This is an optimization exercise on Yosys and OpenROAD, whose aim is small area, a short achievable clock period and few clock cycles per item, not a production implementation.
RTL that was checked went through simulation tests only; none was proved equivalent to the original.
The series may have gaps, and a smaller design here may also do less where the tests do not look.
Function not checked in runs 2 and 5 to 7: the RTL went through the layout flow alone.

$ cat flow/config.mk
export PLATFORM = sky130hd
export DESIGN_NAME = muldiv
export DESIGN_NICKNAME = muldiv
export VERILOG_FILES = /design/flow/design.v
export SDC_FILE = /design/flow/constraint.sdc
export NUM_CORES = 4
export LEC_CHECK = 0
export CAP_MARGIN = 20
export CORE_MARGIN = 2
export CORE_UTILIZATION = 40
export PLACE_DENSITY = 0.6
export SLEW_MARGIN = 20
$ cat flow/constraint.sdc
create_clock -name core_clock -period 8.5 [get_ports {clk_i}]
set_input_delay 1.7000 -clock core_clock [delete_from_list [all_inputs] [get_ports {clk_i}]]
set_output_delay 1.7000 -clock core_clock [all_outputs]
set_load 0.01 [all_outputs]
$ cat flow/design.v
`timescale 1ns / 1ps 
`timescale 1ns / 1ps
 `timescale 1ns / 1ps 
module muldiv#(parameter XLEN = 32)
(
    input                   clk_i,
    input                   rst_i,
    input  [XLEN-1 : 0]     a_i,
    input  [XLEN-1 : 0]     b_i,
    input                   req_i,
    input  [ 2 : 0]         operation_sel_i,
    output reg [XLEN-1 : 0] muldiv_result_o,
    output reg              ready_o
);
function [XLEN-1 : 0] abs;
    input [XLEN-1 : 0] num;
    abs = num[XLEN-1] ? -num : num;
endfunction
wire operation_mul, operation_mulh, operation_mulhsu, operation_mulhu,
     operation_div, operation_divu, operation_rem, operation_remu;
assign operation_mul = (operation_sel_i == 3'b000);
assign operation_mulh = (operation_sel_i == 3'b001);
assign operation_mulhsu = (operation_sel_i == 3'b010);
assign operation_mulhu = (operation_sel_i == 3'b011);
assign operation_div = (operation_sel_i == 3'b100);
assign operation_divu = (operation_sel_i == 3'b101);
assign operation_rem = (operation_sel_i == 3'b110);
assign operation_remu = (operation_sel_i == 3'b111);
wire is_divider, is_a_zero, is_b_zero,
     is_a_neg, is_b_neg, signed_adjust, mul_overflow;
assign is_divider = operation_sel_i[2];
assign is_a_zero = (a_i == 32'b0);
assign is_b_zero = (b_i == 32'b0);
assign is_a_neg  = a_i[31] & (operation_mulh | operation_mulhsu | operation_div | operation_rem);
assign is_b_neg  = b_i[31] & (operation_mulh | operation_div | operation_rem);
assign signed_adjust = is_a_neg ^ is_b_neg;
assign mul_overflow   = (is_a_neg & (a_i[30: 0] == 31'b0));
wire [XLEN-1 : 0] op_a, op_b;
assign op_a = ( | is_a_neg)? abs(a_i) : a_i;
assign op_b = ( | is_b_neg)? abs(b_i) : b_i;
wire              is_calc_done;
reg  [XLEN-1 : 0] reg32;
reg  [XLEN*2 : 0] result;        
reg  [ 5 : 0]     cnt;
reg  [XLEN-1 : 0]   op_a_r, op_b_r;
reg  [XLEN*2-1 : 0] fast_result, mul0, mul1;
reg  [ 1 : 0]       fast_mul_counter;
assign is_calc_done = !(operation_mul | operation_mulh | operation_mulhsu |
                        operation_mulhu)? ~|cnt : & fast_mul_counter;
wire [XLEN-1 : 0] mull, mulh, quotient, remainder;
assign mull = result[31 : 0];
assign mulh = result[63 : 32];
assign quotient = result[31 : 0];
assign remainder = result[64 : 33];
localparam S_IDLE        = 3'b000,
           S_CALC        = 3'b001,
           S_SIGN_ADJUST = 3'b010,
           S_DONE        = 3'b011,
           S_STALL       = 3'b100;
reg [2 : 0] S, S_nxt;
always @(posedge clk_i)
begin
    if (rst_i)
        S <= S_IDLE;
    else
        S <= S_nxt;
end
always @(*)
begin
    case (S)
        S_IDLE:
            S_nxt = (req_i)? (is_a_zero | is_b_zero)? S_DONE : S_CALC : S_IDLE;
        S_CALC:
            S_nxt = (is_calc_done)? S_SIGN_ADJUST : S_CALC;
        S_SIGN_ADJUST:
            S_nxt = S_DONE;
        S_DONE:
            S_nxt = S_IDLE;
        default:
            S_nxt = S_IDLE;
    endcase
end
wire mul_add = result[0];
wire div_sub = (result[63: 32] >= reg32);
wire [32 : 0] adder_opa, adder_opb;
assign adder_opa = is_divider ? -reg32 : reg32;
assign adder_opb = result[63: 32];
wire [32 : 0] adder_tmp = adder_opa + adder_opb;
wire [64 : 0] result_tmp = {adder_tmp, result[31: 0]};
always @(posedge clk_i)
begin
    if (rst_i || ((S == S_IDLE) & req_i)) begin
        fast_result <= 32'b0;
        fast_mul_counter <= 2'b0; 
    end
    else begin
        op_a_r <= op_a;
        op_b_r <= op_b;
        mul0 <= op_a_r * op_b_r;
        mul1 <= mul0;
        fast_result <= mul1;
        fast_mul_counter <= (& fast_mul_counter)? fast_mul_counter : fast_mul_counter + 1;
    end
end
always @(posedge clk_i)
begin
    if ( (S == S_IDLE) & req_i)
    begin
        if (is_divider)
        begin                        
            if (is_b_zero)
            begin                    
                result[64: 33] <= a_i;
                result[32]  <= 1'b0;
                result[31: 0] <= {32{1'b1}};
            end
            else
            begin
                cnt <= 'd32;
                reg32 <= op_b;
                result <= {1'b0, 32'b0, op_a};   
            end
        end
        else
        begin                        
            if (is_a_zero | is_b_zero)
            begin
                result <= 65'b0;
            end
            else
            begin
                cnt <= 'd31;
                reg32 <= op_a;
                result <= {1'b0, 32'b0, op_b};   
            end
        end
    end
    else if (S == S_CALC)
    begin
        cnt <= cnt - 'd1;
        if (is_divider)
        begin
            result <= (div_sub)? {result_tmp[63 : 0], 1'b1} : {result[63 : 0], 1'b0};
        end
        else
        begin
            result <= (mul_add)? {1'b0, result_tmp[64 : 1]} : {1'b0, result[64 : 1]};
        end
    end
    else if (S == S_SIGN_ADJUST)
    begin
        if (is_divider)
        begin
            result[64: 33] <= (is_a_neg)? -remainder : remainder;
            result[31: 0] <= (signed_adjust)? -quotient : quotient;
        end
        else
        begin
            result <= (operation_mulh | operation_mulhu)? (signed_adjust)? -fast_result : fast_result
                    : (operation_mulhsu)? (is_a_neg)? -fast_result : fast_result : fast_result;
        end
    end
end
always @(posedge clk_i)
begin
    if (S == S_DONE || S == S_STALL)
        ready_o <= 1;
    else
        ready_o <= 0;
end
always @(posedge clk_i)
begin
    if (S == S_DONE)
        muldiv_result_o <= ( {32{operation_mul}} & mull)
                      | ( {32{operation_mulh | operation_mulhsu | operation_mulhu}} & mulh)
                      | ( {32{operation_div | operation_divu}} & quotient)
                      | ( {32{operation_rem | operation_remu}} & remainder)
                      ;
    else
        muldiv_result_o <= muldiv_result_o;
end
endmodule
$ cat flow/run.sh
#!/bin/bash
# synth_recipe.tcl (not shown) runs the flow's synth.tcl, then flattens the netlist and writes it again
# the make line also repeats each setting of config.mk as NAME=value (left out here)
make -C /OpenROAD-flow-scripts/flow DESIGN_CONFIG=/design/flow/config.mk WORK_HOME=/design/flow/orfs CLKGATE_MAP_FILE= SYNTH_SCRIPT=/design/flow/synth_recipe.tcl finish
==> run_1/pdn.png <==
Scale bar: 100 um. Pins as bars on the die edge. Tap cells in grey.
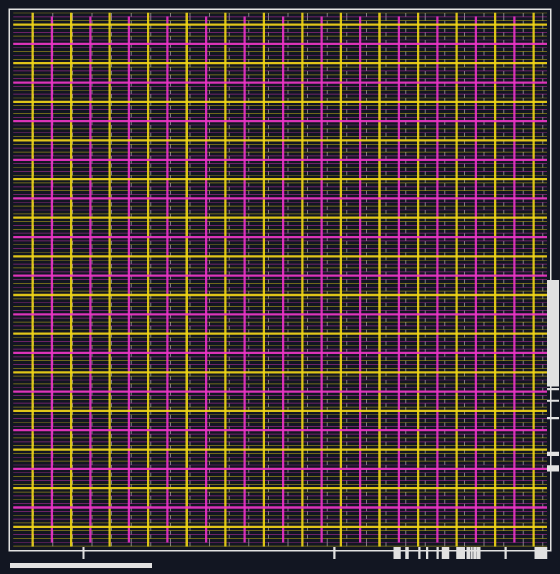
Yellow shows VSS. Magenta shows VDD.
27 straps on met4. 1,890 tap cells. The core has 138 rows.

==> run_1/cell_classes.png <==
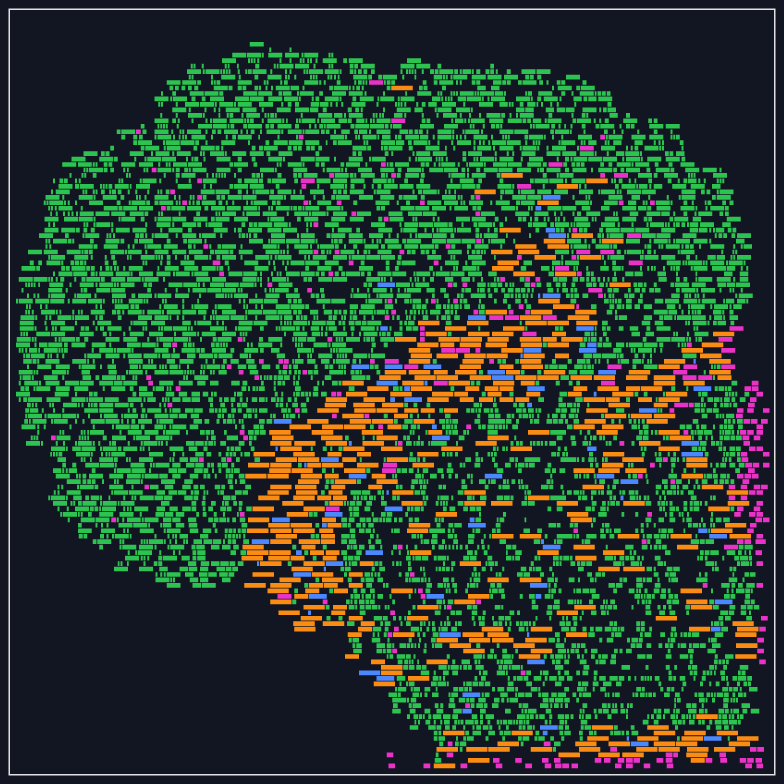
Blue shows clock drivers and dummy loads, cells 83. Magenta shows other buffers and delay cells, cells 263. Orange shows flip-flops, cells 396. Green shows all other logic, cells 5,281.

==> run_1/clock_map.png <==
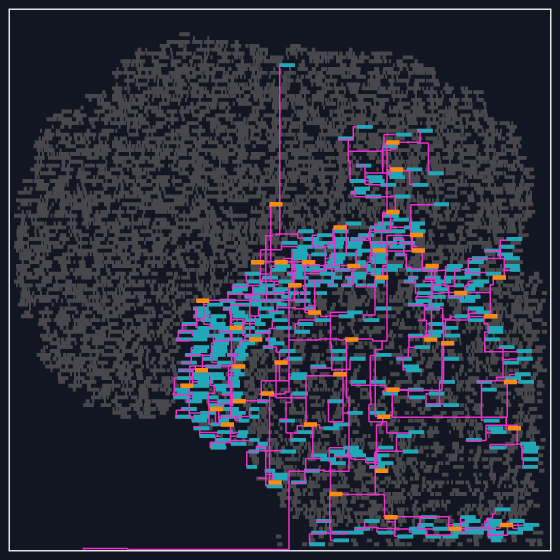
Cyan shows flip-flops, count 396. Magenta shows clock wires, length 6,290 um. Orange shows cells driving clock nets, count 45.
There are 46 routed clock nets.

run 1: per-stage QoR:
| stage | util [%] | cell area, um^2 |
|---|---|---|
| floorplan | - | 56600 |
| detailed placement | 42.64 | 60150 |
| CTS | 43.72 | 61680 |
| global placement | 42.63 | 60140 |
| global route | 43.95 | 61990 |
| finish | 43.96 | 62010 |
run 1: critical path: cells and delay by family, from the launching register on:
| family | cells | cell delay, ps |
|---|---|---|
| adders and majority gates | 9 | 4270 |
| AOI/OAI and AO/OA | 7 | 1960 |
| and+or+nand+nor | 2 | 580 |
| DFF | 1 | 520 |
| buffers and inverters | 5 | 400 |
| xor gates and xnor gates | 1 | 170 |
run 1: layout by cell type, fill, tap and decap left out, types with 117 or more instances in the layout:
cell / n
a21oi_1: 254
and2_1: 653
buf_4: 121
edfxtp_1: 326
fa_1: 897
ha_1: 339
inv_1: 987
nand2_1: 632
nor2_1: 253
o21ai_0: 147
xnor2_1: 179
xor2_1: 117
run 1: cells in the mapped netlist, drive strengths merged (74+ instances only):
master	number	area, um^2
a21oi	255	1276
and2	654	4091
clkbuf	331	1242
edfxtp	326	9789
fa	897	17960
ha	339	4242
inv	988	3709
mux2i	74	740.7
nand2	636	2390
nor2	257	967.2
o21ai	164	839.6
xnor2	179	1568
xor2	117	1025
run 1: area by class of cell:
type	count	area [um^2]	share of cell area [%]
Multi-Input combinational cell	4292	40500	65.31
Tap cell	1890	2365	3.813
Clock buffer	59	1239	1.998
Inverter	989	3712	5.987
Antenna cell	7	17.52	0.02825
Timing Repair Buffer	263	2711	4.372
Sequential cell	396	11190	18.05
Clock inverter	24	279.0	0.4500
run 1: registers in the layout, indices dropped and copies added (netlist names):
| register | flops |
|---|---|
| cnt | 6 |
| reg32 | 32 |
| result | 65 |
| mul0 | 64 |
| op_a_r | 32 |
| fast_mul_counter | 2 |
| S | 2 |
| muldiv_result_o | 32 |
| fast_result | 64 |
| mul1 | 64 |
| op_b_r | 32 |
| ready_o | 1 |
run 1: timing repair:
action                                  4_1_cts  5_1_grt
resized for setup                             4        8
pin swaps                                     0        2
endpoints found under the setup margin        6       10
setup buffers                                 0       24
hold buffers                                  0        0
run 1: routing by layer:
layer / part of all wire (%) / track usage [%] / up-vias
li1: - / - / 19142
met1: 42 / 34.28 / 22065
met2: 47 / 40.30 / 1581
met3: 7.3 / 3.761 / 311
met4: 4.0 / 9.333 / 4
met5: 0.017 / 0 / -
run 1: final timing paths:
kind / startpoint / slack (ps) / endpoint / cells after the start
setup reg to reg: op_a_r[13] / 340 / mul0[58] / 24
setup / recovery: op_a_r[13] / 340 / mul0[58] / 24
hold / removal: mul0[36] / 410 / mul1[36] / 0
hold reg to reg: mul0[36] / 410 / mul1[36] / 0
run 1: cell families (layout without fill, tap and decap cells):
kind of cell,count (synthesis),after routing
and+or+nand+nor,1848,1848
buffers and inverters,1335,1335
adders and majority gates,1236,1236
AOI/OAI and AO/OA,823,823
DFF,396,396
xor gates and xnor gates,296,296
muxes,89,89
other,0,7
==> results.ini, run 1 <==
[run_status]
status=timing/DRC/antenna clean

[yosys]
synth_nets=7329
ys_ff_latch=396
synth_cells=6023
synthArstFlopShare_pct=0
yosys_warnings=1
avgSynthCellArea_um2=9.398
synth.distinct_cells=84
yosys.area_share.simple_pct=16.63
synth_top_flop_cell=edfxtp_1
muxShareOfSynthArea_pct=1.746
netlist_area_um2=56600
synth.yosys.seq_area_share_pct=19.77
synthAdderAreaFrac_pct=39.22
synth_edf_count=326
synth_top_family_by_area=adder cells
synth-compound-area-share_pct=9.200
synth_xor_xnor_area_share_pct=4.580

[die]
dieArea_um2=144500
io_pins=103
core_um2=141100
fp.dieH_um=380.2
die_w_um=380.2
row_count=138
start_util_pct=40.12

[route]
dr_total_vias=43103
wl_per_cell_um=22.76
via_per_inst=5.442
drc=0
wirelength_um=180300
dr.pass1.iters=6
drtAntennaViolNets=0
first_iter_violations=3822

[clock_tree]
cts_tree=yes
cts_sinks=396
ctsLongestPathBuffers=3
clk_latency_ps=610
cts_max_level=2
cts_made_buffers=45
cts.clk_slew.worst_paths_ps=60
cts_root_buf=clkbuf_16

[sta]
hold_viol=0
setup_slack_ps=335.8
hold_slack_ps=413.1
max_slew.worst_pin.slew_ps=1329
fin_crit_sh_pct=96.05
slew_headroom_pct=10.79
slew_viol_final=0
setup_tns_ps=0
max_freq_mhz=122.5
rsz0062_at_grt=no
setup_viol=0
clock_skew_ps=36.29
fin_crit_ps=8164

[finish]
drive_gt1_share_pct=5.213
syn2layout_area_growth_pct=9.556
nNetsFinal=7293
fillCellCount=13659
final_cells=7920

[worst_setup_path]
path_cells=buf_12 -> and2_1 -> fa_1 -> fa_1 -> fa_1 -> inv_1 -> fa_1 -> inv_1 -> fa_1 -> fa_1 -> fa_1 -> inv_1 -> fa_1 -> inv_1 -> ha_1 -> a21o_1 -> a21o_1 -> a21o_1 -> a2111oi_2 -> a211o_1 -> a2111oi_0 -> or3_1 -> a311o_1 -> xor2_1
worst_path_most_repeated_cell=fa_1
crit_type=reg -> reg
cpMaxStageDelayCell=fa_1
crit_fanout=8
crit_required_ps=8830
startpoint_type=flip-flop
cp.arrival_ps=8490
max_stage_delay_ps=550
setup.worst_path.end_class=flip-flop

[global_routing]
grt_pass1_wl_um=276300
overflow=0
grt_start_max_net_pins=178
grt_pass1_vias=44109
grt.total_usage_pct=25.07
antenna_found_initial=10

[worst_hold_path]
hp-class=reg -> reg

[run]
timing.max_cap.violations=0

[place]
hpwl_um=142200
io_buffers=102
place.gp.congestion=0.9794
dp_cells=7806
pre_cts_ws_ps=-172.8

Testbench counts for the RTL of run 1, summed over its fixed seeds: cycles 66,369, ops 3,200.
==> run 1 -> run 2 <==
==> flow/design.v (replaced) <==
`timescale 1ns / 1ps 
`timescale 1ns / 1ps
 `timescale 1ns / 1ps 
module muldiv#(parameter XLEN = 32)
(
    input                   clk_i,
    input                   rst_i,
    input  [XLEN-1 : 0]     a_i,
    input  [XLEN-1 : 0]     b_i,
    input                   req_i,
    input  [ 2 : 0]         operation_sel_i,
    output [XLEN-1 : 0]     muldiv_result_o,
    output reg              ready_o
);
localparam K = 4;                  
localparam NSTEP = 32 / K;
localparam S_IDLE = 3'd0, S_MUL = 3'd1, S_NORM = 3'd2, S_DIV = 3'd3,
           S_FIX  = 3'd4, S_DONE = 3'd5;
reg  [2:0]  S;
reg  [4:0]  cnt;
reg  [32:0] acc_hi;    
reg  [31:0] acc_lo;    
reg  [32:0] opd;       
reg         neg;       
reg         out_hi;    
wire [2:0] op = operation_sel_i;
wire is_div  = op[2];
wire a_sgn   = (op == 3'd1) | (op == 3'd2) | (op == 3'd4) | (op == 3'd6);
wire b_sgn   = (op == 3'd1) | (op == 3'd4) | (op == 3'd6);
wire a_neg   = a_sgn & a_i[31];
wire b_neg   = b_sgn & b_i[31];
wire b_zero  = (b_i == 32'b0);
wire is_rem  = op[1];
wire [31:0] a_abs = a_neg ? -a_i : a_i;
wire [31:0] b_abs = b_neg ? -b_i : b_i;
wire        last_step = (cnt == 5'd0);
wire [K:0]  digit = {last_step & b_sgn & acc_lo[K-1], acc_lo[K-1:0]};
wire signed [33+K:0] prod = $signed(opd) * $signed(digit);
wire signed [33+K:0] mt   = $signed({acc_hi[32], acc_hi}) + prod;
function [5:0] bitlen;
    input [31:0] x;
    integer i;
    begin
        bitlen = 6'd0;
        for (i = 0; i < 32; i = i + 1)
            if (x[i]) bitlen = i + 1;
    end
endfunction
wire [5:0]  la = bitlen(acc_lo);
wire [5:0]  lb = bitlen(opd[31:0]);
wire        q_zero = (la < lb);
wire [5:0]  nq = la - lb;              
wire [4:0]  sh = 5'd31 - nq[4:0];      
wire [63:0] norm = {32'b0, acc_lo} << sh;
wire [32:0] rem_sh = {acc_hi[31:0], acc_lo[31]};
wire [33:0] dsub   = {1'b0, rem_sh} - {1'b0, opd};
wire        q_bit  = ~dsub[33];
wire [31:0] fix_src = is_rem ? acc_hi[31:0] : acc_lo;
always @(posedge clk_i)
begin
    if (rst_i) begin
        S <= S_IDLE;
        ready_o <= 1'b0;
    end
    else begin
        ready_o <= 1'b0;
        case (S)
            S_IDLE:
                if (req_i) begin
                    if (!is_div) begin
                        acc_hi <= 33'b0;
                        acc_lo <= b_i;
                        opd    <= {a_neg, a_i};
                        cnt    <= NSTEP - 1;
                        out_hi <= (op != 3'd0);
                        S      <= S_MUL;
                    end
                    else if (b_zero) begin
                        acc_hi <= {1'b0, a_i};
                        acc_lo <= 32'hffffffff;
                        out_hi <= is_rem;
                        S      <= S_DONE;
                        ready_o <= 1'b1;
                    end
                    else begin
                        acc_lo <= a_abs;
                        opd    <= {1'b0, b_abs};
                        neg    <= is_rem ? a_neg : (a_neg ^ b_neg);
                        S      <= S_NORM;
                    end
                end
            S_MUL: begin
                acc_hi <= mt[33+K:K];
                acc_lo <= {mt[K-1:0], acc_lo[31:K]};
                cnt    <= cnt - 5'd1;
                if (last_step) begin
                    S <= S_DONE;
                    ready_o <= 1'b1;
                end
            end
            S_NORM: begin
                if (q_zero) begin
                    acc_hi <= {1'b0, a_i};
                    acc_lo <= 32'b0;
                    out_hi <= is_rem;
                    S      <= S_DONE;
                    ready_o <= 1'b1;
                end
                else begin
                    acc_hi <= {1'b0, norm[63:32]};
                    acc_lo <= norm[31:0];
                    cnt    <= nq[4:0];
                    S      <= S_DIV;
                end
            end
            S_DIV: begin
                acc_hi <= q_bit ? dsub[32:0] : rem_sh;
                acc_lo <= {acc_lo[30:0], q_bit};
                cnt    <= cnt - 5'd1;
                out_hi <= is_rem;
                if (last_step) begin
                    if (neg)
                        S <= S_FIX;
                    else begin
                        S <= S_DONE;
                        ready_o <= 1'b1;
                    end
                end
            end
            S_FIX: begin
                acc_lo <= -fix_src;
                out_hi <= 1'b0;
                S      <= S_DONE;
                ready_o <= 1'b1;
            end
            default:    
                S <= S_IDLE;
        endcase
    end
end
assign muldiv_result_o = out_hi ? acc_hi[31:0] : acc_lo;
endmodule
==> run_2/final_all.png <==
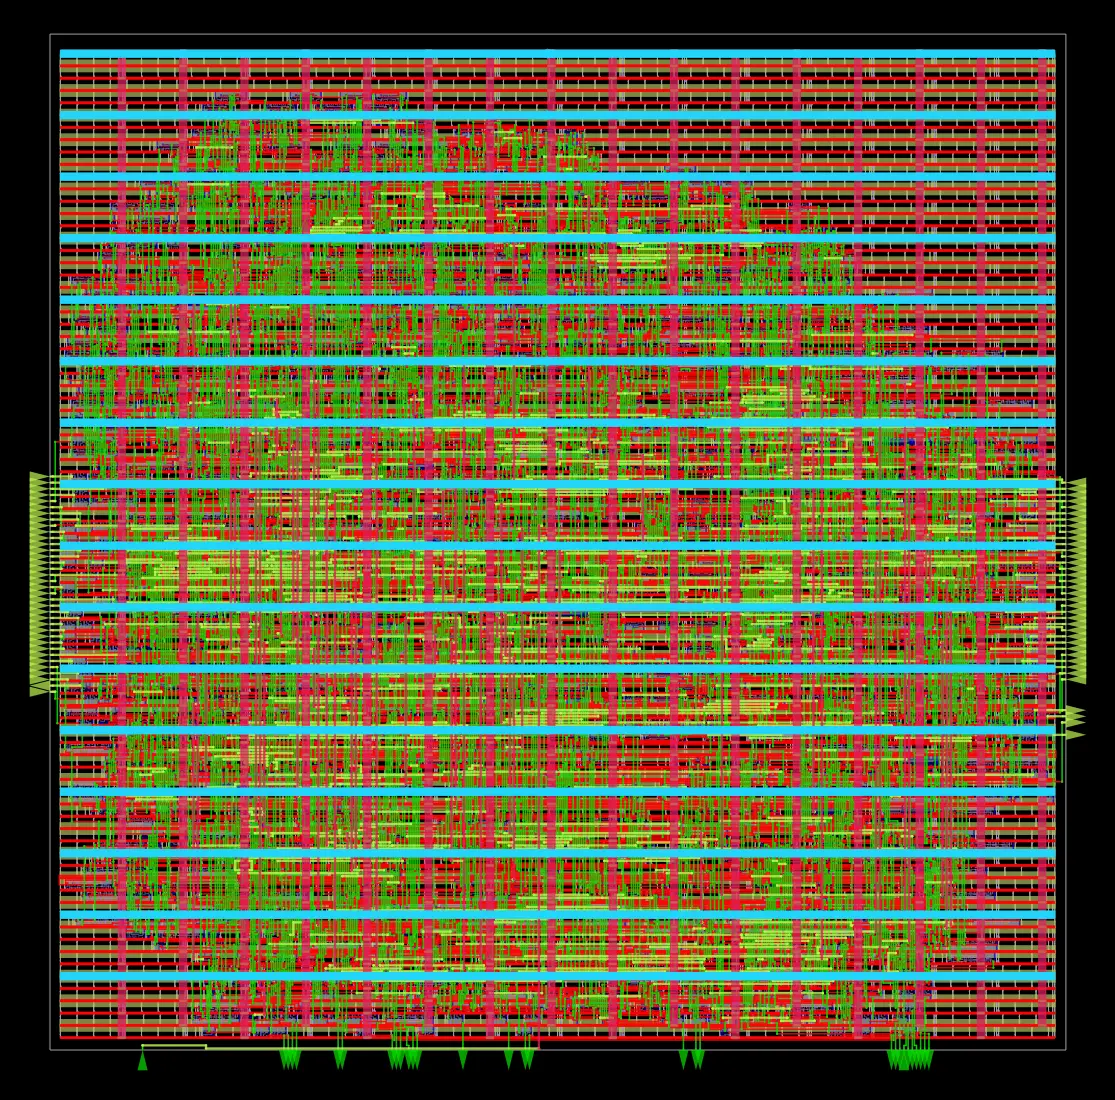
I/O pin total: 103
fin util: 44.66%

==> run 2 against run 1 <==
  * Highest routed layer is now met4
  * Flip-flop and latch count shrank 287
  * Count of clock-buffer cells in the layout shrank 50
  * Largest cell class unchanged
==> results.ini, run 2 <==
[run_status]
status=timing/DRC/antenna clean  ; unchanged

[yosys]
synth_top_flop_cell=edfxtp_1  ; unchanged
avgSynthCellArea_um2=8.144  ; was 9.398 um^2
synth_edf_count=105  ; was 326
yosys.area.top_type_share_pct=16.19  ; was 31.73%
synth_area_leaders=edfxtp_1 (16%), fa_1 (14%), ha_1 (7.5%), mux2i_1 (5.6%), a21oi_1 (5.4%)  ; was fa_1 (32%), edfxtp_1 (17%), ha_1 (7.5%), and2_1 (7.2%), inv_1 (6.5%)
synth.yosys.seq_area_share_pct=16.60  ; was 19.77%
yosys_warnings=1  ; unchanged
synth.distinct_cells=77  ; was 84
synth_nets=2711  ; was 7,329
ys_ff_latch=109  ; was 396
yosysMostFrequentCell=nand2_1  ; was inv_1
ys_top_cells_by_count=nand2_1 (224), a21oi_1 (210), nor2_1 (200), inv_1 (164), o21ai_0 (154)  ; was inv_1 (987), fa_1 (897), and2_1 (653), nand2_1 (635), ha_1 (339)
netlist_area_um2=19470  ; was 56,600 um^2
synthArstFlopShare_pct=0  ; unchanged
yosys.area.top_type=edfxtp_1  ; was fa_1
synth_cells=2391  ; was 6,023

[route]
wl_per_cell_um=26.22  ; was 22.76 um
first_iter_violations=2345  ; was 3,822
dr.pass1.iters=8  ; was 6
drtAntennaViolNets=0  ; unchanged
via_per_inst=6.382  ; was 5.442
drc=0  ; unchanged
dr_total_vias=19209  ; was 43,103
wirelength_um=78920  ; was 180,300 um

[finish]
drive_gt1_share_pct=6.096  ; was 5.213%
nNetsFinal=2711  ; was 7,293
mostFrequentLayoutCell=nand2_1  ; was inv_1
diodes=0  ; was 7
final_cells=3010  ; was 7,920
largest_registers=acc_hi x33, opd x33, acc_lo x32

[clock_tree]
cts_root_buf=clkbuf_16  ; unchanged
cts.clk_slew.worst_paths_ps=90  ; was 60 ps
cts_made_buffers=9  ; was 45
clk_latency_ps=410  ; was 610 ps
hold_buffers=0  ; unchanged
cts_max_level=3  ; was 2
cts_tree=yes  ; unchanged
ctsLongestPathBuffers=2  ; was 3
postCtsSetupBuffers=0  ; unchanged
cts_sinks=109  ; was 396
cts_resized=0  ; was 4

[sta]
fin_crit_ps=7984  ; was 8164 ps
slew_headroom_pct=27.82  ; was 10.79%
fin_crit_sh_pct=93.93  ; was 96.05%
max_freq_mhz=125.2  ; was 122.5 MHz
rsz0062_at_grt=no  ; unchanged
setup_viol=0  ; unchanged
max_slew.worst_pin.slew_ps=1083  ; was 1329 ps
hold_viol=0  ; unchanged
setup_slack_ps=515.8  ; was 335.8 ps
clock_skew_ps=23.66  ; was 36.29 ps
slew_viol_final=0  ; unchanged
setup_tns_ps=0  ; unchanged

[die]
core_um2=47850  ; was 141,100 um^2
fp.dieH_um=224.6  ; was 380.2 um
row_count=80  ; was 138
dieArea_um2=50460  ; was 144,500 um^2
die_w_um=224.6  ; was 380.2 um
start_util_pct=40.70  ; was 40.12%

[worst_setup_path]
crit_required_ps=8640  ; was 8830 ps
startpoint_type=primary input  ; was flip-flop
cp.arrival_ps=8120  ; was 8490 ps
setup.worst_path.end_class=flip-flop  ; unchanged
path_cells=clkdlybuf4s50_1 -> nand2b_1 -> o21ai_2 -> nand3_1 -> or2_2 -> fa_1 -> fa_1 -> fa_1 -> fa_1 -> inv_1 -> ha_1 -> a21o_1 -> a41oi_1 -> o21ai_0 -> a221o_1 -> a31o_2 -> a311o_1 -> a311oi_1 -> xnor2_1 -> a222oi_1 -> o21ai_0  ; was buf_12 -> and2_1 -> fa_1 -> fa_1 -> fa_1 -> inv_1 -> fa_1 -> inv_1 -> fa_1 -> fa_1 -> fa_1 -> inv_1 -> fa_1 -> inv_1 -> ha_1 -> a21o_1 -> a21o_1 -> a21o_1 -> a2111oi_2 -> a211o_1 -> a2111oi_0 -> or3_1 -> a311o_1 -> xor2_1
worst_path_most_repeated_cell=fa_1  ; unchanged
crit_fanout=5  ; was 8
cpMaxStageDelayCell=fa_1  ; unchanged
max_stage_delay_ps=610  ; was 550 ps

[place]
place.gp.congestion=1.001  ; was 0.9794
dp_cells=2995  ; was 7,806
io_buffers=102  ; unchanged
pre_cts_ws_ps=204.7  ; was -172.8 ps
hpwl_um=61810  ; was 142,200 um

[global_routing]
grt_pass1_vias=18181  ; was 44,109
grt.total_usage_pct=31.19  ; was 25.07%
grt_pass1_wl_um=117600  ; was 276,300 um
antenna_found_initial=2  ; was 10
grt_start_max_net_pins=92  ; was 178
overflow=0  ; unchanged

[run]
timing.max_cap.violations=0  ; unchanged

[worst_hold_path]
hp-class=reg -> reg  ; unchanged

==> run_2/pdn.png <==
Scale bar: 50 um. Pins as bars on the die edge. Tap cells in grey.
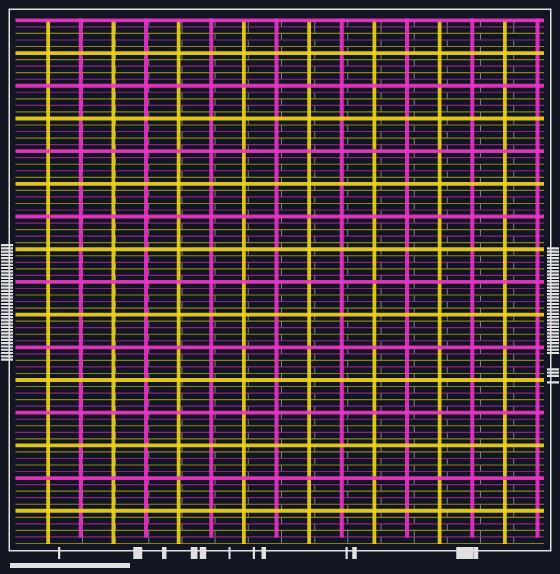
Magenta shows VDD. Yellow shows VSS.
615 tap cells. 16 straps on met4. 81 met1 rails follow the rows. 103 signal pins sit on the boundary.

run 2: kinds of logic after synthesis:
kind of cell | Yosys count | synth area share, %
xor gates and xnor gates | 157 | 7.062
buffers and inverters | 322 | 6.303
and+or+nand+nor | 736 | 18.27
DFF | 109 | 16.60
adders and majority gates | 250 | 21.23
AOI/OAI and AO/OA | 662 | 21.33
muxes | 155 | 9.195
run 2: metal layers:
metal  routed length (um)  vias up  global-route usage (%)
met5                    0        -                       0
met4                 3461        0                   12.52
met3                 7719      133                   5.722
met2                34760     1064                   47.67
met1                32990     9414                   43.52
li1                     -     8598                       -
run 2: area by class of cell:
class / instances / area, um^2
Fill cell: 4812 / 26480
Multi-Input combinational cell: 1960 / 15100
Sequential cell: 109 / 3234
Timing Repair Buffer: 147 / 1351
Tap cell: 615 / 769.5
Inverter: 164 / 615.6
Clock buffer: 9 / 225.2
Clock inverter: 6 / 71.32
run 2: per-stage QoR:
step / hold WS, ps / util (%) / instance area, um^2
4_1_cts: 692.1 / 44.66 / 21370
2_1_floorplan: 628.7 / - / 19470
6_report: 686.7 / 44.66 / 21370
3_3_place_gp: 684.5 / 44.04 / 21070
5_1_grt: 756.3 / 44.66 / 21370
3_5_place_dp: 692.8 / 44.04 / 21070
run 2: final timing paths:
path                           start          to  slack, ps  cells past startpoint
setup / recovery  operation_sel_i[0]  acc_hi[18]        520                     21
hold / removal                   neg        S[0]        690                      5
setup reg to reg              opd[4]  acc_hi[11]       1530                     20
hold reg to reg                  neg        S[0]        690                      5
run 2: worst max-delay path, delay by kind of cell:
kind,cells,cell delay [ps]
buf+inv,2,550
compound gates,10,2530
xor+xnor,1,110
simple gates,3,740
fa+ha+maj,5,2470
## Run 3: files that changed since run 2, shown whole
==> flow/design.v <==
`timescale 1ns / 1ps 
`timescale 1ns / 1ps
 `timescale 1ns / 1ps 
module muldiv#(parameter XLEN = 32)
(
    input                   clk_i,
    input                   rst_i,
    input  [XLEN-1 : 0]     a_i,
    input  [XLEN-1 : 0]     b_i,
    input                   req_i,
    input  [ 2 : 0]         operation_sel_i,
    output [XLEN-1 : 0]     muldiv_result_o,
    output reg              ready_o
);
reg st_idle, st_mul, st_corr, st_norm, st_div, st_fix, st_done;
reg  [4:0]  cnt;       
reg  [32:0] acc_hi;    
reg  [31:0] acc_lo;    
reg  [32:0] opd;       
reg         corr;      
reg         negq;      
reg         negr;      
reg         is_rem, out_hi;
reg  [5:0]  la, lb;    
reg c_one1, c_two1, c_neg1, c_one2, c_two2, c_neg2;
reg c_z0, c_z1, c_cz, c_cin;
wire [2:0] op = operation_sel_i;
wire is_div  = op[2];
wire a_sgn   = (op == 3'd1) | (op == 3'd2) | (op == 3'd4) | (op == 3'd6);
wire b_sgn   = (op == 3'd1) | (op == 3'd4) | (op == 3'd6);
wire a_neg   = a_sgn & a_i[31];
wire b_neg   = b_sgn & b_i[31];
wire b_zero  = (b_i == 32'b0);
wire [36:0] m1x = {{4{opd[32]}}, opd};
wire [36:0] m2x = {{3{opd[32]}}, opd, 1'b0};
wire [36:0] pp1 = ({37{c_one1}} & m1x | {37{c_two1}} & m2x) ^ {37{c_neg1}};
wire [36:0] pp2 = ({37{c_one2}} & m1x | {37{c_two2}} & m2x) ^ {37{c_neg2}};
wire [36:0] row_x = {{4{acc_hi[32]}}, acc_hi};
wire [36:0] row_y = pp1;
wire [36:0] row_z = {pp2[34:0], c_z1, c_z0};
wire [36:0] csa_s = row_x ^ row_y ^ row_z;
wire [36:0] csa_c = {(row_x[35:0] & row_y[35:0]) | (row_x[35:0] & row_z[35:0]) |
                     (row_y[35:0] & row_z[35:0]), c_cz};
wire [37:0] tsum  = {csa_s, c_cin} + {csa_c, c_cin};
wire [36:0] T     = tsum[37:1];
wire        q_bit = ~T[36];
function [2:0] booth;
    input [2:0] x;
    booth = {x[2], x[1] ^ x[0], (x[2] & ~x[1] & ~x[0]) | (~x[2] & x[1] & x[0])};
endfunction
function [5:0] bitlen;
    input [31:0] x;
    integer i;
    begin
        bitlen = 6'd0;
        for (i = 0; i < 32; i = i + 1)
            if (x[i]) bitlen = i + 1;
    end
endfunction
wire [5:0]  nq = la - lb;                  
wire        q_zero = negq ? T[36] : nq[5];
wire [32:0] dnorm = opd << nq[4:0];
wire        last = (cnt == 5'd0);
wire start     = (st_idle | st_done) & req_i;
wire mul_end   = st_mul & last;
wire norm_end  = st_norm & q_zero;
wire div_end   = st_div & last;
wire fix_next  = (norm_end | div_end) & is_rem & negr;
wire done_next = (start & is_div & b_zero) | (mul_end & ~corr) | st_corr |
                 ((norm_end | div_end) & ~(is_rem & negr)) | st_fix;
always @(posedge clk_i)
begin
    if (rst_i) begin
        st_idle <= 1'b1;
        st_mul  <= 1'b0;
        st_corr <= 1'b0;
        st_norm <= 1'b0;
        st_div  <= 1'b0;
        st_fix  <= 1'b0;
        st_done <= 1'b0;
        ready_o <= 1'b0;
    end
    else begin
        st_idle <= (st_idle | st_done) & ~req_i;
        st_mul  <= (start & ~is_div) | (st_mul & ~last);
        st_corr <= mul_end & corr;
        st_norm <= start & is_div & ~b_zero;
        st_div  <= (st_norm & ~q_zero) | (st_div & ~last);
        st_fix  <= fix_next;
        st_done <= done_next;
        ready_o <= done_next;
    end
end
always @(posedge clk_i)
begin
    is_rem <= op[1];
    negq   <= (a_neg ^ b_neg) & ~b_zero & ~op[1];
    negr   <= a_neg & ~b_zero;
    corr   <= ~b_sgn & b_i[31] & (op[1:0] != 2'b00);
    out_hi <= is_div ? op[1] : (op[1:0] != 2'b00);
    la     <= bitlen(a_i ^ {32{a_neg}}) + {5'd0, a_neg};
    lb     <= bitlen(b_neg ? (~b_i | 32'd1) : b_i);
end
always @(posedge clk_i)
begin
    if (st_mul)
        acc_hi <= T[36:4];
    else if (st_corr | st_norm | (st_div & q_bit))
        acc_hi <= T[32:0];
    else if (st_fix)
        acc_hi <= ~T[32:0];             
    else if (!st_div)
        acc_hi <= is_div ? {1'b0, a_i ^ {32{a_neg & ~b_zero}}} : 33'b0;
    if (st_mul)
        acc_lo <= {T[3:0], acc_lo[31:4]};
    else if (st_div)
        acc_lo <= {acc_lo[30:0], q_bit ^ negq};
    else if (st_norm)
        acc_lo <= {32{negq & ~q_zero}};
    else
        acc_lo <= is_div ? 32'hffffffff : b_i;
    if (st_norm)
        opd <= dnorm;
    else if (st_div)
        opd <= {opd[32], opd[32:1]};
    else
        opd <= is_div ? {b_neg, b_i} : {a_neg, a_i};
    if (st_norm)
        cnt <= nq[4:0];
    else if (st_mul | st_div)
        cnt <= cnt - 5'd1;
    else
        cnt <= 5'd7;
end
always @(posedge clk_i)
begin
    {c_one1, c_two1, c_neg1, c_one2, c_two2, c_neg2} <= 6'b0;
    {c_z0, c_z1, c_cz, c_cin} <= 4'b0;
    if (st_idle | st_done) begin
        if (!is_div) begin
            {c_neg1, c_one1, c_two1} <= booth({b_i[1:0], 1'b0});
            {c_neg2, c_one2, c_two2} <= booth(b_i[3:1]);
            c_z0  <= b_i[1];
            c_z1  <= b_i[3];
            c_cz  <= b_i[3];
            c_cin <= b_i[3];
        end
        else begin
            c_one1 <= (a_neg ^ b_neg) & ~op[1];
            c_neg1 <= (a_neg ^ b_neg) & ~op[1] & ~b_neg;
            c_z0   <= (a_neg ^ b_neg) & ~op[1] & ~b_neg;
            c_cz   <= a_neg;
        end
    end
    else if (st_mul) begin
        if (!last) begin
            {c_neg1, c_one1, c_two1} <= booth(acc_lo[5:3]);
            {c_neg2, c_one2, c_two2} <= booth(acc_lo[7:5]);
            c_z0  <= acc_lo[5];
            c_z1  <= acc_lo[7];
            c_cz  <= acc_lo[7];
            c_cin <= acc_lo[7];
        end
        else
            c_one1 <= 1'b1;             
    end
    else if ((st_norm & ~q_zero) | (st_div & ~last)) begin
        c_one1 <= 1'b1;                 
        c_neg1 <= ~opd[32];
        c_z0   <= ~opd[32];
    end
    else if (st_norm | st_div)
        c_neg1 <= 1'b1;                 
end
assign muldiv_result_o = out_hi ? acc_hi[31:0] : acc_lo;
endmodule
==> flow/config.mk <==
export PLATFORM = sky130hd
export DESIGN_NAME = muldiv
export DESIGN_NICKNAME = muldiv
export VERILOG_FILES = /design/flow/design.v
export SDC_FILE = /design/flow/constraint.sdc
export NUM_CORES = 4
export LEC_CHECK = 0
export CAP_MARGIN = 20
export CORE_MARGIN = 2
export CORE_UTILIZATION = 40
export PLACE_DENSITY = 0.6
export SETUP_SLACK_MARGIN = 5.0
export SLEW_MARGIN = 20
==> run_3/final_placement.png <==
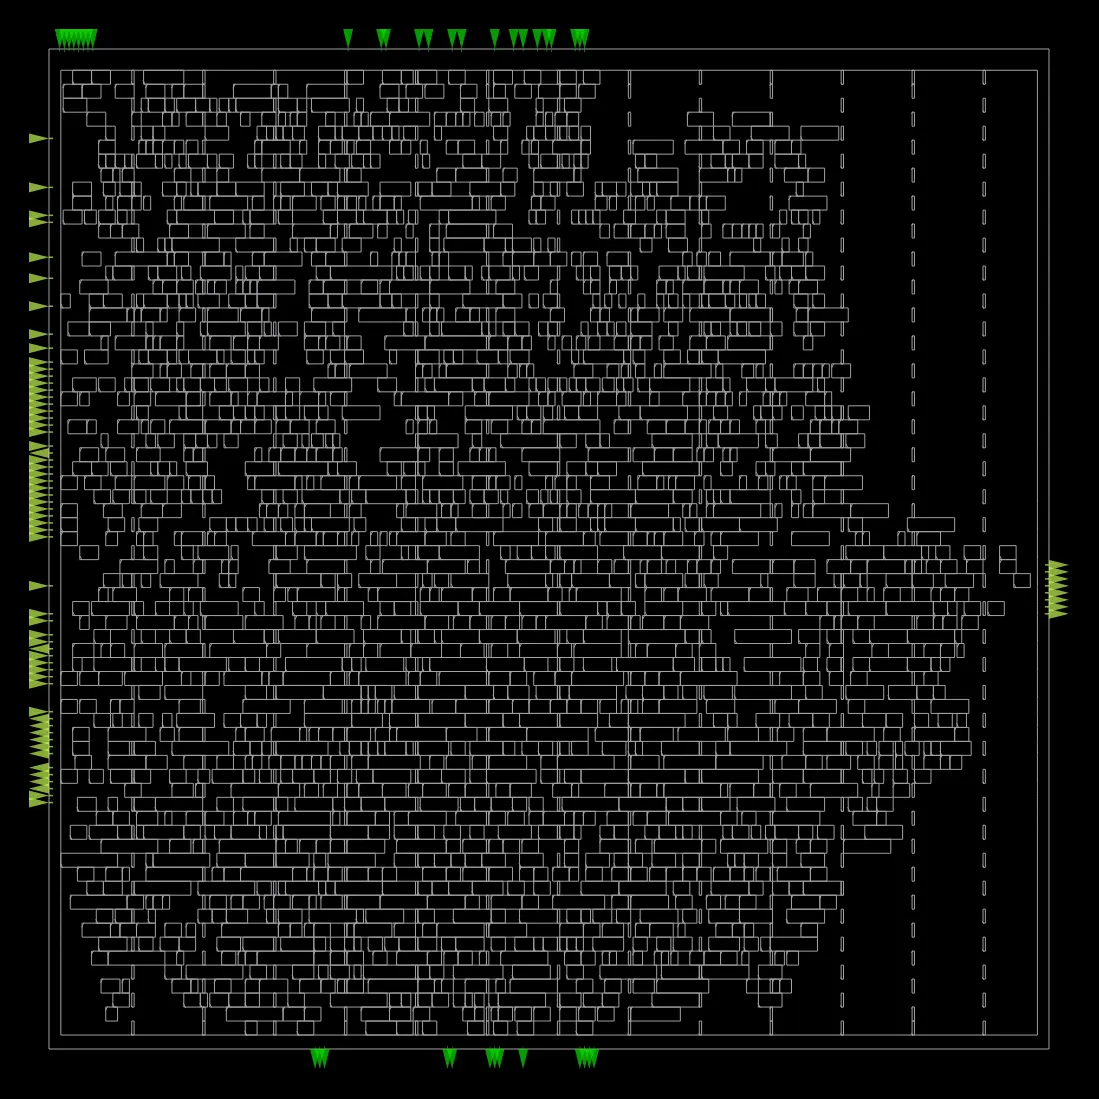
fin cells: 2,472
core footprint: 35,660 um^2
Seq cells: 135
Placement Rows: 69

==> run 3 against run 2 <==
  * Cell area down 7.0%
  * Cell count down 18%
  * Still clean on timing, DRC and antenna
  * Synthesized cell count down 22%
==> results.ini, run 3 <==
[global_routing]
grt.total_usage_pct=34.75  ; was 31.19%
overflow=0  ; unchanged
met2_usage_pct=52.45  ; was 47.67%
grt.met1_usage_pct=45.49  ; was 43.52%
top_usage_layer=met2  ; unchanged
grt_start_max_net_pins=70  ; was 92
grt_pass1_vias=15600  ; was 18,181
use_met3_pct=8.190  ; was 5.722%
grt_pass1_wl_um=99440  ; was 117,600 um

[die]
die_w_um=194.5  ; was 224.6 um
io_pins=103  ; unchanged
start_util_pct=40.73  ; was 40.70%
dieArea_um2=37840  ; was 50,460 um^2

[clock_tree]
cts_tree=yes  ; unchanged
clk_latency_ps=440  ; was 410 ps
cts_made_buffers=17  ; was 9
ctsLongestPathBuffers=2  ; unchanged
cts.clk_slew.worst_paths_ps=70  ; was 90 ps
cts_max_level=4  ; was 3

[finish]
largest_registers=acc_hi x33, opd x33, acc_lo x32  ; unchanged
ff_latch_area_um2=3112  ; was 3234 um^2
final_cell_mix=nor2_1 (157), nand2_1 (153), a21oi_1 (114)  ; was nand2_1 (224), a21oi_1 (210), nor2_1 (199)
stdcell_area_um2=19870  ; was 21,370 um^2
fillCellCount=3118  ; was 4,812
drive_gt1_share_pct=27.50  ; was 6.096%
multi_input_area_um2=12360  ; was 15,100 um^2
diodes=0  ; unchanged
mostFrequentLayoutCell=nor2_1  ; was nand2_1
syn2layout_area_growth_pct=36.80  ; was 9.735%
nNetsFinal=2151  ; was 2,711

[route]
via_per_inst=6.734  ; was 6.382
dr.pass1.iters=8  ; unchanged
drc=0  ; unchanged
dr_total_vias=16647  ; was 19,209
wirelength_um=69410  ; was 78,920 um
wl_per_cell_um=28.08  ; was 26.22 um
first_iter_violations=2237  ; was 2,345
drtAntennaViolNets=0  ; unchanged

[worst_setup_path]
worst_path_most_repeated_cell=or4_4  ; was fa_1
cpMaxStageDelayCell=fa_1  ; unchanged
max_stage_delay_ps=500  ; was 610 ps
path_cells=buf_4 -> buf_16 -> a22oi_2 -> xnor2_2 -> fa_1 -> ha_4 -> o21a_2 -> o32ai_4 -> or4_4 -> o221ai_4 -> or4_4 -> buf_12 -> and3_4 -> o221ai_2 -> o211ai_1 -> o21ai_1  ; was clkdlybuf4s50_1 -> nand2b_1 -> o21ai_2 -> nand3_1 -> or2_2 -> fa_1 -> fa_1 -> fa_1 -> fa_1 -> inv_1 -> ha_1 -> a21o_1 -> a41oi_1 -> o21ai_0 -> a221o_1 -> a31o_2 -> a311o_1 -> a311oi_1 -> xnor2_1 -> a222oi_1 -> o21ai_0
cp.arrival_ps=4500  ; was 8120 ps
setup.worst_path.end_class=flip-flop  ; unchanged
r2r-start=c_one1  ; was opd[4]
startpoint_type=flip-flop  ; was primary input
cp_num_cells=16  ; was 21
crit_buf_inv=3  ; was 2
crit_family=compound AO/OA/AOI/OAI gates  ; unchanged
r2r_setup_slack_ps=4180  ; was 1530 ps
crit_type=reg -> reg  ; was in -> reg
crit_fanout=8  ; was 5
crit_required_ps=8680  ; was 8640 ps

[yosys]
yosys.area.top_type=dfxtp_1  ; was edfxtp_1
yosys.area.top_type_share_pct=13.79  ; was 16.19%
synth.yosys.seq_area_share_pct=21.02  ; was 16.60%
synth_edf_count=35  ; was 105
ys_top_cells_by_count=nand2_1 (160), nor2_1 (160), clkbuf_1 (128), a21oi_1 (124), o21ai_0 (121)  ; was nand2_1 (224), a21oi_1 (210), nor2_1 (200), inv_1 (164), o21ai_0 (154)
synth_cells=1857  ; was 2,391
synth.distinct_cells=89  ; was 77
yosys_warnings=1  ; unchanged
netlist_area_um2=14520  ; was 19,470 um^2
synthArstFlopShare_pct=0  ; unchanged
synth_nets=2010  ; was 2,711
avgSynthCellArea_um2=7.820  ; was 8.144 um^2
synth_area_leaders=dfxtp_1 (14%), edfxtp_1 (7.2%), xnor2_1 (6.9%), fa_1 (5.2%), a22oi_1 (5.1%)  ; was edfxtp_1 (16%), fa_1 (14%), ha_1 (7.5%), mux2i_1 (5.6%), a21oi_1 (5.4%)
synth_top_flop_cell=dfxtp_1  ; was edfxtp_1

[place]
io_buffers=102  ; unchanged
placed_area_um2=15840  ; was 21,070 um^2
place.gp.congestion=0.9933  ; was 1.001
pre_cts_ws_ps=3028  ; was 204.7 ps

[sta]
hold_viol=0  ; unchanged
max_freq_mhz=231.4  ; was 125.2 MHz
clock_skew_ps=14.47  ; was 23.66 ps
setup_tns_ps=0  ; unchanged
fin_crit_ps=4322  ; was 7984 ps
max_slew.worst_pin.slew_ps=1026  ; was 1083 ps
slew_viol_final=0  ; unchanged
setup_viol=0  ; unchanged
rsz0062_at_grt=yes  ; was no
setup_slack_ps=4178  ; was 515.8 ps

[worst_hold_path]
holdPathStages=1  ; was 5
hp-class=reg -> reg  ; unchanged
hold_start=corr  ; was neg
min_to=st_corr  ; was S[0]

[run]
timing.max_cap.violations=0  ; unchanged

[run_status]
status=timing/DRC/antenna clean  ; unchanged

Testbench counts for the RTL of run 3, summed over its fixed seeds: cycles 30,115, ops 3,200.
==> run_3/metal_stack.png <==
Two of the layers only.
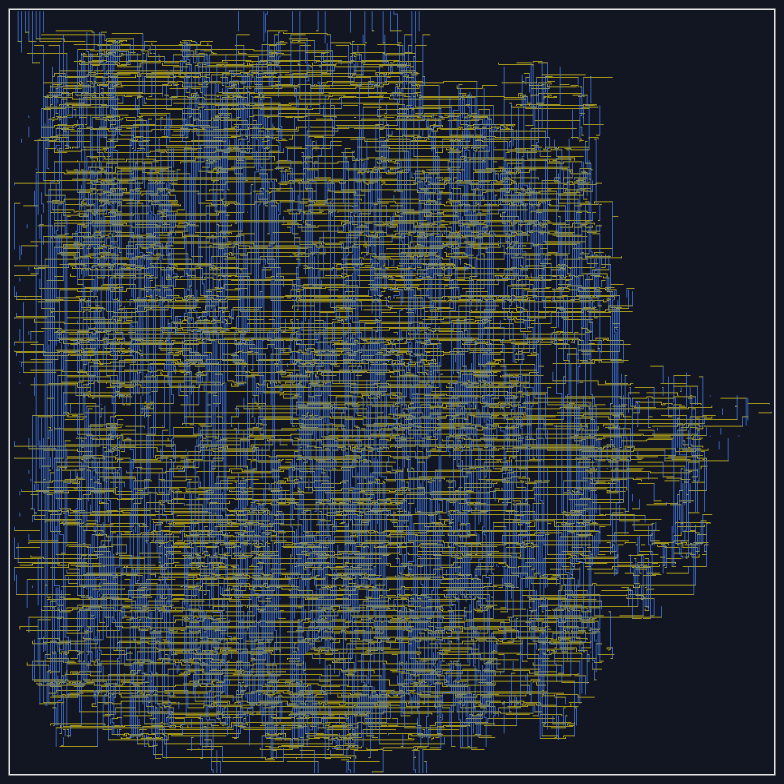
Blue shows met2, wire length 29.2 mm. Yellow shows met1, wire length 26.8 mm.

[run 3: timing repair]
action | CTS | global route
pin swaps | 110 | 93
cloned | 21 | 5
buffers inserted | 111 | 30
setup endpoints to repair | 148 | 121
hold buffers | 0 | 0
resized for setup | 335 | 116
[run 3: kinds of logic after synthesis]
family          Yosys count  synth area share [%]
compound gates          637                 29.69
xor+xnor                140                 8.444
fa+ha+maj                83                 9.116
buf+inv                 222                 6.255
flops                   135                 21.02
mux                     114                 8.349
simple gates            526                 17.12
[run 3: metrics by stage]
| stage | instances | hold slack (ps) | utilization [%] |
|---|---|---|---|
| after floorplan | 1857 | 427.7 | - |
| after global placement | 2273 | 451.8 | 44.42 |
| after detailed placement | 2273 | 457.6 | 44.44 |
| after CTS | 2437 | 480.0 | 53.35 |
| after global routing | 2472 | 515.1 | 55.71 |
| final | 2472 | 498.6 | 55.71 |
[run 3: routing by layer]
| metal | share of wire, % | wire (um) |
|---|---|---|
| met1 | 39 | 26760 |
| met2 | 42 | 29210 |
| met5 | 0 | 0 |
| met4 | 7.3 | 5069 |
| met3 | 12 | 8372 |
[run 3: worst max path at each step]
stage	startpoint	end	slack (ps)
2_1_floorplan	c_one2	acc_hi[0]	4460
3_3_place_gp	c_one2	acc_hi[5]	3110
3_5_place_dp	c_one2	acc_hi[5]	3030
4_1_cts	c_one1	acc_hi[19]	4340
5_1_grt	c_one1	acc_hi[8]	4090
6_report	c_one1	acc_hi[8]	4180
[run 3: layout make-up]
| type | instances | area share (%) |
|---|---|---|
| multi-input cells | 1510 | 62.23 |
| flip-flops and latches | 135 | 15.66 |
| repair buffers | 279 | 15.21 |
| well taps | 461 | 2.904 |
| clock buffers | 17 | 2.141 |
| inverters | 55 | 1.052 |
| clock inverters | 15 | 0.7999 |
==> run 3 -> run 4 <==
--- a/flow/config.mk
+++ b/flow/config.mk
@@ -9,5 +9,5 @@
 export CORE_MARGIN = 2
 export CORE_UTILIZATION = 40
 export PLACE_DENSITY = 0.6
-export SETUP_SLACK_MARGIN = 5.0
+export SETUP_SLACK_MARGIN = 4.0
 export SLEW_MARGIN = 20
==> run_4/pdn.png <==
Scale bar: 50 um. Pins as bars on the die edge. Tap cells in grey.
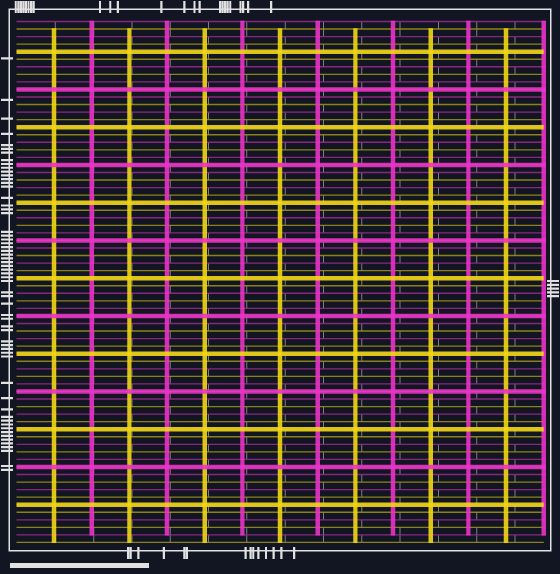
Magenta shows VDD. Yellow shows VSS.
103 signal pins sit on the boundary. 13 straps on met5. 14 straps on met4.

==> run 4 against run 3 <==
  * Cell count down 5.9%
  * Cell area down 15%
  * Global-route usage down 2.8 points
  * Setup slack worse by 280 ps
  * Count of clock-buffer cells in the layout up 3
  * Sequential share of layout area up 2.5 points
  * Non-clock buffer count down 143
  * Routed wire length down 9.7%
  * Critical path type is now in -> reg
==> results.ini, run 4 <==
[run_status]
status=timing/DRC/antenna clean  ; unchanged

[sta]
clock_skew_ps=16.15  ; was 14.47 ps
hold_viol=0  ; unchanged
slew_headroom_pct=36.98  ; was 31.09%
fin_crit_sh_pct=54.18  ; was 50.85%
fin_crit_ps=4606  ; was 4322 ps
rsz0062_at_grt=yes  ; unchanged
setup_tns_ps=0  ; unchanged
max_slew.worst_pin.slew_ps=938.2  ; was 1026 ps

[worst_setup_path]
setup.worst_path.end=la[4]  ; was acc_hi[8]
crit_type=in -> reg  ; was reg -> reg
cpMaxStageDelayCell=clkdlybuf4s50_1  ; was fa_1
crit_family=compound AO/OA/AOI/OAI gates  ; unchanged
crit_buf_inv=1  ; was 3
crit_required_ps=8840  ; was 8680 ps
startpoint=a_i[21]  ; was c_one1
r2r_end=acc_hi[22]  ; was acc_hi[8]
crit_fanout=9  ; was 8
startpoint_type=primary input  ; was flip-flop
cp_num_cells=11  ; was 16
path_cells=clkdlybuf4s50_1 -> nand2_1 -> or4_1 -> o32ai_1 -> nand3_1 -> o211ai_1 -> a21oi_1 -> ha_1 -> o21ai_0 -> o2111ai_1 -> and3_1  ; was buf_4 -> buf_16 -> a22oi_2 -> xnor2_2 -> fa_1 -> ha_4 -> o21a_2 -> o32ai_4 -> or4_4 -> o221ai_4 -> or4_4 -> buf_12 -> and3_4 -> o221ai_2 -> o211ai_1 -> o21ai_1
setup.worst_path.end_class=flip-flop  ; unchanged
r2r_setup_slack_ps=4110  ; was 4180 ps
max_stage_delay_ps=890  ; was 500 ps

[die]
dieArea_um2=37840  ; unchanged
row_count=69  ; unchanged
io_pins=103  ; unchanged
start_util_pct=40.73  ; unchanged
fp.dieH_um=194.5  ; unchanged
core_um2=35660  ; unchanged

[route]
wl_per_cell_um=26.94  ; was 28.08 um
first_iter_violations=1996  ; was 2,237
drc=0  ; unchanged
dr_total_vias=15491  ; was 16,647
wirelength_um=62680  ; was 69,410 um
drtAntennaViolNets=0  ; unchanged
dr.pass1.iters=6  ; was 8
via_per_inst=6.657  ; was 6.734

[yosys]
synth.yosys.seq_area_share_pct=21.02  ; unchanged
ys_ff_latch=135  ; unchanged
synth_area_leaders=dfxtp_1 (14%), edfxtp_1 (7.2%), xnor2_1 (6.9%), fa_1 (5.2%), a22oi_1 (5.1%)  ; unchanged
synth.distinct_cells=89  ; unchanged
synth_edf_count=35  ; unchanged
ys_top_cells_by_count=nand2_1 (160), nor2_1 (160), clkbuf_1 (128), a21oi_1 (124), o21ai_0 (121)  ; unchanged
yosys.area.top_type=dfxtp_1  ; unchanged
synthArstFlopShare_pct=0  ; unchanged
synth_top_flop_cell=dfxtp_1  ; unchanged
avgSynthCellArea_um2=7.820  ; unchanged

[finish]
syn2layout_area_growth_pct=16.43  ; was 36.80%
final_cell_mix=nand2_1 (160), nor2_1 (160), a21oi_1 (121)  ; was nor2_1 (157), nand2_1 (153), a21oi_1 (114)
fillCellCount=3530  ; was 3,118
nNetsFinal=2006  ; was 2,151
drive_gt1_share_pct=11.96  ; was 27.50%
largest_registers=acc_hi x33, opd x33, acc_lo x32  ; unchanged

[place]
io_buffers=102  ; unchanged
place.gp.congestion=1.031  ; was 0.9933
hpwl_um=46640  ; was 44,940 um

[global_routing]
grt_pass1_wl_um=91110  ; was 99,440 um
antenna_found_initial=3  ; was 0
overflow=0  ; unchanged
grt_start_max_net_pins=75  ; was 70
grt_pass1_vias=14142  ; was 15,600
grt.total_usage_pct=31.94  ; was 34.75%

[clock_tree]
cts_tree=yes  ; unchanged
cts.clk_slew.worst_paths_ps=60  ; was 70 ps
cts_made_buffers=17  ; unchanged
ctsLongestPathBuffers=2  ; unchanged
cts_max_level=4  ; unchanged
clk_latency_ps=450  ; was 440 ps

[worst_hold_path]
holdPathStages=2  ; was 1
hp-class=reg -> reg  ; unchanged

[run]
timing.max_cap.violations=0  ; unchanged

==> run_4/metal_stack.png <==
Two of the layers only.
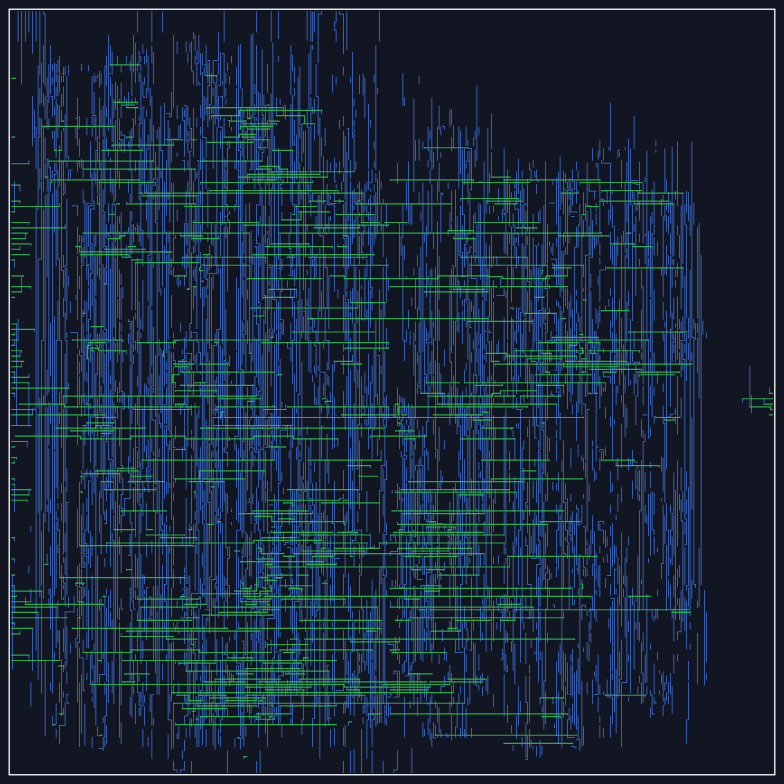
Green shows met3, wire length 6,040 um. Blue shows met2, wire length 26.8 mm.

## run 4: worst register-to-register path, stage by stage (launching register included)
cell       delay [ps]
dfxtp_1           350
buf_8             230
nand2_1           110
xor2_1            170
fa_1              540
inv_1              60
ha_1              290
a211o_1           360
a211oi_2          280
o21ai_2           170
o211a_1           330
o2111ai_4         440
nand3_4           300
a221oi_1          300
a211o_1           140
o21ai_0            70
## run 4: final cells by class
class                      count  area, um^2  share of cell area [%]
antenna                        1       2.502                 0.01480
clock buffer                  20       467.9                   2.768
clock inverter                11       95.09                  0.5624
inverter                      55       206.4                   1.221
multi-input combinational   1508       11120                   65.80
sequential                   135        3075                   18.19
tap                          461       576.8                   3.412
timing repair buffer         136        1359                   8.037
## run 4: cells by family after synthesis
group	Yosys count	share of synthesized area, %
fa+ha+maj	83	9.116
mux	114	8.349
compound gates	637	29.69
flops	135	21.02
simple gates	526	17.12
buf+inv	222	6.255
xor+xnor	140	8.444
## run 4: what timing repair did
| action | CTS | global route |
|---|---|---|
| gates cloned | 4 | 4 |
| pin swaps | 5 | 9 |
| setup endpoints to repair | 110 | 104 |
| gates resized for setup | 44 | 65 |
| setup buffers | 4 | 8 |
## run 4: worst min-delay path by stage
stage / startpoint / endpoint / slack [ps]
3_3_place_gp: negr / st_fix / 450
2_1_floorplan: is_rem / st_fix / 430
6_report: negr / st_fix / 460
5_1_grt: corr / st_corr / 500
4_1_cts: is_rem / st_fix / 460
3_5_place_dp: is_rem / st_fix / 450
## run 4: metal layers
| metal | track usage (%) | routed length (um) | up-vias |
|---|---|---|---|
| li1 | - | - | 6881 |
| met1 | 44.22 | 26310 | 7519 |
| met2 | 48.24 | 26840 | 907 |
| met3 | 5.882 | 6044 | 180 |
| met4 | 14.47 | 3461 | 4 |
| met5 | 0 | 27 | - |
## run 4: stage by stage
stage,setup slack (ps),util [%],area [um^2],hold WS (ps),instances
detailed placement,2673,43.91,15660,447.1,2275
floorplan,4074,-,14540,427.7,1857
CTS,4001,46.29,16500,459.5,2314
global placement,2800,43.91,15660,450.8,2275
global route,3862,47.41,16910,504.2,2326
finish,3894,47.42,16910,463.6,2327
==> run 4 -> run 5 <==
--- a/flow/design.v
+++ b/flow/design.v
@@ -57,7 +57,7 @@
             if (x[i]) bitlen = i + 1;
     end
 endfunction
-wire [5:0]  nq = la - lb;                  
+wire [5:0]  nq = la + {5'd0, negr} - lb;   
 wire        q_zero = negq ? T[36] : nq[5];
 wire [32:0] dnorm = opd << nq[4:0];
 wire        last = (cnt == 5'd0);
@@ -98,8 +98,8 @@
     negr   <= a_neg & ~b_zero;
     corr   <= ~b_sgn & b_i[31] & (op[1:0] != 2'b00);
     out_hi <= is_div ? op[1] : (op[1:0] != 2'b00);
-    la     <= bitlen(a_i ^ {32{a_neg}}) + {5'd0, a_neg};
-    lb     <= bitlen(b_neg ? (~b_i | 32'd1) : b_i);
+    la     <= bitlen({a_i[31] & ~a_sgn, a_i[30:0] ^ a_i[31:1]});
+    lb     <= bitlen({b_i[31] & ~b_sgn, b_i[30:0] ^ b_i[31:1]} | 32'd1);
 end
 always @(posedge clk_i)
 begin
==> run_5/clock_map.png <==
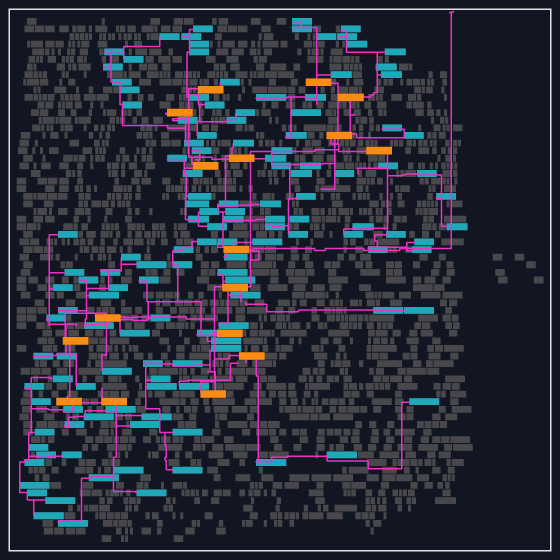
Orange shows cells driving clock nets, count 17. Cyan shows flip-flops, count 135. Magenta shows clock wires, length 2,240 um.
There are 18 routed clock nets.

==> run 5 against run 4 <==
  * Worst hold slack better by 17 ps
  * Setup slack better by 140 ps
  * Fmax is 3.1% higher
  * Flip-flop and latch count did not move
  * Sequential share of layout area rose by 0.070 points
  * Largest cell class unchanged
==> results.ini, run 5 <==
[die]
start_util_pct=40.41  ; was 40.73%
fp.dieH_um=193.1  ; was 194.5 um
die_w_um=193.1  ; was 194.5 um
dieArea_um2=37290  ; was 37,840 um^2
io_pins=103  ; unchanged
row_count=69  ; unchanged

[sta]
hold_viol=0  ; unchanged
clock_skew_ps=13.72  ; was 16.15 ps
max_freq_mhz=223.9  ; was 217.1 MHz
fin_crit_sh_pct=52.55  ; was 54.18%
slew_viol_final=0  ; unchanged
slew_headroom_pct=26.78  ; was 36.98%
rsz0062_at_grt=yes  ; unchanged
max_slew.worst_pin.slew_ps=1094  ; was 938.2 ps
fin_crit_ps=4467  ; was 4606 ps
hold_slack_ps=480.1  ; was 463.6 ps
setup_viol=0  ; unchanged
setup_tns_ps=0  ; unchanged

[route]
via_per_inst=6.410  ; was 6.657
drtAntennaViolNets=0  ; unchanged
dr_total_vias=14826  ; was 15,491
dr.pass1.iters=5  ; was 6
first_iter_violations=1814  ; was 1,996
wirelength_um=60310  ; was 62,680 um
drc=0  ; unchanged
wl_per_cell_um=26.08  ; was 26.94 um

[yosys]
synth_cells=1813  ; was 1,857
synth.yosys.seq_area_share_pct=21.34  ; was 21.02%
synthArstFlopShare_pct=0  ; unchanged
netlist_area_um2=14300  ; was 14,520 um^2
synth_top_flop_cell=dfxtp_1  ; unchanged
synth_edf_count=35  ; unchanged
yosys.area.top_type_share_pct=14.00  ; was 13.79%
yosys_warnings=1  ; unchanged
ys_ff_latch=135  ; unchanged
synth_nets=1987  ; was 2,010
synth.distinct_cells=86  ; was 89
yosysMostFrequentCell=nor2_1
ys_top_cells_by_count=nor2_1 (167), nand2_1 (144), o21ai_0 (133), a21oi_1 (121)  ; was nand2_1 (160), nor2_1 (160), clkbuf_1 (128), a21oi_1 (124), o21ai_0 (121)
yosys.area.top_type=dfxtp_1  ; unchanged
synth_area_leaders=dfxtp_1 (14%), edfxtp_1 (7.3%), xnor2_1 (7.3%), ha_1 (5.8%), mux2i_1 (5.7%)  ; was dfxtp_1 (14%), edfxtp_1 (7.2%), xnor2_1 (6.9%), fa_1 (5.2%), a22oi_1 (5.1%)

[worst_hold_path]
hp-class=reg -> reg  ; unchanged
hold_start=acc_lo[0]  ; was negr

[finish]
largest_registers=acc_hi x33, opd x33, acc_lo x32  ; unchanged
syn2layout_area_growth_pct=18.13  ; was 16.43%
mostFrequentLayoutCell=nor2_1
fillCellCount=3457  ; was 3,530
nNetsFinal=2013  ; was 2,006
drive_gt1_share_pct=12.47  ; was 11.96%
final_cell_mix=nor2_1 (166), nand2_1 (143), o21ai_0 (129)  ; was nand2_1 (160), nor2_1 (160), a21oi_1 (121)
diodes=0  ; was 1

[worst_setup_path]
crit_family=compound AO/OA/AOI/OAI gates  ; unchanged
cp.arrival_ps=4640  ; was 4940 ps
cp_num_cells=14  ; was 11
crit_required_ps=8680  ; was 8840 ps
path_cells=buf_12 -> a22oi_2 -> xnor2_2 -> fa_1 -> ha_2 -> a211o_1 -> a31o_1 -> or4b_1 -> o21a_4 -> mux2_4 -> nor2_8 -> buf_12 -> nor2_4 -> a211o_1  ; was clkdlybuf4s50_1 -> nand2_1 -> or4_1 -> o32ai_1 -> nand3_1 -> o211ai_1 -> a21oi_1 -> ha_1 -> o21ai_0 -> o2111ai_1 -> and3_1
r2r-start=c_two2  ; was c_one1
crit_fanout=17  ; was 9
max_stage_delay_ps=580  ; was 890 ps
rr_worst_depth=14  ; was 15
startpoint=c_two2  ; was a_i[21]
setup.worst_path.end_class=flip-flop  ; unchanged
r2r_setup_slack_ps=4030  ; was 4110 ps
setup.worst_path.end=acc_hi[32]  ; was la[4]
startpoint_type=flip-flop  ; was primary input
crit_buf_inv=2  ; was 1
r2r_end=acc_hi[32]  ; was acc_hi[22]
crit_type=reg -> reg  ; was in -> reg
cpMaxStageDelayCell=fa_1  ; was clkdlybuf4s50_1

[global_routing]
grt_start_max_net_pins=73  ; was 75
grt_pass1_vias=13714  ; was 14,142
grt.total_usage_pct=31.79  ; was 31.94%
grt_pass1_wl_um=87110  ; was 91,110 um
overflow=0  ; unchanged
antenna_found_initial=1  ; was 3

[clock_tree]
hold_buffers=0  ; unchanged
cts_made_buffers=17  ; unchanged
cts_max_level=4  ; unchanged
cts_root_buf=clkbuf_16  ; unchanged
ctsLongestPathBuffers=2  ; unchanged
clk_latency_ps=450  ; about the same
cts_sinks=135  ; unchanged
cts.clk_slew.worst_paths_ps=70  ; was 60 ps
cts_tree=yes  ; unchanged

[place]
hpwl_um=44790  ; was 46,640 um
io_buffers=102  ; unchanged
place.gp.congestion=0.9807  ; was 1.031

[run]
timing.max_cap.violations=0  ; unchanged

[run_status]
status=timing/DRC/antenna clean  ; unchanged

==> run_5/cell_classes.png <==
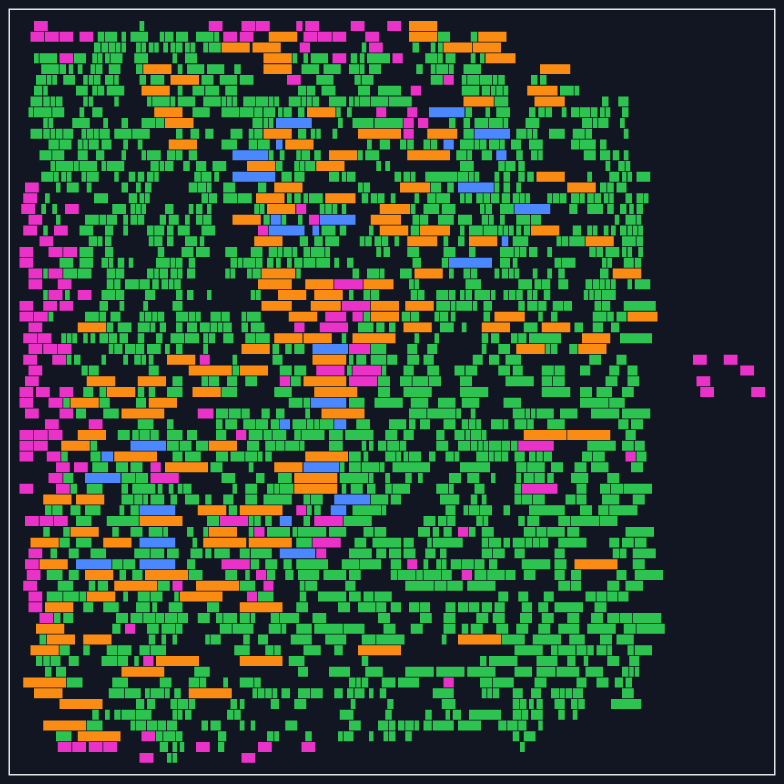
Blue shows clock drivers and dummy loads, cells 32. Magenta shows other buffers and delay cells, cells 150. Green shows all other logic, cells 1,535. Orange shows flip-flops, cells 135.

run 5: cell types whose count changed after synthesis, moves of 9 or more:
| cell | change |
|---|---|
| clkbuf_1 | -9 |
| o21ai_0 | +12 |
| inv_1 | +30 |
| mux2i_1 | +16 |
| o221ai_1 | -10 |
| ha_1 | +21 |
| o22ai_1 | +10 |
| nand2_1 | -16 |
| o21ai_1 | -17 |
| xor2_1 | +15 |
run 5: worst min path at each step:
stage,to,cells past startpoint
3_3_place_gp,acc_lo[1],2
2_1_floorplan,acc_lo[1],2
6_report,acc_lo[1],2
4_1_cts,acc_lo[1],2
3_5_place_dp,acc_lo[1],2
5_1_grt,st_corr,1
run 5: per-stage QoR:
stage | area, um^2 | worst slack (ps) | util, % | instances
after floorplan | 14440 | 3702 | - | 1813
after global placement | 15560 | 3258 | 43.95 | 2252
after detailed placement | 15560 | 3099 | 43.95 | 2252
after CTS | 16550 | 3975 | 46.77 | 2305
after global routing | 16900 | 3930 | 47.74 | 2313
final | 16900 | 4033 | 47.74 | 2313
run 5: cell families (layout without fill, tap and decap cells):
group                      after synthesis  after routing  share of synthesized area [%]
adders and majority gates              104            104                          11.09
muxes                                  135            135                          10.25
DFF                                    135            135                          21.34
AOI/OAI and AO/OA                      576            577                          26.16
and+or+nand+nor                        474            476                          15.11
buffers and inverters                  230            266                          6.307
xor gates and xnor gates               159            159                          9.736
run 5: tightest hold or removal path, cell delays in order, from the launching register on:
cell	delay, ps
dfxtp_1	330
a22oi_1	60
o21ai_0	60
run 5: per-layer routing:
metal  GRT usage [%]  wire [um]  vias up
met3           5.719       6081      154
met2           45.88      25030      872
met5               0         13        -
met4           15.88       3368        2
met1           45.25      25820     7164
li1                -          -     6634
run 5: layout make-up:
cell class	instances	area (um^2)	area share (%)
clock buffer	19	475.5	2.814
clock inverter	13	142.6	0.8441
inverter	84	315.3	1.866
multi-input combinational	1451	10730	63.52
sequential	135	3085	18.26
tap	461	576.8	3.414
timing repair buffer	150	1568	9.278
run 5: what timing repair did:
action,CTS,global route
buffers inserted,18,6
setup endpoints to repair,102,94
pin swaps,7,5
cloned,3,2
resized for setup,27,62
==> run 5 -> run 6 <==
--- a/flow/design.v
+++ b/flow/design.v
@@ -12,7 +12,7 @@
     output [XLEN-1 : 0]     muldiv_result_o,
     output reg              ready_o
 );
-reg st_idle, st_mul, st_corr, st_norm, st_div, st_fix, st_done;
+reg st_idle, st_mul, st_corr, st_norm, st_div, st_rcor, st_fix, st_done;
 reg  [4:0]  cnt;       
 reg  [32:0] acc_hi;    
 reg  [31:0] acc_lo;    
@@ -43,7 +43,7 @@
                      (row_y[35:0] & row_z[35:0]), c_cz};
 wire [37:0] tsum  = {csa_s, c_cin} + {csa_c, c_cin};
 wire [36:0] T     = tsum[37:1];
-wire        q_bit = ~T[36];
+wire        t_neg = T[36];
 function [2:0] booth;
     input [2:0] x;
     booth = {x[2], x[1] ^ x[0], (x[2] & ~x[1] & ~x[0]) | (~x[2] & x[1] & x[0])};
@@ -58,16 +58,18 @@
     end
 endfunction
 wire [5:0]  nq = la + {5'd0, negr} - lb;   
-wire        q_zero = negq ? T[36] : nq[5];
+wire        q_zero = negq ? t_neg : nq[5];
 wire [32:0] dnorm = opd << nq[4:0];
 wire        last = (cnt == 5'd0);
 wire start     = (st_idle | st_done) & req_i;
 wire mul_end   = st_mul & last;
 wire norm_end  = st_norm & q_zero;
 wire div_end   = st_div & last;
-wire fix_next  = (norm_end | div_end) & is_rem & negr;
+wire rcor_next = div_end & is_rem & t_neg;
+wire fix_next  = (norm_end | (div_end & ~(is_rem & t_neg)) | st_rcor) & is_rem & negr;
 wire done_next = (start & is_div & b_zero) | (mul_end & ~corr) | st_corr |
-                 ((norm_end | div_end) & ~(is_rem & negr)) | st_fix;
+                 ((norm_end | (div_end & ~(is_rem & t_neg)) | st_rcor) &
+                  ~(is_rem & negr)) | st_fix;
 always @(posedge clk_i)
 begin
     if (rst_i) begin
@@ -76,6 +78,7 @@
         st_corr <= 1'b0;
         st_norm <= 1'b0;
         st_div  <= 1'b0;
+        st_rcor <= 1'b0;
         st_fix  <= 1'b0;
         st_done <= 1'b0;
         ready_o <= 1'b0;
@@ -86,6 +89,7 @@
         st_corr <= mul_end & corr;
         st_norm <= start & is_div & ~b_zero;
         st_div  <= (st_norm & ~q_zero) | (st_div & ~last);
+        st_rcor <= rcor_next;
         st_fix  <= fix_next;
         st_done <= done_next;
         ready_o <= done_next;
@@ -97,7 +101,7 @@
     negq   <= (a_neg ^ b_neg) & ~b_zero & ~op[1];
     negr   <= a_neg & ~b_zero;
     corr   <= ~b_sgn & b_i[31] & (op[1:0] != 2'b00);
-    out_hi <= is_div ? op[1] : (op[1:0] != 2'b00);
+    out_hi <= st_fix ? 1'b0 : is_div ? op[1] : (op[1:0] != 2'b00);
     la     <= bitlen({a_i[31] & ~a_sgn, a_i[30:0] ^ a_i[31:1]});
     lb     <= bitlen({b_i[31] & ~b_sgn, b_i[30:0] ^ b_i[31:1]} | 32'd1);
 end
@@ -105,24 +109,26 @@
 begin
     if (st_mul)
         acc_hi <= T[36:4];
-    else if (st_corr | st_norm | (st_div & q_bit))
+    else if (st_corr | st_norm | st_div | st_rcor)
         acc_hi <= T[32:0];
-    else if (st_fix)
-        acc_hi <= ~T[32:0];             
-    else if (!st_div)
+    else
         acc_hi <= is_div ? {1'b0, a_i ^ {32{a_neg & ~b_zero}}} : 33'b0;
     if (st_mul)
         acc_lo <= {T[3:0], acc_lo[31:4]};
     else if (st_div)
-        acc_lo <= {acc_lo[30:0], q_bit ^ negq};
+        acc_lo <= {acc_lo[30:0], ~t_neg ^ negq};
     else if (st_norm)
         acc_lo <= {32{negq & ~q_zero}};
+    else if (st_fix)
+        acc_lo <= ~T[31:0];             
     else
         acc_lo <= is_div ? 32'hffffffff : b_i;
     if (st_norm)
         opd <= dnorm;
-    else if (st_div)
+    else if (st_div & ~last)
         opd <= {opd[32], opd[32:1]};
+    else if (st_div | st_rcor)
+        opd <= opd;
     else
         opd <= is_div ? {b_neg, b_i} : {a_neg, a_i};
     if (st_norm)
@@ -164,12 +170,17 @@
         else
             c_one1 <= 1'b1;             
     end
-    else if ((st_norm & ~q_zero) | (st_div & ~last)) begin
+    else if (st_norm & ~q_zero) begin
         c_one1 <= 1'b1;                 
         c_neg1 <= ~opd[32];
         c_z0   <= ~opd[32];
     end
-    else if (st_norm | st_div)
+    else if ((st_div & ~last) | rcor_next) begin
+        c_one1 <= 1'b1;                 
+        c_neg1 <= t_neg ~^ opd[32];
+        c_z0   <= t_neg ~^ opd[32];
+    end
+    else if (st_norm | st_div | st_rcor)
         c_neg1 <= 1'b1;                 
 end
 assign muldiv_result_o = out_hi ? acc_hi[31:0] : acc_lo;
--- a/flow/config.mk
+++ b/flow/config.mk
@@ -9,5 +9,5 @@
 export CORE_MARGIN = 2
 export CORE_UTILIZATION = 40
 export PLACE_DENSITY = 0.6
-export SETUP_SLACK_MARGIN = 4.0
+export SETUP_SLACK_MARGIN = 4.5
 export SLEW_MARGIN = 20
==> run_6/metal_stack.png <==
Two of the layers only.
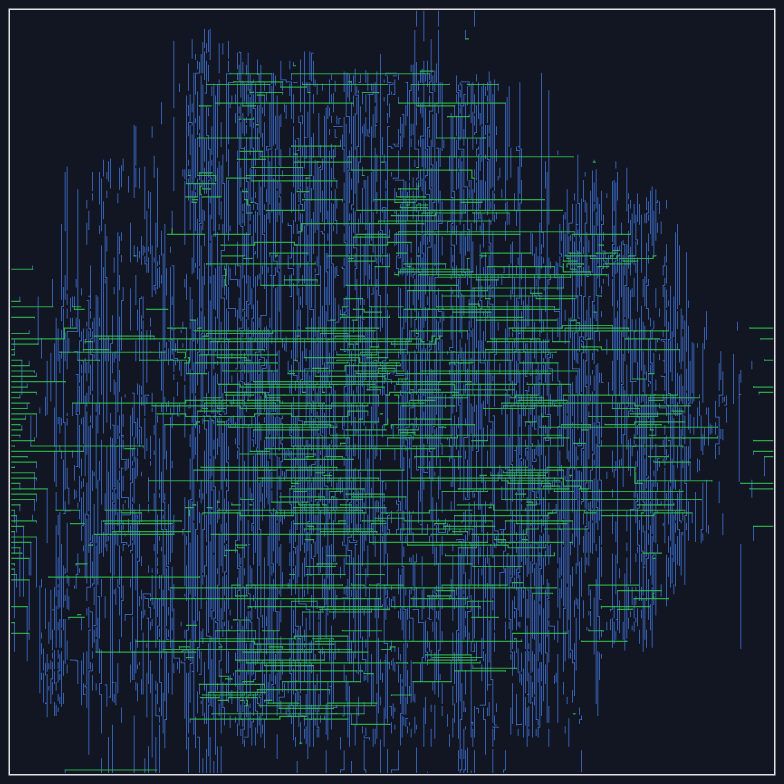
Blue shows met2, wire length 26.4 mm. Green shows met3, wire length 6,890 um.

==> run 6 against run 5 <==
  * Count of clock-buffer cells in the layout grew 2
  * Register-to-register slack gained 130 ps
  * Sequential share of layout area shrank 1.0 points
  * Setup slack gained 130 ps
  * First-iteration DRC count grew 17%
  * Worst hold slack lost 12 ps
  * Utilization grew 2.5 points
  * Die area grew 0.94%
  * Synthesized cell count grew 0.94%
  * Fmax grew 3.0%
==> results.ini, run 6 <==
[run_status]
status=timing/DRC/antenna clean  ; unchanged

[global_routing]
overflow=0  ; unchanged
grt_start_max_net_pins=80  ; was 73
grt_pass1_vias=14461  ; was 13,714
antenna_found_initial=1  ; unchanged
grt.total_usage_pct=31.47  ; was 31.79%
grt_pass1_wl_um=90410  ; was 87,110 um

[clock_tree]
cts.clk_slew.worst_paths_ps=70  ; about the same
ctsLongestPathBuffers=2  ; unchanged
cts_sinks=136  ; was 135
cts_made_buffers=17  ; unchanged
cts_root_buf=clkbuf_16  ; unchanged
cts_max_level=4  ; unchanged
cts_tree=yes  ; unchanged

[worst_setup_path]
path_cells=a22oi_2 -> xnor2_1 -> fa_1 -> ha_1 -> o211ai_1 -> o211ai_2 -> nand4_4 -> a2111oi_4 -> o21ai_2 -> o221ai_4 -> o31ai_4 -> buf_6 -> bufbuf_16 -> o22ai_1 -> o21ai_1  ; was buf_12 -> a22oi_2 -> xnor2_2 -> fa_1 -> ha_2 -> a211o_1 -> a31o_1 -> or4b_1 -> o21a_4 -> mux2_4 -> nor2_8 -> buf_12 -> nor2_4 -> a211o_1
r2r-start=opd[3]  ; was c_two2
crit_fanout=13  ; was 17
startpoint=opd[3]  ; was c_two2
crit_type=reg -> reg  ; unchanged
r2r_setup_slack_ps=4170  ; was 4030 ps
cpMaxStageDelayCell=edfxtp_1  ; was fa_1
startpoint_type=flip-flop  ; unchanged
setup.worst_path.end_class=flip-flop  ; unchanged
max_stage_delay_ps=500  ; was 580 ps
cp.arrival_ps=4640  ; about the same
crit_required_ps=8800  ; was 8680 ps

[yosys]
yosys.area.top_type_share_pct=14.28  ; was 14.00%
synth_nets=2002  ; was 1,987
yosysMostFrequentCell=nand2_1  ; was nor2_1
synth_cells=1830  ; was 1,813
synth.yosys.seq_area_share_pct=21.14  ; was 21.34%
synth.distinct_cells=81  ; was 86
yosys.area.top_type=dfxtp_1  ; unchanged
ys_ff_latch=136  ; was 135
synth_top_flop_cell=dfxtp_1  ; unchanged
yosys_warnings=1  ; unchanged
avgSynthCellArea_um2=7.891  ; was 7.890 um^2
synth_edf_count=33  ; was 35
netlist_area_um2=14440  ; was 14,300 um^2
synth_area_leaders=dfxtp_1 (14%), edfxtp_1 (6.9%), xnor2_1 (6.5%), ha_1 (5.5%), fa_1 (5.3%)  ; was dfxtp_1 (14%), edfxtp_1 (7.3%), xnor2_1 (7.3%), ha_1 (5.8%), mux2i_1 (5.7%)
synthArstFlopShare_pct=0  ; unchanged

[worst_hold_path]
hold_start=corr  ; was acc_lo[0]
hp-class=reg -> reg  ; unchanged

[sta]
max_slew.worst_pin.slew_ps=1196  ; was 1094 ps
setup_tns_ps=0  ; unchanged
max_freq_mhz=230.7  ; was 223.9 MHz
setup_slack_ps=4165  ; was 4033 ps
setup_viol=0  ; unchanged
slew_headroom_pct=19.76  ; was 26.78%
fin_crit_ps=4335  ; was 4467 ps
slew_viol_final=0  ; unchanged
clock_skew_ps=13.42  ; was 13.72 ps
fin_crit_sh_pct=51.00  ; was 52.55%
hold_viol=0  ; unchanged
hold_slack_ps=467.9  ; was 480.1 ps

[finish]
diodes=0  ; unchanged
drive_gt1_share_pct=18.21  ; was 12.47%
stdcell_area_um2=17880  ; was 16,900 um^2
syn2layout_area_growth_pct=23.83  ; was 18.13%

[place]
pre_cts_ws_ps=2931  ; was 3099 ps
placed_area_um2=15580  ; was 15,560 um^2
place.gp.congestion=1.027  ; was 0.9807
hpwl_um=44160  ; was 44,790 um
io_buffers=102  ; unchanged

[route]
first_iter_violations=2117  ; was 1,814
dr_total_vias=15580  ; was 14,826
wl_met3_um=6889  ; was 6081 um
dr.pass1.iters=6  ; was 5
wl_met1_um=24600  ; was 25,820 um
wl_per_cell_um=25.86  ; was 26.08 um
drc=0  ; unchanged
drtAntennaViolNets=0  ; unchanged
met2_length_um=26410  ; was 25,030 um
via_per_inst=6.494  ; was 6.410
wirelength_um=62040  ; was 60,310 um

[die]
start_util_pct=40.60  ; was 40.41%
die_w_um=194.0  ; was 193.1 um
core_um2=35570  ; was 35,400 um^2
fp.dieH_um=194.0  ; was 193.1 um
row_count=69  ; unchanged
io_pins=103  ; unchanged
dieArea_um2=37640  ; was 37,290 um^2

[run]
timing.max_cap.violations=0  ; unchanged

==> run_6/pdn.png <==
Scale bar: 50 um. Pins as bars on the die edge. Tap cells in grey.
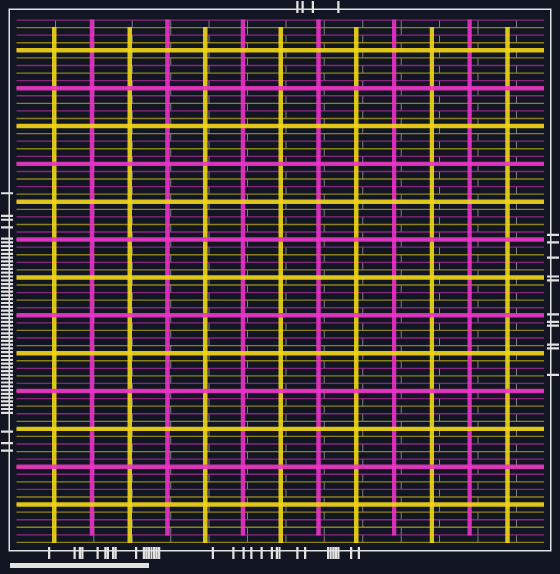
Yellow shows VSS. Magenta shows VDD.
13 straps on met4. 13 straps on met5. 461 tap cells. 70 met1 rails follow the rows.

-- run 6: what timing repair did --
item / 4_1_cts / 5_1_grt
hold endpoints to repair: 0 / 0
pin swaps: 9 / 34
endpoints found under the setup margin: 104 / 69
hold buffers: 0 / 0
gates cloned: 2 / 0
gates resized for setup: 85 / 92
buffers inserted: 68 / 34
-- run 6: layer usage --
layer  GRT usage [%]  vias to the layer above
met5               0                        -
met4           17.90                        2
met3           6.592                      207
met2           46.70                     1000
met1           42.33                     7468
li1                -                     6903
-- run 6: cell families after synthesis --
kind of cell	synth area share, %
AOI/OAI and AO/OA	28.82
and+or+nand+nor	14.64
buffers and inverters	6.741
xor gates and xnor gates	9.279
DFF	21.14
muxes	8.569
adders and majority gates	10.81
-- run 6: worst max-delay path: cells and delay by family, from the launching register on --
| kind | cells | cell delay (ps) |
|---|---|---|
| flops | 1 | 500 |
| simple gates | 1 | 270 |
| xor+xnor | 1 | 180 |
| buf+inv | 2 | 490 |
| compound gates | 9 | 1960 |
| fa+ha+maj | 2 | 780 |
-- run 6: cell type report --
| class | instances | area (um^2) |
|---|---|---|
| multi-input combinational | 1460 | 11150 |
| clock inverter | 11 | 88.84 |
| tap | 461 | 576.8 |
| sequential | 136 | 3085 |
| fill | 3402 | 17690 |
| inverter | 85 | 321.6 |
| clock buffer | 21 | 481.7 |
| timing repair buffer | 225 | 2173 |
-- run 6: path summary, 6_finish.rpt --
check	to	depth (start not counted)
max	acc_lo[30]	15
min	st_corr	1
max reg2reg	acc_lo[30]	15
min reg2reg	st_corr	1
-- run 6: metrics by stage --
stage	cells	util [%]
6_report	2399	50.27
5_1_grt	2399	50.27
4_1_cts	2365	48.26
3_5_place_dp	2263	43.79
3_3_place_gp	2263	43.77
2_1_floorplan	1830	-
==> run 6 -> run 7 <==
--- a/flow/config.mk
+++ b/flow/config.mk
@@ -9,5 +9,5 @@
 export CORE_MARGIN = 2
 export CORE_UTILIZATION = 40
 export PLACE_DENSITY = 0.6
-export SETUP_SLACK_MARGIN = 4.5
+export SETUP_SLACK_MARGIN = 4.2
 export SLEW_MARGIN = 20
==> run_7/cell_classes.png <==
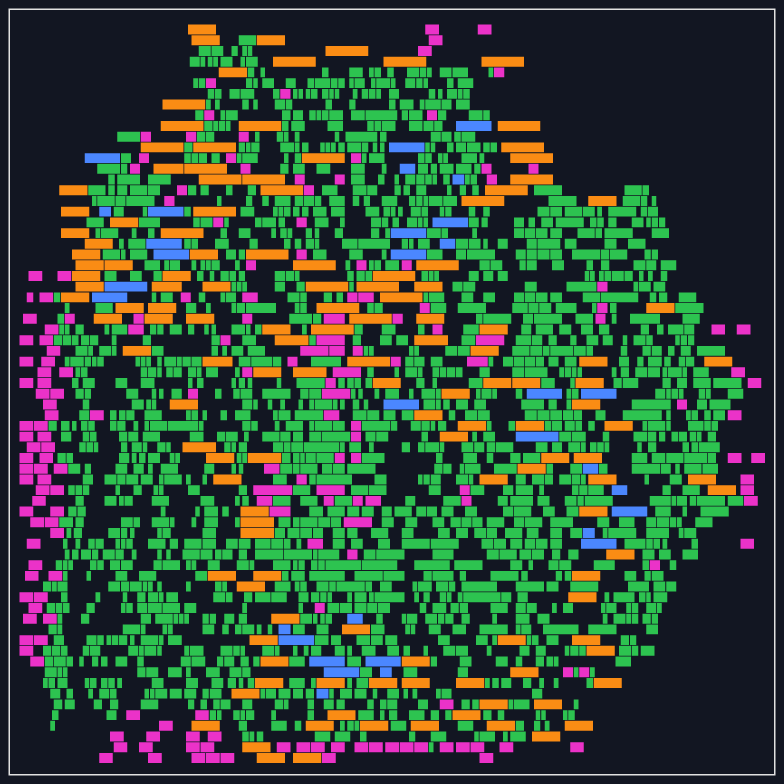
Magenta shows other buffers and delay cells, cells 182. Orange shows flip-flops, cells 136. Blue shows clock drivers and dummy loads, cells 32. Green shows all other logic, cells 1,545.

==> run 7 against run 6 <==
  * First-iteration DRC count increased by 0.47%
  * Via count decreased by 1.9%
  * Flip-flop and latch count stayed put
  * Die area unchanged
  * Setup slack worse by 69 ps
  * Register-to-register slack worse by 70 ps
  * Utilization decreased by 1.4 points
==> results.ini, run 7 <==
[run_status]
status=timing/DRC/antenna clean  ; unchanged

[place]
dp_cells=2261  ; was 2,263
hpwl_um=44070  ; was 44,160 um
io_buffers=102  ; unchanged
place.gp.congestion=1.008  ; was 1.027

[route]
wl_per_cell_um=25.69  ; was 25.86 um
dr_total_vias=15288  ; was 15,580
via_per_inst=6.489  ; was 6.494
drtAntennaViolNets=0  ; unchanged
drc=0  ; unchanged
wirelength_um=60540  ; was 62,040 um
first_iter_violations=2127  ; was 2,117

[yosys]
yosys.area.top_type=dfxtp_1  ; unchanged
yosys.area.top_type_share_pct=14.28  ; unchanged
synth_cells=1830  ; unchanged
synth_nets=2002  ; unchanged
synth_area_leaders=dfxtp_1 (14%), edfxtp_1 (6.9%), xnor2_1 (6.5%), ha_1 (5.5%), fa_1 (5.3%)  ; unchanged
ys_ff_latch=136  ; unchanged
synth.yosys.seq_area_share_pct=21.14  ; unchanged
synth_top_flop_cell=dfxtp_1  ; unchanged
ys_top_cells_by_count=nand2_1 (158), nor2_1 (137), a21oi_1 (134), o21ai_0 (120), clkbuf_1 (109)  ; unchanged
yosys_warnings=1  ; unchanged
synth_edf_count=33  ; unchanged
yosysMostFrequentCell=nand2_1  ; unchanged

[worst_setup_path]
crit_fanout=27  ; was 13
setup.worst_path.end=acc_lo[27]  ; was acc_lo[30]
cp.arrival_ps=4700  ; was 4640 ps
rr_worst_depth=15  ; unchanged
r2r_setup_slack_ps=4100  ; was 4170 ps
r2r_end=acc_lo[27]  ; was acc_lo[30]
cpMaxStageDelayCell=edfxtp_1  ; unchanged
max_stage_delay_ps=560  ; was 500 ps
crit_required_ps=8800  ; about the same
path_cells=buf_6 -> a22oi_2 -> xnor2_1 -> fa_1 -> ha_4 -> o211ai_1 -> o211ai_2 -> nand4_4 -> a2111oi_4 -> o21ai_2 -> o221ai_4 -> o31ai_4 -> buf_12 -> a311oi_1 -> o31ai_1  ; was a22oi_2 -> xnor2_1 -> fa_1 -> ha_1 -> o211ai_1 -> o211ai_2 -> nand4_4 -> a2111oi_4 -> o21ai_2 -> o221ai_4 -> o31ai_4 -> buf_6 -> bufbuf_16 -> o22ai_1 -> o21ai_1

[sta]
clock_skew_ps=18.82  ; was 13.42 ps
setup_viol=0  ; unchanged
setup_tns_ps=0  ; unchanged
slew_headroom_pct=30.09  ; was 19.76%
hold_viol=0  ; unchanged
hold_slack_ps=456.8  ; was 467.9 ps
max_freq_mhz=227.1  ; was 230.7 MHz
slew_viol_final=0  ; unchanged

[finish]
final_cell_mix=nand2_1 (156), nor2_1 (133), a21oi_1 (129)  ; was nand2_1 (157), nor2_1 (133), a21oi_1 (120)
diodes=0  ; unchanged
fin_util_pct=48.89  ; was 50.27%
mostFrequentLayoutCell=nand2_1  ; unchanged
largest_registers=acc_hi x33, opd x33, acc_lo x32  ; unchanged
syn2layout_area_growth_pct=20.41  ; was 23.83%
drive_gt1_share_pct=15.04  ; was 18.21%
final_cells=2356  ; was 2,399

[clock_tree]
cts_made_buffers=17  ; unchanged
cts_max_level=4  ; unchanged
cts_tree=yes  ; unchanged
cts_sinks=136  ; unchanged
ctsLongestPathBuffers=2  ; unchanged
hold_buffers=0  ; unchanged
clk_latency_ps=460  ; was 440 ps
cts.clk_slew.worst_paths_ps=80  ; was 70 ps

[worst_hold_path]
hp-class=reg -> reg  ; unchanged

[die]
die_w_um=194.0  ; unchanged
dieArea_um2=37640  ; unchanged
core_um2=35570  ; unchanged
start_util_pct=40.60  ; unchanged
row_count=69  ; unchanged

[global_routing]
grt_pass1_wl_um=88340  ; was 90,410 um
grt_pass1_vias=14213  ; was 14,461
antenna_found_initial=0  ; was 1
overflow=0  ; unchanged

==> run_7/clock_map.png <==
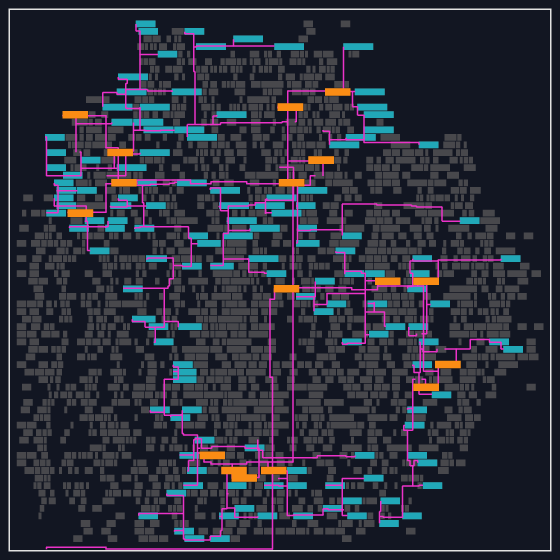
Cyan shows flip-flops, count 136. Orange shows cells driving clock nets, count 17. Magenta shows clock wires, length 2,310 um.
There are 18 routed clock nets.

## run 7: cell counts after synthesis
Identical to the previous run, type by type.
## run 7: repair_timing
| action | 4_1_cts | 5_1_grt |
|---|---|---|
| setup buffers | 32 | 31 |
| hold endpoints to repair | 0 | 0 |
| pin swaps | 7 | 29 |
| setup endpoints to repair | 68 | 71 |
| resized for setup | 44 | 84 |
| cloned | 0 | 0 |
## run 7: final cells by class
| type | count | area, um^2 | area share (%) |
|---|---|---|---|
| repair buffers | 182 | 1780 | 10.24 |
| inverters | 85 | 322.8 | 1.856 |
| flip-flops and latches | 136 | 3083 | 17.73 |
| clock inverters | 13 | 168.9 | 0.9714 |
| clock buffers | 19 | 475.5 | 2.734 |
| multi-input cells | 1460 | 10980 | 63.15 |
| well taps | 461 | 576.8 | 3.317 |
## run 7: cell families after synthesis
kind of cell / after synthesis / synth area share (%)
muxes: 114 / 8.569
DFF: 136 / 21.14
adders and majority gates: 102 / 10.81
and+or+nand+nor: 464 / 14.64
xor gates and xnor gates: 153 / 9.279
buffers and inverters: 234 / 6.741
AOI/OAI and AO/OA: 627 / 28.82
## run 7: layer usage
| layer | global-route usage (%) | wire length [um] | vias to the layer above | part of all wire (%) |
|---|---|---|---|---|
| met3 | 6.784 | 6703 | 181 | 11 |
| met1 | 41.63 | 24540 | 7332 | 41 |
| met4 | 14.84 | 3186 | 0 | 5.3 |
| li1 | - | - | 6816 | - |
| met2 | 46.69 | 26110 | 959 | 43 |
| met5 | 0 | 0 | - | 0 |
## run 7: worst min path at each step
stage / startpoint / to / slack, ps / cells past startpoint
2_1_floorplan: acc_lo[31] / acc_lo[27] / 420 / 2
3_3_place_gp: corr / st_corr / 460 / 1
3_5_place_dp: corr / st_corr / 470 / 1
4_1_cts: corr / st_corr / 460 / 1
5_1_grt: corr / st_corr / 480 / 1
6_report: corr / st_corr / 460 / 1
## run 7: through the flow
step	instance area [um^2]	worst slack (ps)
3_5_place_dp	15550	3011
5_1_grt	17390	4019
3_3_place_gp	15550	3100
2_1_floorplan	14440	4308
6_report	17390	4096
4_1_cts	16670	4201
## run 7: critical path: cells and delay by family (launching register included)
family	cells	cell delay (ps)
AO/OA/AOI/OAI	9	2030
flip-flops	1	560
buffers and inverters	2	420
XOR/XNOR	1	160
adder cells (fa/ha/maj)	2	800
AND/OR/NAND/NOR	1	270
==> run 7 -> run 8 <==
--- a/flow/design.v
+++ b/flow/design.v
@@ -127,9 +127,7 @@
         opd <= dnorm;
     else if (st_div & ~last)
         opd <= {opd[32], opd[32:1]};
-    else if (st_div | st_rcor)
-        opd <= opd;
-    else
+    else                                 
         opd <= is_div ? {b_neg, b_i} : {a_neg, a_i};
     if (st_norm)
         cnt <= nq[4:0];
--- a/flow/config.mk
+++ b/flow/config.mk
@@ -7,7 +7,7 @@
 export LEC_CHECK = 0
 export CAP_MARGIN = 20
 export CORE_MARGIN = 2
-export CORE_UTILIZATION = 40
-export PLACE_DENSITY = 0.6
+export CORE_UTILIZATION = 55
+export PLACE_DENSITY = 0.75
 export SETUP_SLACK_MARGIN = 4.2
 export SLEW_MARGIN = 20
==> run_8/cell_classes.png <==
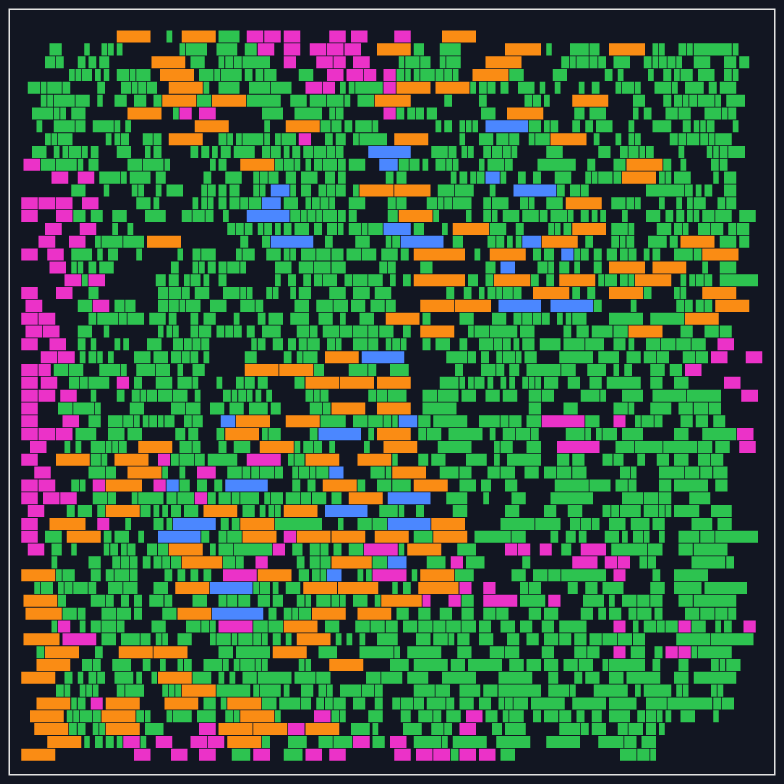
Blue shows clock drivers and dummy loads, cells 32. Green shows all other logic, cells 1,529. Orange shows flip-flops, cells 136. Magenta shows other buffers and delay cells, cells 153.

==> run 8 against run 7 <==
  * Still clean
  * Die area decreased by 30%
  * Global-route usage up 10 points
  * Sequential share of layout area decreased by 0.45 points
  * Flip-flop and latch count did not move
  * Critical path depth increased by 1
  * Register-to-register slack better by 40 ps
  * Fmax grew 0.87%
==> results.ini, run 8 <==
[run_status]
status=timing/DRC/antenna clean  ; unchanged

[worst_hold_path]
hp-class=reg -> reg  ; unchanged

[yosys]
synth.distinct_cells=76  ; was 81
synth_nets=1982  ; was 2,002
netlist_area_um2=13740  ; was 14,440 um^2
yosys_warnings=1  ; unchanged
yosys.area.top_type_share_pct=19.53  ; was 14.28%
yosysMostFrequentCell=nand2_1  ; unchanged
synth_area_leaders=dfxtp_1 (20%), xnor2_1 (7.0%), ha_1 (5.8%), fa_1 (5.5%), o21ai_0 (5.5%)  ; was dfxtp_1 (14%), edfxtp_1 (6.9%), xnor2_1 (6.5%), ha_1 (5.5%), fa_1 (5.3%)
ys_ff_latch=136  ; unchanged
avgSynthCellArea_um2=7.589  ; was 7.891 um^2
synth.yosys.seq_area_share_pct=19.97  ; was 21.14%
synth_cells=1810  ; was 1,830
yosys.area.top_type=dfxtp_1  ; unchanged
ys_top_cells_by_count=nand2_1 (181), o21ai_0 (151), dfxtp_1 (134), nor2_1 (123), a21oi_1 (118)  ; was nand2_1 (158), nor2_1 (137), a21oi_1 (134), o21ai_0 (120), clkbuf_1 (109)
synth_top_flop_cell=dfxtp_1  ; unchanged
synthArstFlopShare_pct=0  ; unchanged
synth_edf_count=2  ; was 33

[finish]
multi_input_area_um2=10470  ; was 10,980 um^2
fin_util_pct=66.26  ; was 48.89%
nNetsFinal=2009  ; was 2,054
largest_registers=acc_hi x33, opd x33, acc_lo x32  ; unchanged
final_cell_mix=nand2_1 (179), o21ai_0 (145), nor2_1 (121)  ; was nand2_1 (156), nor2_1 (133), a21oi_1 (129)
drive_gt1_share_pct=12.32  ; was 15.04%
fillCellCount=2129  ; was 3,492
mostFrequentLayoutCell=nand2_1  ; unchanged
diodes=0  ; unchanged
syn2layout_area_growth_pct=17.66  ; was 20.41%
stdcell_area_um2=16160  ; was 17,390 um^2
final_cells=2174  ; was 2,356
ff_latch_area_um2=2793  ; was 3083 um^2

[die]
row_count=57  ; was 69
dieArea_um2=26250  ; was 37,640 um^2
io_pins=103  ; unchanged
fp.dieH_um=162.0  ; was 194.0 um
die_w_um=162.0  ; was 194.0 um
core_um2=24390  ; was 35,570 um^2
start_util_pct=56.31  ; was 40.60%

[route]
drc=0  ; unchanged
dr_total_vias=15060  ; was 15,288
drtAntennaViolNets=0  ; unchanged
wl_per_cell_um=25.77  ; was 25.69 um
wirelength_um=56030  ; was 60,540 um
first_iter_violations=2441  ; was 2,127
dr.pass1.iters=9  ; was 7
via_per_inst=6.927  ; was 6.489

[clock_tree]
ctsLongestPathBuffers=2  ; unchanged
cts_tree=yes  ; unchanged
cts_sinks=136  ; unchanged
cts.clk_slew.worst_paths_ps=70  ; was 80 ps
cts_root_buf=clkbuf_16  ; unchanged
hold_buffers=0  ; unchanged
clk_latency_ps=440  ; was 460 ps
cts_max_level=4  ; unchanged
cts_made_buffers=17  ; unchanged

[worst_setup_path]
startpoint_type=flip-flop  ; unchanged
crit_type=reg -> reg  ; unchanged
r2r_setup_slack_ps=4130  ; was 4100 ps
crit_required_ps=8830  ; was 8800 ps
setup.worst_path.end_class=flip-flop  ; unchanged
cp.arrival_ps=4690  ; was 4700 ps
crit_fanout=17  ; was 27

[sta]
max_slew.worst_pin.slew_ps=1045  ; was 1049 ps
slew_viol_final=0  ; unchanged
max_freq_mhz=229.0  ; was 227.1 MHz
setup_viol=0  ; unchanged
setup_slack_ps=4134  ; was 4096 ps
hold_slack_ps=470.3  ; was 456.8 ps
rsz0062_at_grt=yes  ; unchanged
clock_skew_ps=14.01  ; was 18.82 ps
fin_crit_sh_pct=51.37  ; was 51.81%
setup_tns_ps=0  ; unchanged
hold_viol=0  ; unchanged
fin_crit_ps=4366  ; was 4404 ps
slew_headroom_pct=30.33  ; was 30.09%

[place]
pre_cts_ws_ps=3455  ; was 3011 ps
hpwl_um=41450  ; was 44,070 um
placed_area_um2=14790  ; was 15,550 um^2
dp_cells=2110  ; was 2,261
place.gp.congestion=1.023  ; was 1.008
io_buffers=102  ; unchanged

[global_routing]
overflow=0  ; unchanged
grt_pass1_vias=13342  ; was 14,213
grt_pass1_wl_um=80960  ; was 88,340 um
grt.total_usage_pct=40.82  ; was 30.86%
grt_start_max_net_pins=99  ; was 91
antenna_found_initial=1  ; was 0

[run]
timing.max_cap.violations=0  ; unchanged

Testbench counts for the RTL of run 8, summed over its fixed seeds: cycles 30,308, ops 3,200.
==> run_8/pdn.png <==
Scale bar: 50 um. Pins as bars on the die edge. Tap cells in grey.
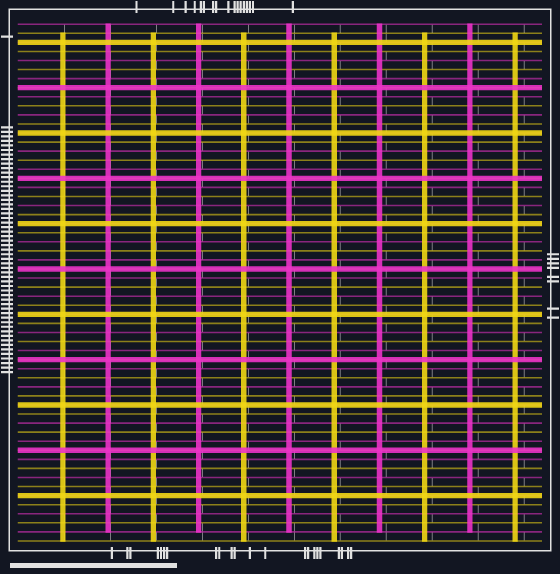
Magenta shows VDD. Yellow shows VSS.
11 straps on met4. 324 tap cells. The core has 57 rows. 103 signal pins sit on the boundary. 58 met1 rails follow the rows.

## run 8: cell families after synthesis
family | Yosys count | synth area share (%)
muxes | 100 | 8.034
AOI/OAI and AO/OA | 587 | 27.81
adders and majority gates | 102 | 11.37
DFF | 136 | 19.97
xor gates and xnor gates | 161 | 10.32
and+or+nand+nor | 484 | 15.78
buffers and inverters | 240 | 6.722
## run 8: cell type report
class	instances	area share [%]
inverters	94	2.183
clock buffers	17	2.632
well taps	324	2.508
clock inverters	15	1.068
multi-input cells	1435	64.80
flip-flops and latches	136	17.28
repair buffers	153	9.530
## run 8: path summary, 6_finish.rpt
kind | startpoint | to | depth (start not counted)
max | c_one1 | acc_lo[18] | 16
min | corr | st_corr | 2
max reg2reg | c_one1 | acc_lo[18] | 16
min reg2reg | corr | st_corr | 2
## run 8: worst max-delay path, cell delays in order (launching register included)
cell and delay (ps):
dfxtp_4 370, buf_12 160, a22oi_2 210, xor2_1 110, fa_1 490, inv_1 40
ha_1 350, o21ai_0 150, o211ai_1 460, a32oi_2 270, o31ai_4 350, buf_4 180
xor2_1 440, a21oi_1 180, a211o_1 350, o211ai_1 100, nand2_1 70
## run 8: what timing repair did
action	in CTS	in global routing
hold endpoints to repair	0	0
setup endpoints to repair	68	59
gates resized for setup	33	80
pin swaps	8	23
buffers inserted	9	20
gates cloned	1	2
## run 8: per-layer routing
metal / wire length [um] / share of wire, % / GRT usage (%)
met3: 7278 / 13 / 9.985
met2: 23480 / 42 / 60.35
met5: 13 / 0.023 / 0
met1: 22210 / 40 / 56.92
met4: 3055 / 5.5 / 16.89
==> run 8 -> run 9 <==
--- a/flow/config.mk
+++ b/flow/config.mk
@@ -9,5 +9,5 @@
 export CORE_MARGIN = 2
 export CORE_UTILIZATION = 55
 export PLACE_DENSITY = 0.75
-export SETUP_SLACK_MARGIN = 4.2
+export SETUP_SLACK_MARGIN = 4.4
 export SLEW_MARGIN = 20
==> run_9/final_all.png <==
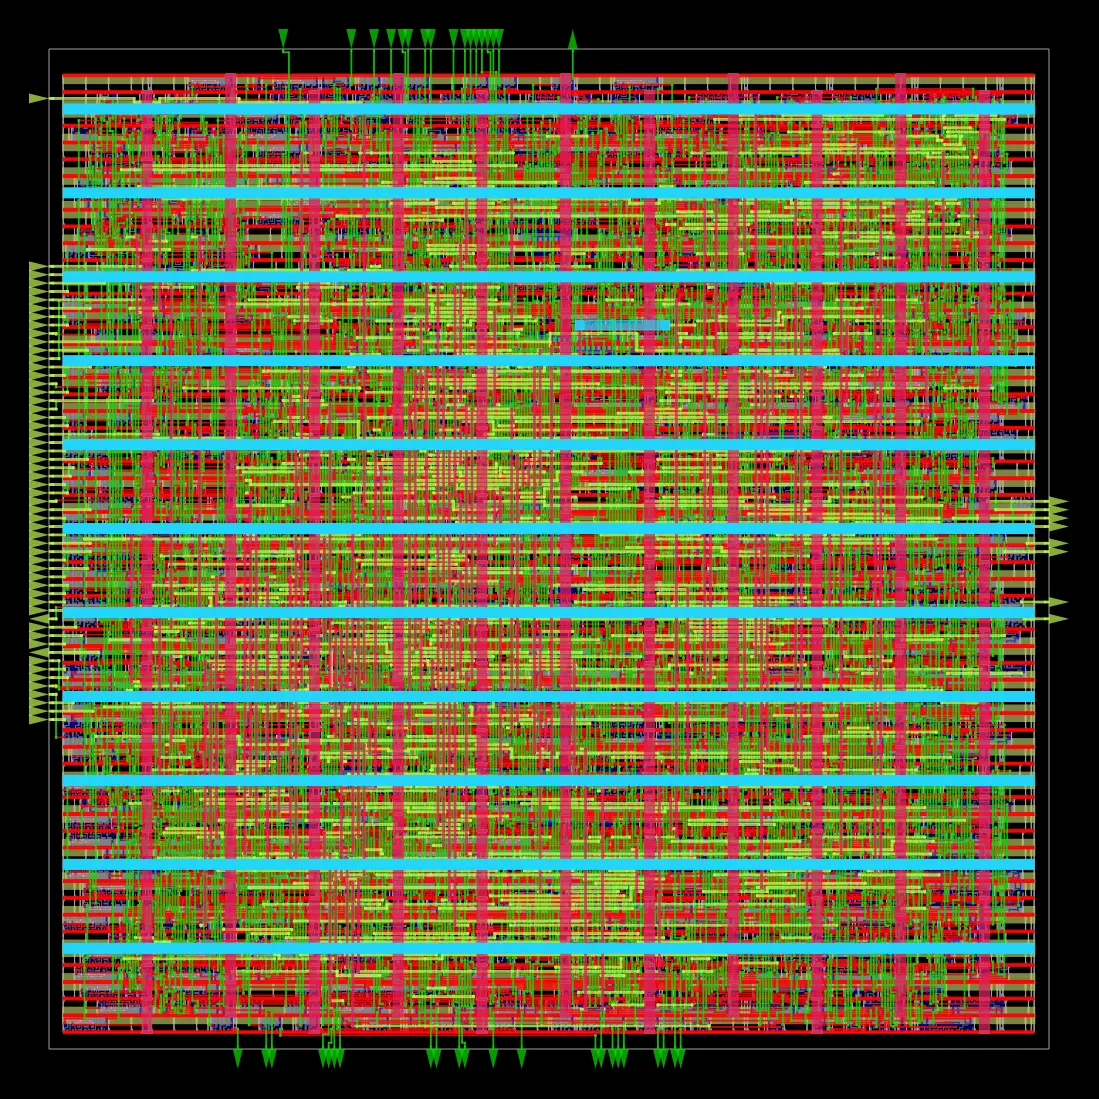
DIE AREA: 26,250 um^2
die width: 162.0 um
Design Area, Final: 16,830 um^2

==> run 9 against run 8 <==
  * Still clean
  * Flip-flop and latch count unchanged
  * Non-clock buffer count increased by 21
  * Global-route usage rose by 0.29 points
  * Worst hold slack got worse by 4.0 ps
  * Die area is the same
  * Cell count rose by 1.0%
  * Register-to-register slack better by 220 ps
  * Setup slack better by 220 ps
  * Cell area grew 4.1%
  * Clock skew up 1.7 ps
  * Utilization up 2.7 points
  * Critical path type unchanged
==> results.ini, run 9 <==
[sta]
setup_viol=0  ; unchanged
fin_crit_ps=4149  ; was 4366 ps
setup_tns_ps=0  ; unchanged
rsz0062_at_grt=yes  ; unchanged
max_slew.worst_pin.slew_ps=1136  ; was 1045 ps
hold_slack_ps=466.3  ; was 470.3 ps
hold_viol=0  ; unchanged
clock_skew_ps=15.74  ; was 14.01 ps
slew_headroom_pct=24.24  ; was 30.33%

[global_routing]
grt.total_usage_pct=41.11  ; was 40.82%
grt.met1_usage_pct=57.17  ; was 56.92%
met2_usage_pct=61.03  ; was 60.35%
grt_pass1_wl_um=81590  ; was 80,960 um
overflow=0  ; unchanged
grt_pass1_vias=13476  ; was 13,342
antenna_found_initial=1  ; unchanged

[place]
io_buffers=102  ; unchanged
place.gp.congestion=1.023  ; unchanged

[worst_setup_path]
r2r_setup_slack_ps=4350  ; was 4130 ps
setup.worst_path.end_class=flip-flop  ; unchanged
startpoint_type=flip-flop  ; unchanged
crit_required_ps=8830  ; about the same
crit_type=reg -> reg  ; unchanged

[finish]
fillCellCount=2037  ; was 2,129
final_cell_mix=nand2_1 (179), o21ai_0 (137), nor2_1 (118)  ; was nand2_1 (179), o21ai_0 (145), nor2_1 (121)
drive_gt1_share_pct=16.72  ; was 12.32%
nNetsFinal=2031  ; was 2,009
mostFrequentLayoutCell=nand2_1  ; unchanged
ff_latch_area_um2=2803  ; was 2793 um^2
diodes=0  ; unchanged
syn2layout_area_growth_pct=22.55  ; was 17.66%
largest_registers=acc_hi x33, opd x33, acc_lo x32  ; unchanged

[yosys]
ys_ff_latch=136  ; unchanged
ys_top_cells_by_count=nand2_1 (181), o21ai_0 (151), dfxtp_1 (134), nor2_1 (123), a21oi_1 (118)  ; unchanged
synth_nets=1982  ; unchanged
synth.distinct_cells=76  ; unchanged
netlist_area_um2=13740  ; unchanged
yosys.area.top_type_share_pct=19.53  ; unchanged
avgSynthCellArea_um2=7.589  ; unchanged
yosysMostFrequentCell=nand2_1  ; unchanged
yosys.area.top_type=dfxtp_1  ; unchanged
synth_edf_count=2  ; unchanged
synth_top_flop_cell=dfxtp_1  ; unchanged

[clock_tree]
clk_latency_ps=450  ; was 440 ps
cts.clk_slew.worst_paths_ps=70  ; about the same
cts_made_buffers=17  ; unchanged
cts_root_buf=clkbuf_16  ; unchanged
cts_tree=yes  ; unchanged
cts_max_level=4  ; unchanged
ctsLongestPathBuffers=2  ; unchanged
hold_buffers=0  ; unchanged

[route]
drc=0  ; unchanged
drtAntennaViolNets=0  ; unchanged
dr_total_vias=15307  ; was 15,060
wl_per_cell_um=26.43  ; was 25.77 um
wirelength_um=58030  ; was 56,030 um

[run]
timing.max_cap.violations=0  ; unchanged

[worst_hold_path]
hp-class=reg -> reg  ; unchanged

[run_status]
status=timing/DRC/antenna clean  ; unchanged

==> run_9/cell_classes.png <==
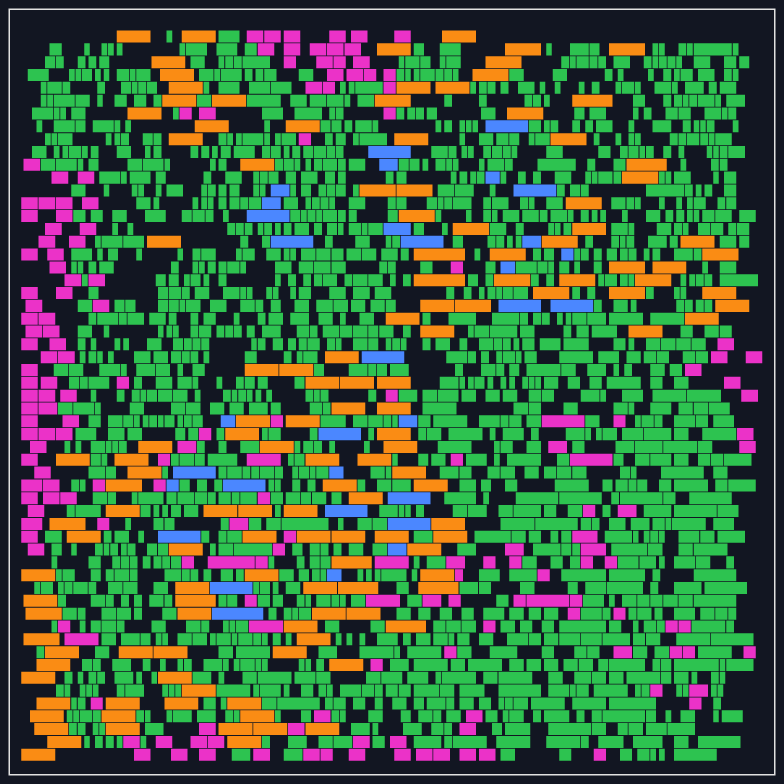
Blue shows clock drivers and dummy loads, cells 32. Magenta shows other buffers and delay cells, cells 174. Green shows all other logic, cells 1,530. Orange shows flip-flops, cells 136.

## run 9: cell counts after synthesis
Identical to the previous run, type by type.
## run 9: path summary, 6_finish.rpt
check	from	to	depth (start not counted)
setup / recovery	c_one2	acc_hi[31]	16
hold reg to reg	corr	st_corr	2
setup reg to reg	c_one2	acc_hi[31]	16
hold / removal	corr	st_corr	2
## run 9: worst max-delay path, cell delays in order, from the launching register on
cell and delay (ps):
dfxtp_4 380, buf_6 140, buf_4 130, a22oi_1 270
xnor2_1 200, fa_1 490, ha_4 270, a21oi_1 150
o21ai_0 180, a311o_1 410, nand2_1 110, nor3b_2 270
o31ai_1 110, a21oi_1 170, xor2_1 310, o22ai_1 150
mux2_2 290
## run 9: kinds of logic (layout without fill, tap and decap cells)
kind of cell	Yosys count	after routing	share of synthesized area, %
compound gates	587	587	27.81
simple gates	484	486	15.78
buf+inv	240	300	6.722
xor+xnor	161	161	10.32
flops	136	136	19.97
fa+ha+maj	102	102	11.37
mux	100	100	8.034
## run 9: layout make-up
cell class	count	area share, %
multi-input combinational	1436	64.90
sequential	136	16.65
timing repair buffer	174	10.39
clock buffer	17	2.527
tap	324	2.408
inverter	94	2.096
clock inverter	15	1.026
## run 9: routing by layer
metal	part of all wire (%)	vias up
met5	0.022	-
met4	6.3	2
met3	13	243
met2	42	1156
met1	39	7261
li1	-	6645
## run 9: through the flow
stage,utilization [%],std cells,cell area [um^2]
2_1_floorplan,-,1810,13740
3_3_place_gp,60.62,2110,14790
3_5_place_dp,60.62,2110,14790
4_1_cts,64.85,2158,15820
5_1_grt,69.01,2196,16830
6_report,69.01,2196,16830
## run 9: timing repair
item / in CTS / in global routing
setup buffers: 15 / 32
cloned: 1 / 6
pin swaps: 13 / 65
resized for setup: 71 / 143
setup endpoints to repair: 71 / 60
==> run 9 -> run 10 <==
--- a/flow/config.mk
+++ b/flow/config.mk
@@ -9,5 +9,5 @@
 export CORE_MARGIN = 2
 export CORE_UTILIZATION = 55
 export PLACE_DENSITY = 0.75
-export SETUP_SLACK_MARGIN = 4.4
+export SETUP_SLACK_MARGIN = 4.0
 export SLEW_MARGIN = 20
==> run_10/final_all.png <==
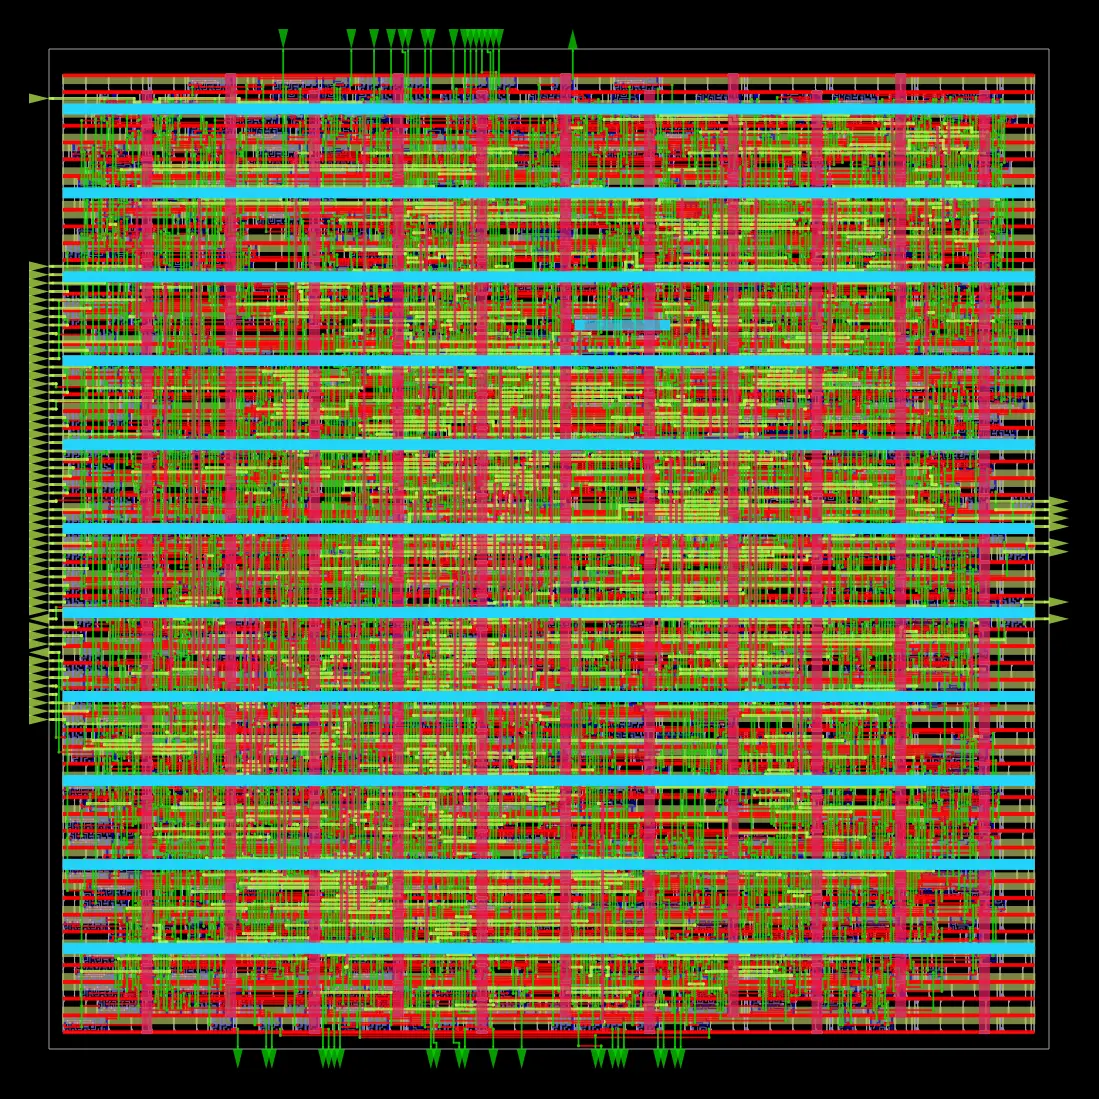
fin util: 64.42%
Die H: 162.0 um
Placement Rows: 57
fin cells: 2,159
final wirelength: 55,210 um

==> run 10 against run 9 <==
  * Clock skew shrank 3.3 ps
  * Critical endpoint is now acc_lo[18]
  * Cell area shrank 6.7%
  * Non-clock buffer count shrank 37
  * Routed wire length shrank 4.9%
  * Count of clock-buffer cells in the layout is the same
  * Critical path depth shrank 1
  * Register-to-register slack lost 290 ps
==> results.ini, run 10 <==
[finish]
syn2layout_area_growth_pct=14.39  ; was 22.55%
largest_registers=acc_hi x33, opd x33, acc_lo x32  ; unchanged

[run_status]
status=timing/DRC/antenna clean  ; unchanged

[global_routing]
grt.total_usage_pct=40.54  ; was 41.11%

[clock_tree]
cts_tree=yes  ; unchanged
cts_root_buf=clkbuf_16  ; unchanged
cts_made_buffers=17  ; unchanged

[route]
highest_layer=met5  ; unchanged
dr_total_vias=14853  ; was 15,307
wl_met3_um=7056  ; was 7656 um
wl_per_cell_um=25.57  ; was 26.43 um
wl_met1_um=22150  ; was 22,520 um
met2_length_um=23110  ; was 24,180 um

[sta]
setup_viol=0  ; unchanged
max_freq_mhz=225.1  ; was 241.0 MHz
setup_tns_ps=0  ; unchanged
slew_headroom_pct=28.68  ; was 24.24%
clock_skew_ps=12.44  ; was 15.74 ps
fin_crit_sh_pct=52.25  ; was 48.81%
max_slew.worst_pin.slew_ps=1069  ; was 1136 ps

[die]
start_util_pct=56.31  ; unchanged
core_um2=24390  ; unchanged

[yosys]
ys_top_cells_by_count=nand2_1 (181), o21ai_0 (151), dfxtp_1 (134), nor2_1 (123), a21oi_1 (118)  ; unchanged
yosys.area_share.simple_pct=15.78  ; unchanged
ys_ff_latch=136  ; unchanged
yosys.area.top_type=dfxtp_1  ; unchanged
synth_xor_xnor_area_share_pct=10.32  ; unchanged
synth-compound-area-share_pct=27.81  ; unchanged
synth.yosys.seq_area_share_pct=19.97  ; unchanged

[worst_setup_path]
setup.worst_path.end=acc_lo[18]  ; was acc_hi[31]

[place]
place.gp.congestion=1.023  ; unchanged

==> run_10/cell_classes.png <==
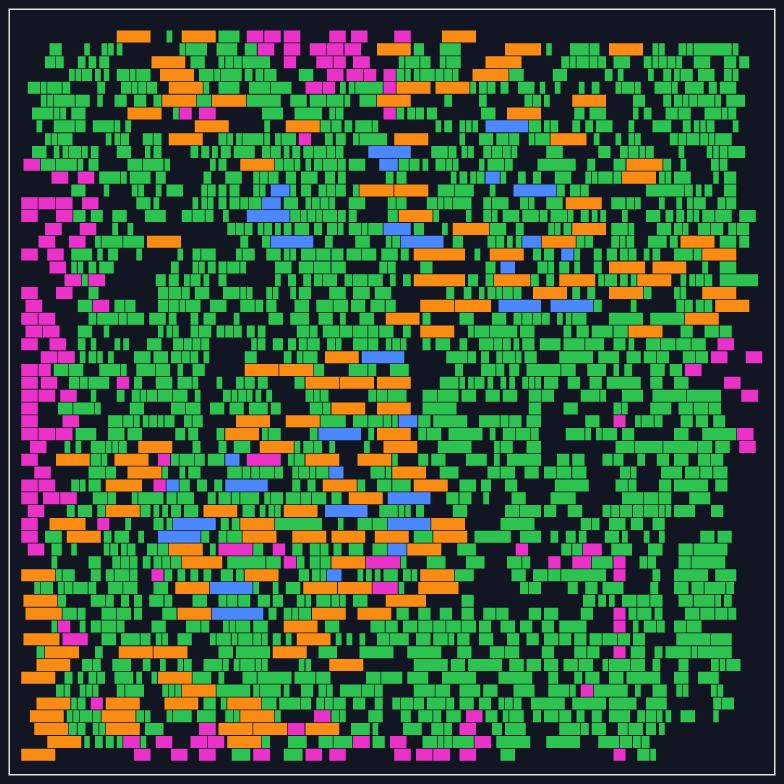
Green shows all other logic, cells 1,529. Orange shows flip-flops, cells 136. Magenta shows other buffers and delay cells, cells 137. Blue shows clock drivers and dummy loads, cells 32.

run 10: cell types whose count changed in the layout (fill, tap and decap cells not counted), sizes merged:
cell           previous run  this run
clkbuf                   20        17
clkdlybuf4s50            99       101
diode                     0         1
nor2                    125       124
buf                      70        36
dlymetal6s2s              2         0
run 10: layer usage:
layer	GRT usage, %	up-vias
met5	0	-
met4	16.65	2
met3	9.193	187
met2	60.00	1108
met1	57.00	6984
li1	-	6572
run 10: cell families (layout without fill, tap and decap cells):
logic type | after synthesis | in the layout
AO/OA/AOI/OAI | 587 | 587
XOR/XNOR | 161 | 161
adder cells (fa/ha/maj) | 102 | 102
buffers and inverters | 240 | 263
flip-flops | 136 | 136
multiplexers | 100 | 100
other | 0 | 1
AND/OR/NAND/NOR | 484 | 485
run 10: worst max-delay path, stage by stage (launching register included):
cell and delay (ps):
dfxtp_4 600, buf_12 250, xnor2_1 150, fa_1 450, ha_1 360, o21ai_0 140, o211ai_1 420, a32oi_2 260
o31ai_2 250, buf_4 170, buf_4 100, xor2_1 430, a21oi_1 190, a211o_1 370, o211ai_1 100, nand2_1 70
run 10: worst min-delay path by stage:
stage                    to  slack (ps)  cells past startpoint
floorplan           st_corr         420                      2
global placement    st_corr         440                      2
detailed placement  st_corr         440                      2
CTS                 st_corr         460                      2
global route        st_corr         490                      2
finish              st_corr         460                      2
run 10: repair_timing:
item	in CTS	in global routing
setup endpoints to repair	46	58
pin swaps	4	8
resized for setup	13	35
endpoints found under the hold margin	0	0
setup buffers	3	12
cloned	0	1
run 10: stage by stage:
| step | hold WS, ps | worst slack, ps | util [%] |
|---|---|---|---|
| 3_3_place_gp | 437.4 | 3520 | 60.62 |
| 4_1_cts | 456.0 | 3995 | 63.46 |
| 2_1_floorplan | 424.7 | 4468 | - |
| 6_report | 457.3 | 4058 | 64.42 |
| 5_1_grt | 489.2 | 3934 | 64.41 |
| 3_5_place_dp | 442.9 | 3455 | 60.62 |
run 10: final cells by class:
class | instances | area share, %
inverter | 94 | 2.246
multi-input combinational | 1435 | 65.17
clock buffer | 17 | 2.707
sequential | 136 | 17.65
timing repair buffer | 137 | 8.536
antenna | 1 | 0.01593
clock inverter | 15 | 1.099
tap | 324 | 2.580

-- static timing again, ports no longer ideal --
How much do the figures lean on ideal ports? The routed layouts below were timed once more, with nothing changed but the port constraints.
Step 1: set_driving_cell puts a clkbuf_16 on clk_i and a buf_2 on each other input, an assumption about the parent block.
Step 2, shift: input delay + t, output delay - t, t = (earliest + latest rising clock arrival at the registers) / 2. This alone moves slack from input paths to output paths.
Three values: ideal ports, drivers, drivers and shift; two values: the first two.
run	t (ns)	setup WS [ns]	worst setup path after step 2	clock arrival spread, ns	pins driven straight from the clock port
run 1	0.662	0.336 / 0.336 / 0.336	register to register	0.038 / 0.038	1
run 2	0.445	0.516 / 0.543 / 0.098	input to register	0.024 / 0.024	1
run 3	0.489	4.178 / 4.178 / 3.877	input to register	0.014 / 0.014	1
run 4	0.498	3.894 / 3.925 / 3.427	input to register	0.016 / 0.016	1
run 5	0.494	4.033 / 4.033 / 3.681	input to register	0.014 / 0.014	1
run 6	0.491	4.165 / 4.165 / 4.090	input to register	0.014 / 0.014	1
run 7	0.502	4.096 / 4.096 / 3.756	input to register	0.019 / 0.019	1
run 8	0.477	4.134 / 4.134 / 3.855	input to register	0.014 / 0.014	1
run 9	0.489	4.351 / 4.351 / 3.943	input to register	0.016 / 0.016	1
run 10	0.479	4.058 / 4.058 / 3.636	input to register	0.012 / 0.013	1
After both steps setup and hold are still met in every run listed. For run 4, which loses most, drivers alone change the setup slack by +0.031 ns; drivers and shift together by -0.467 ns.
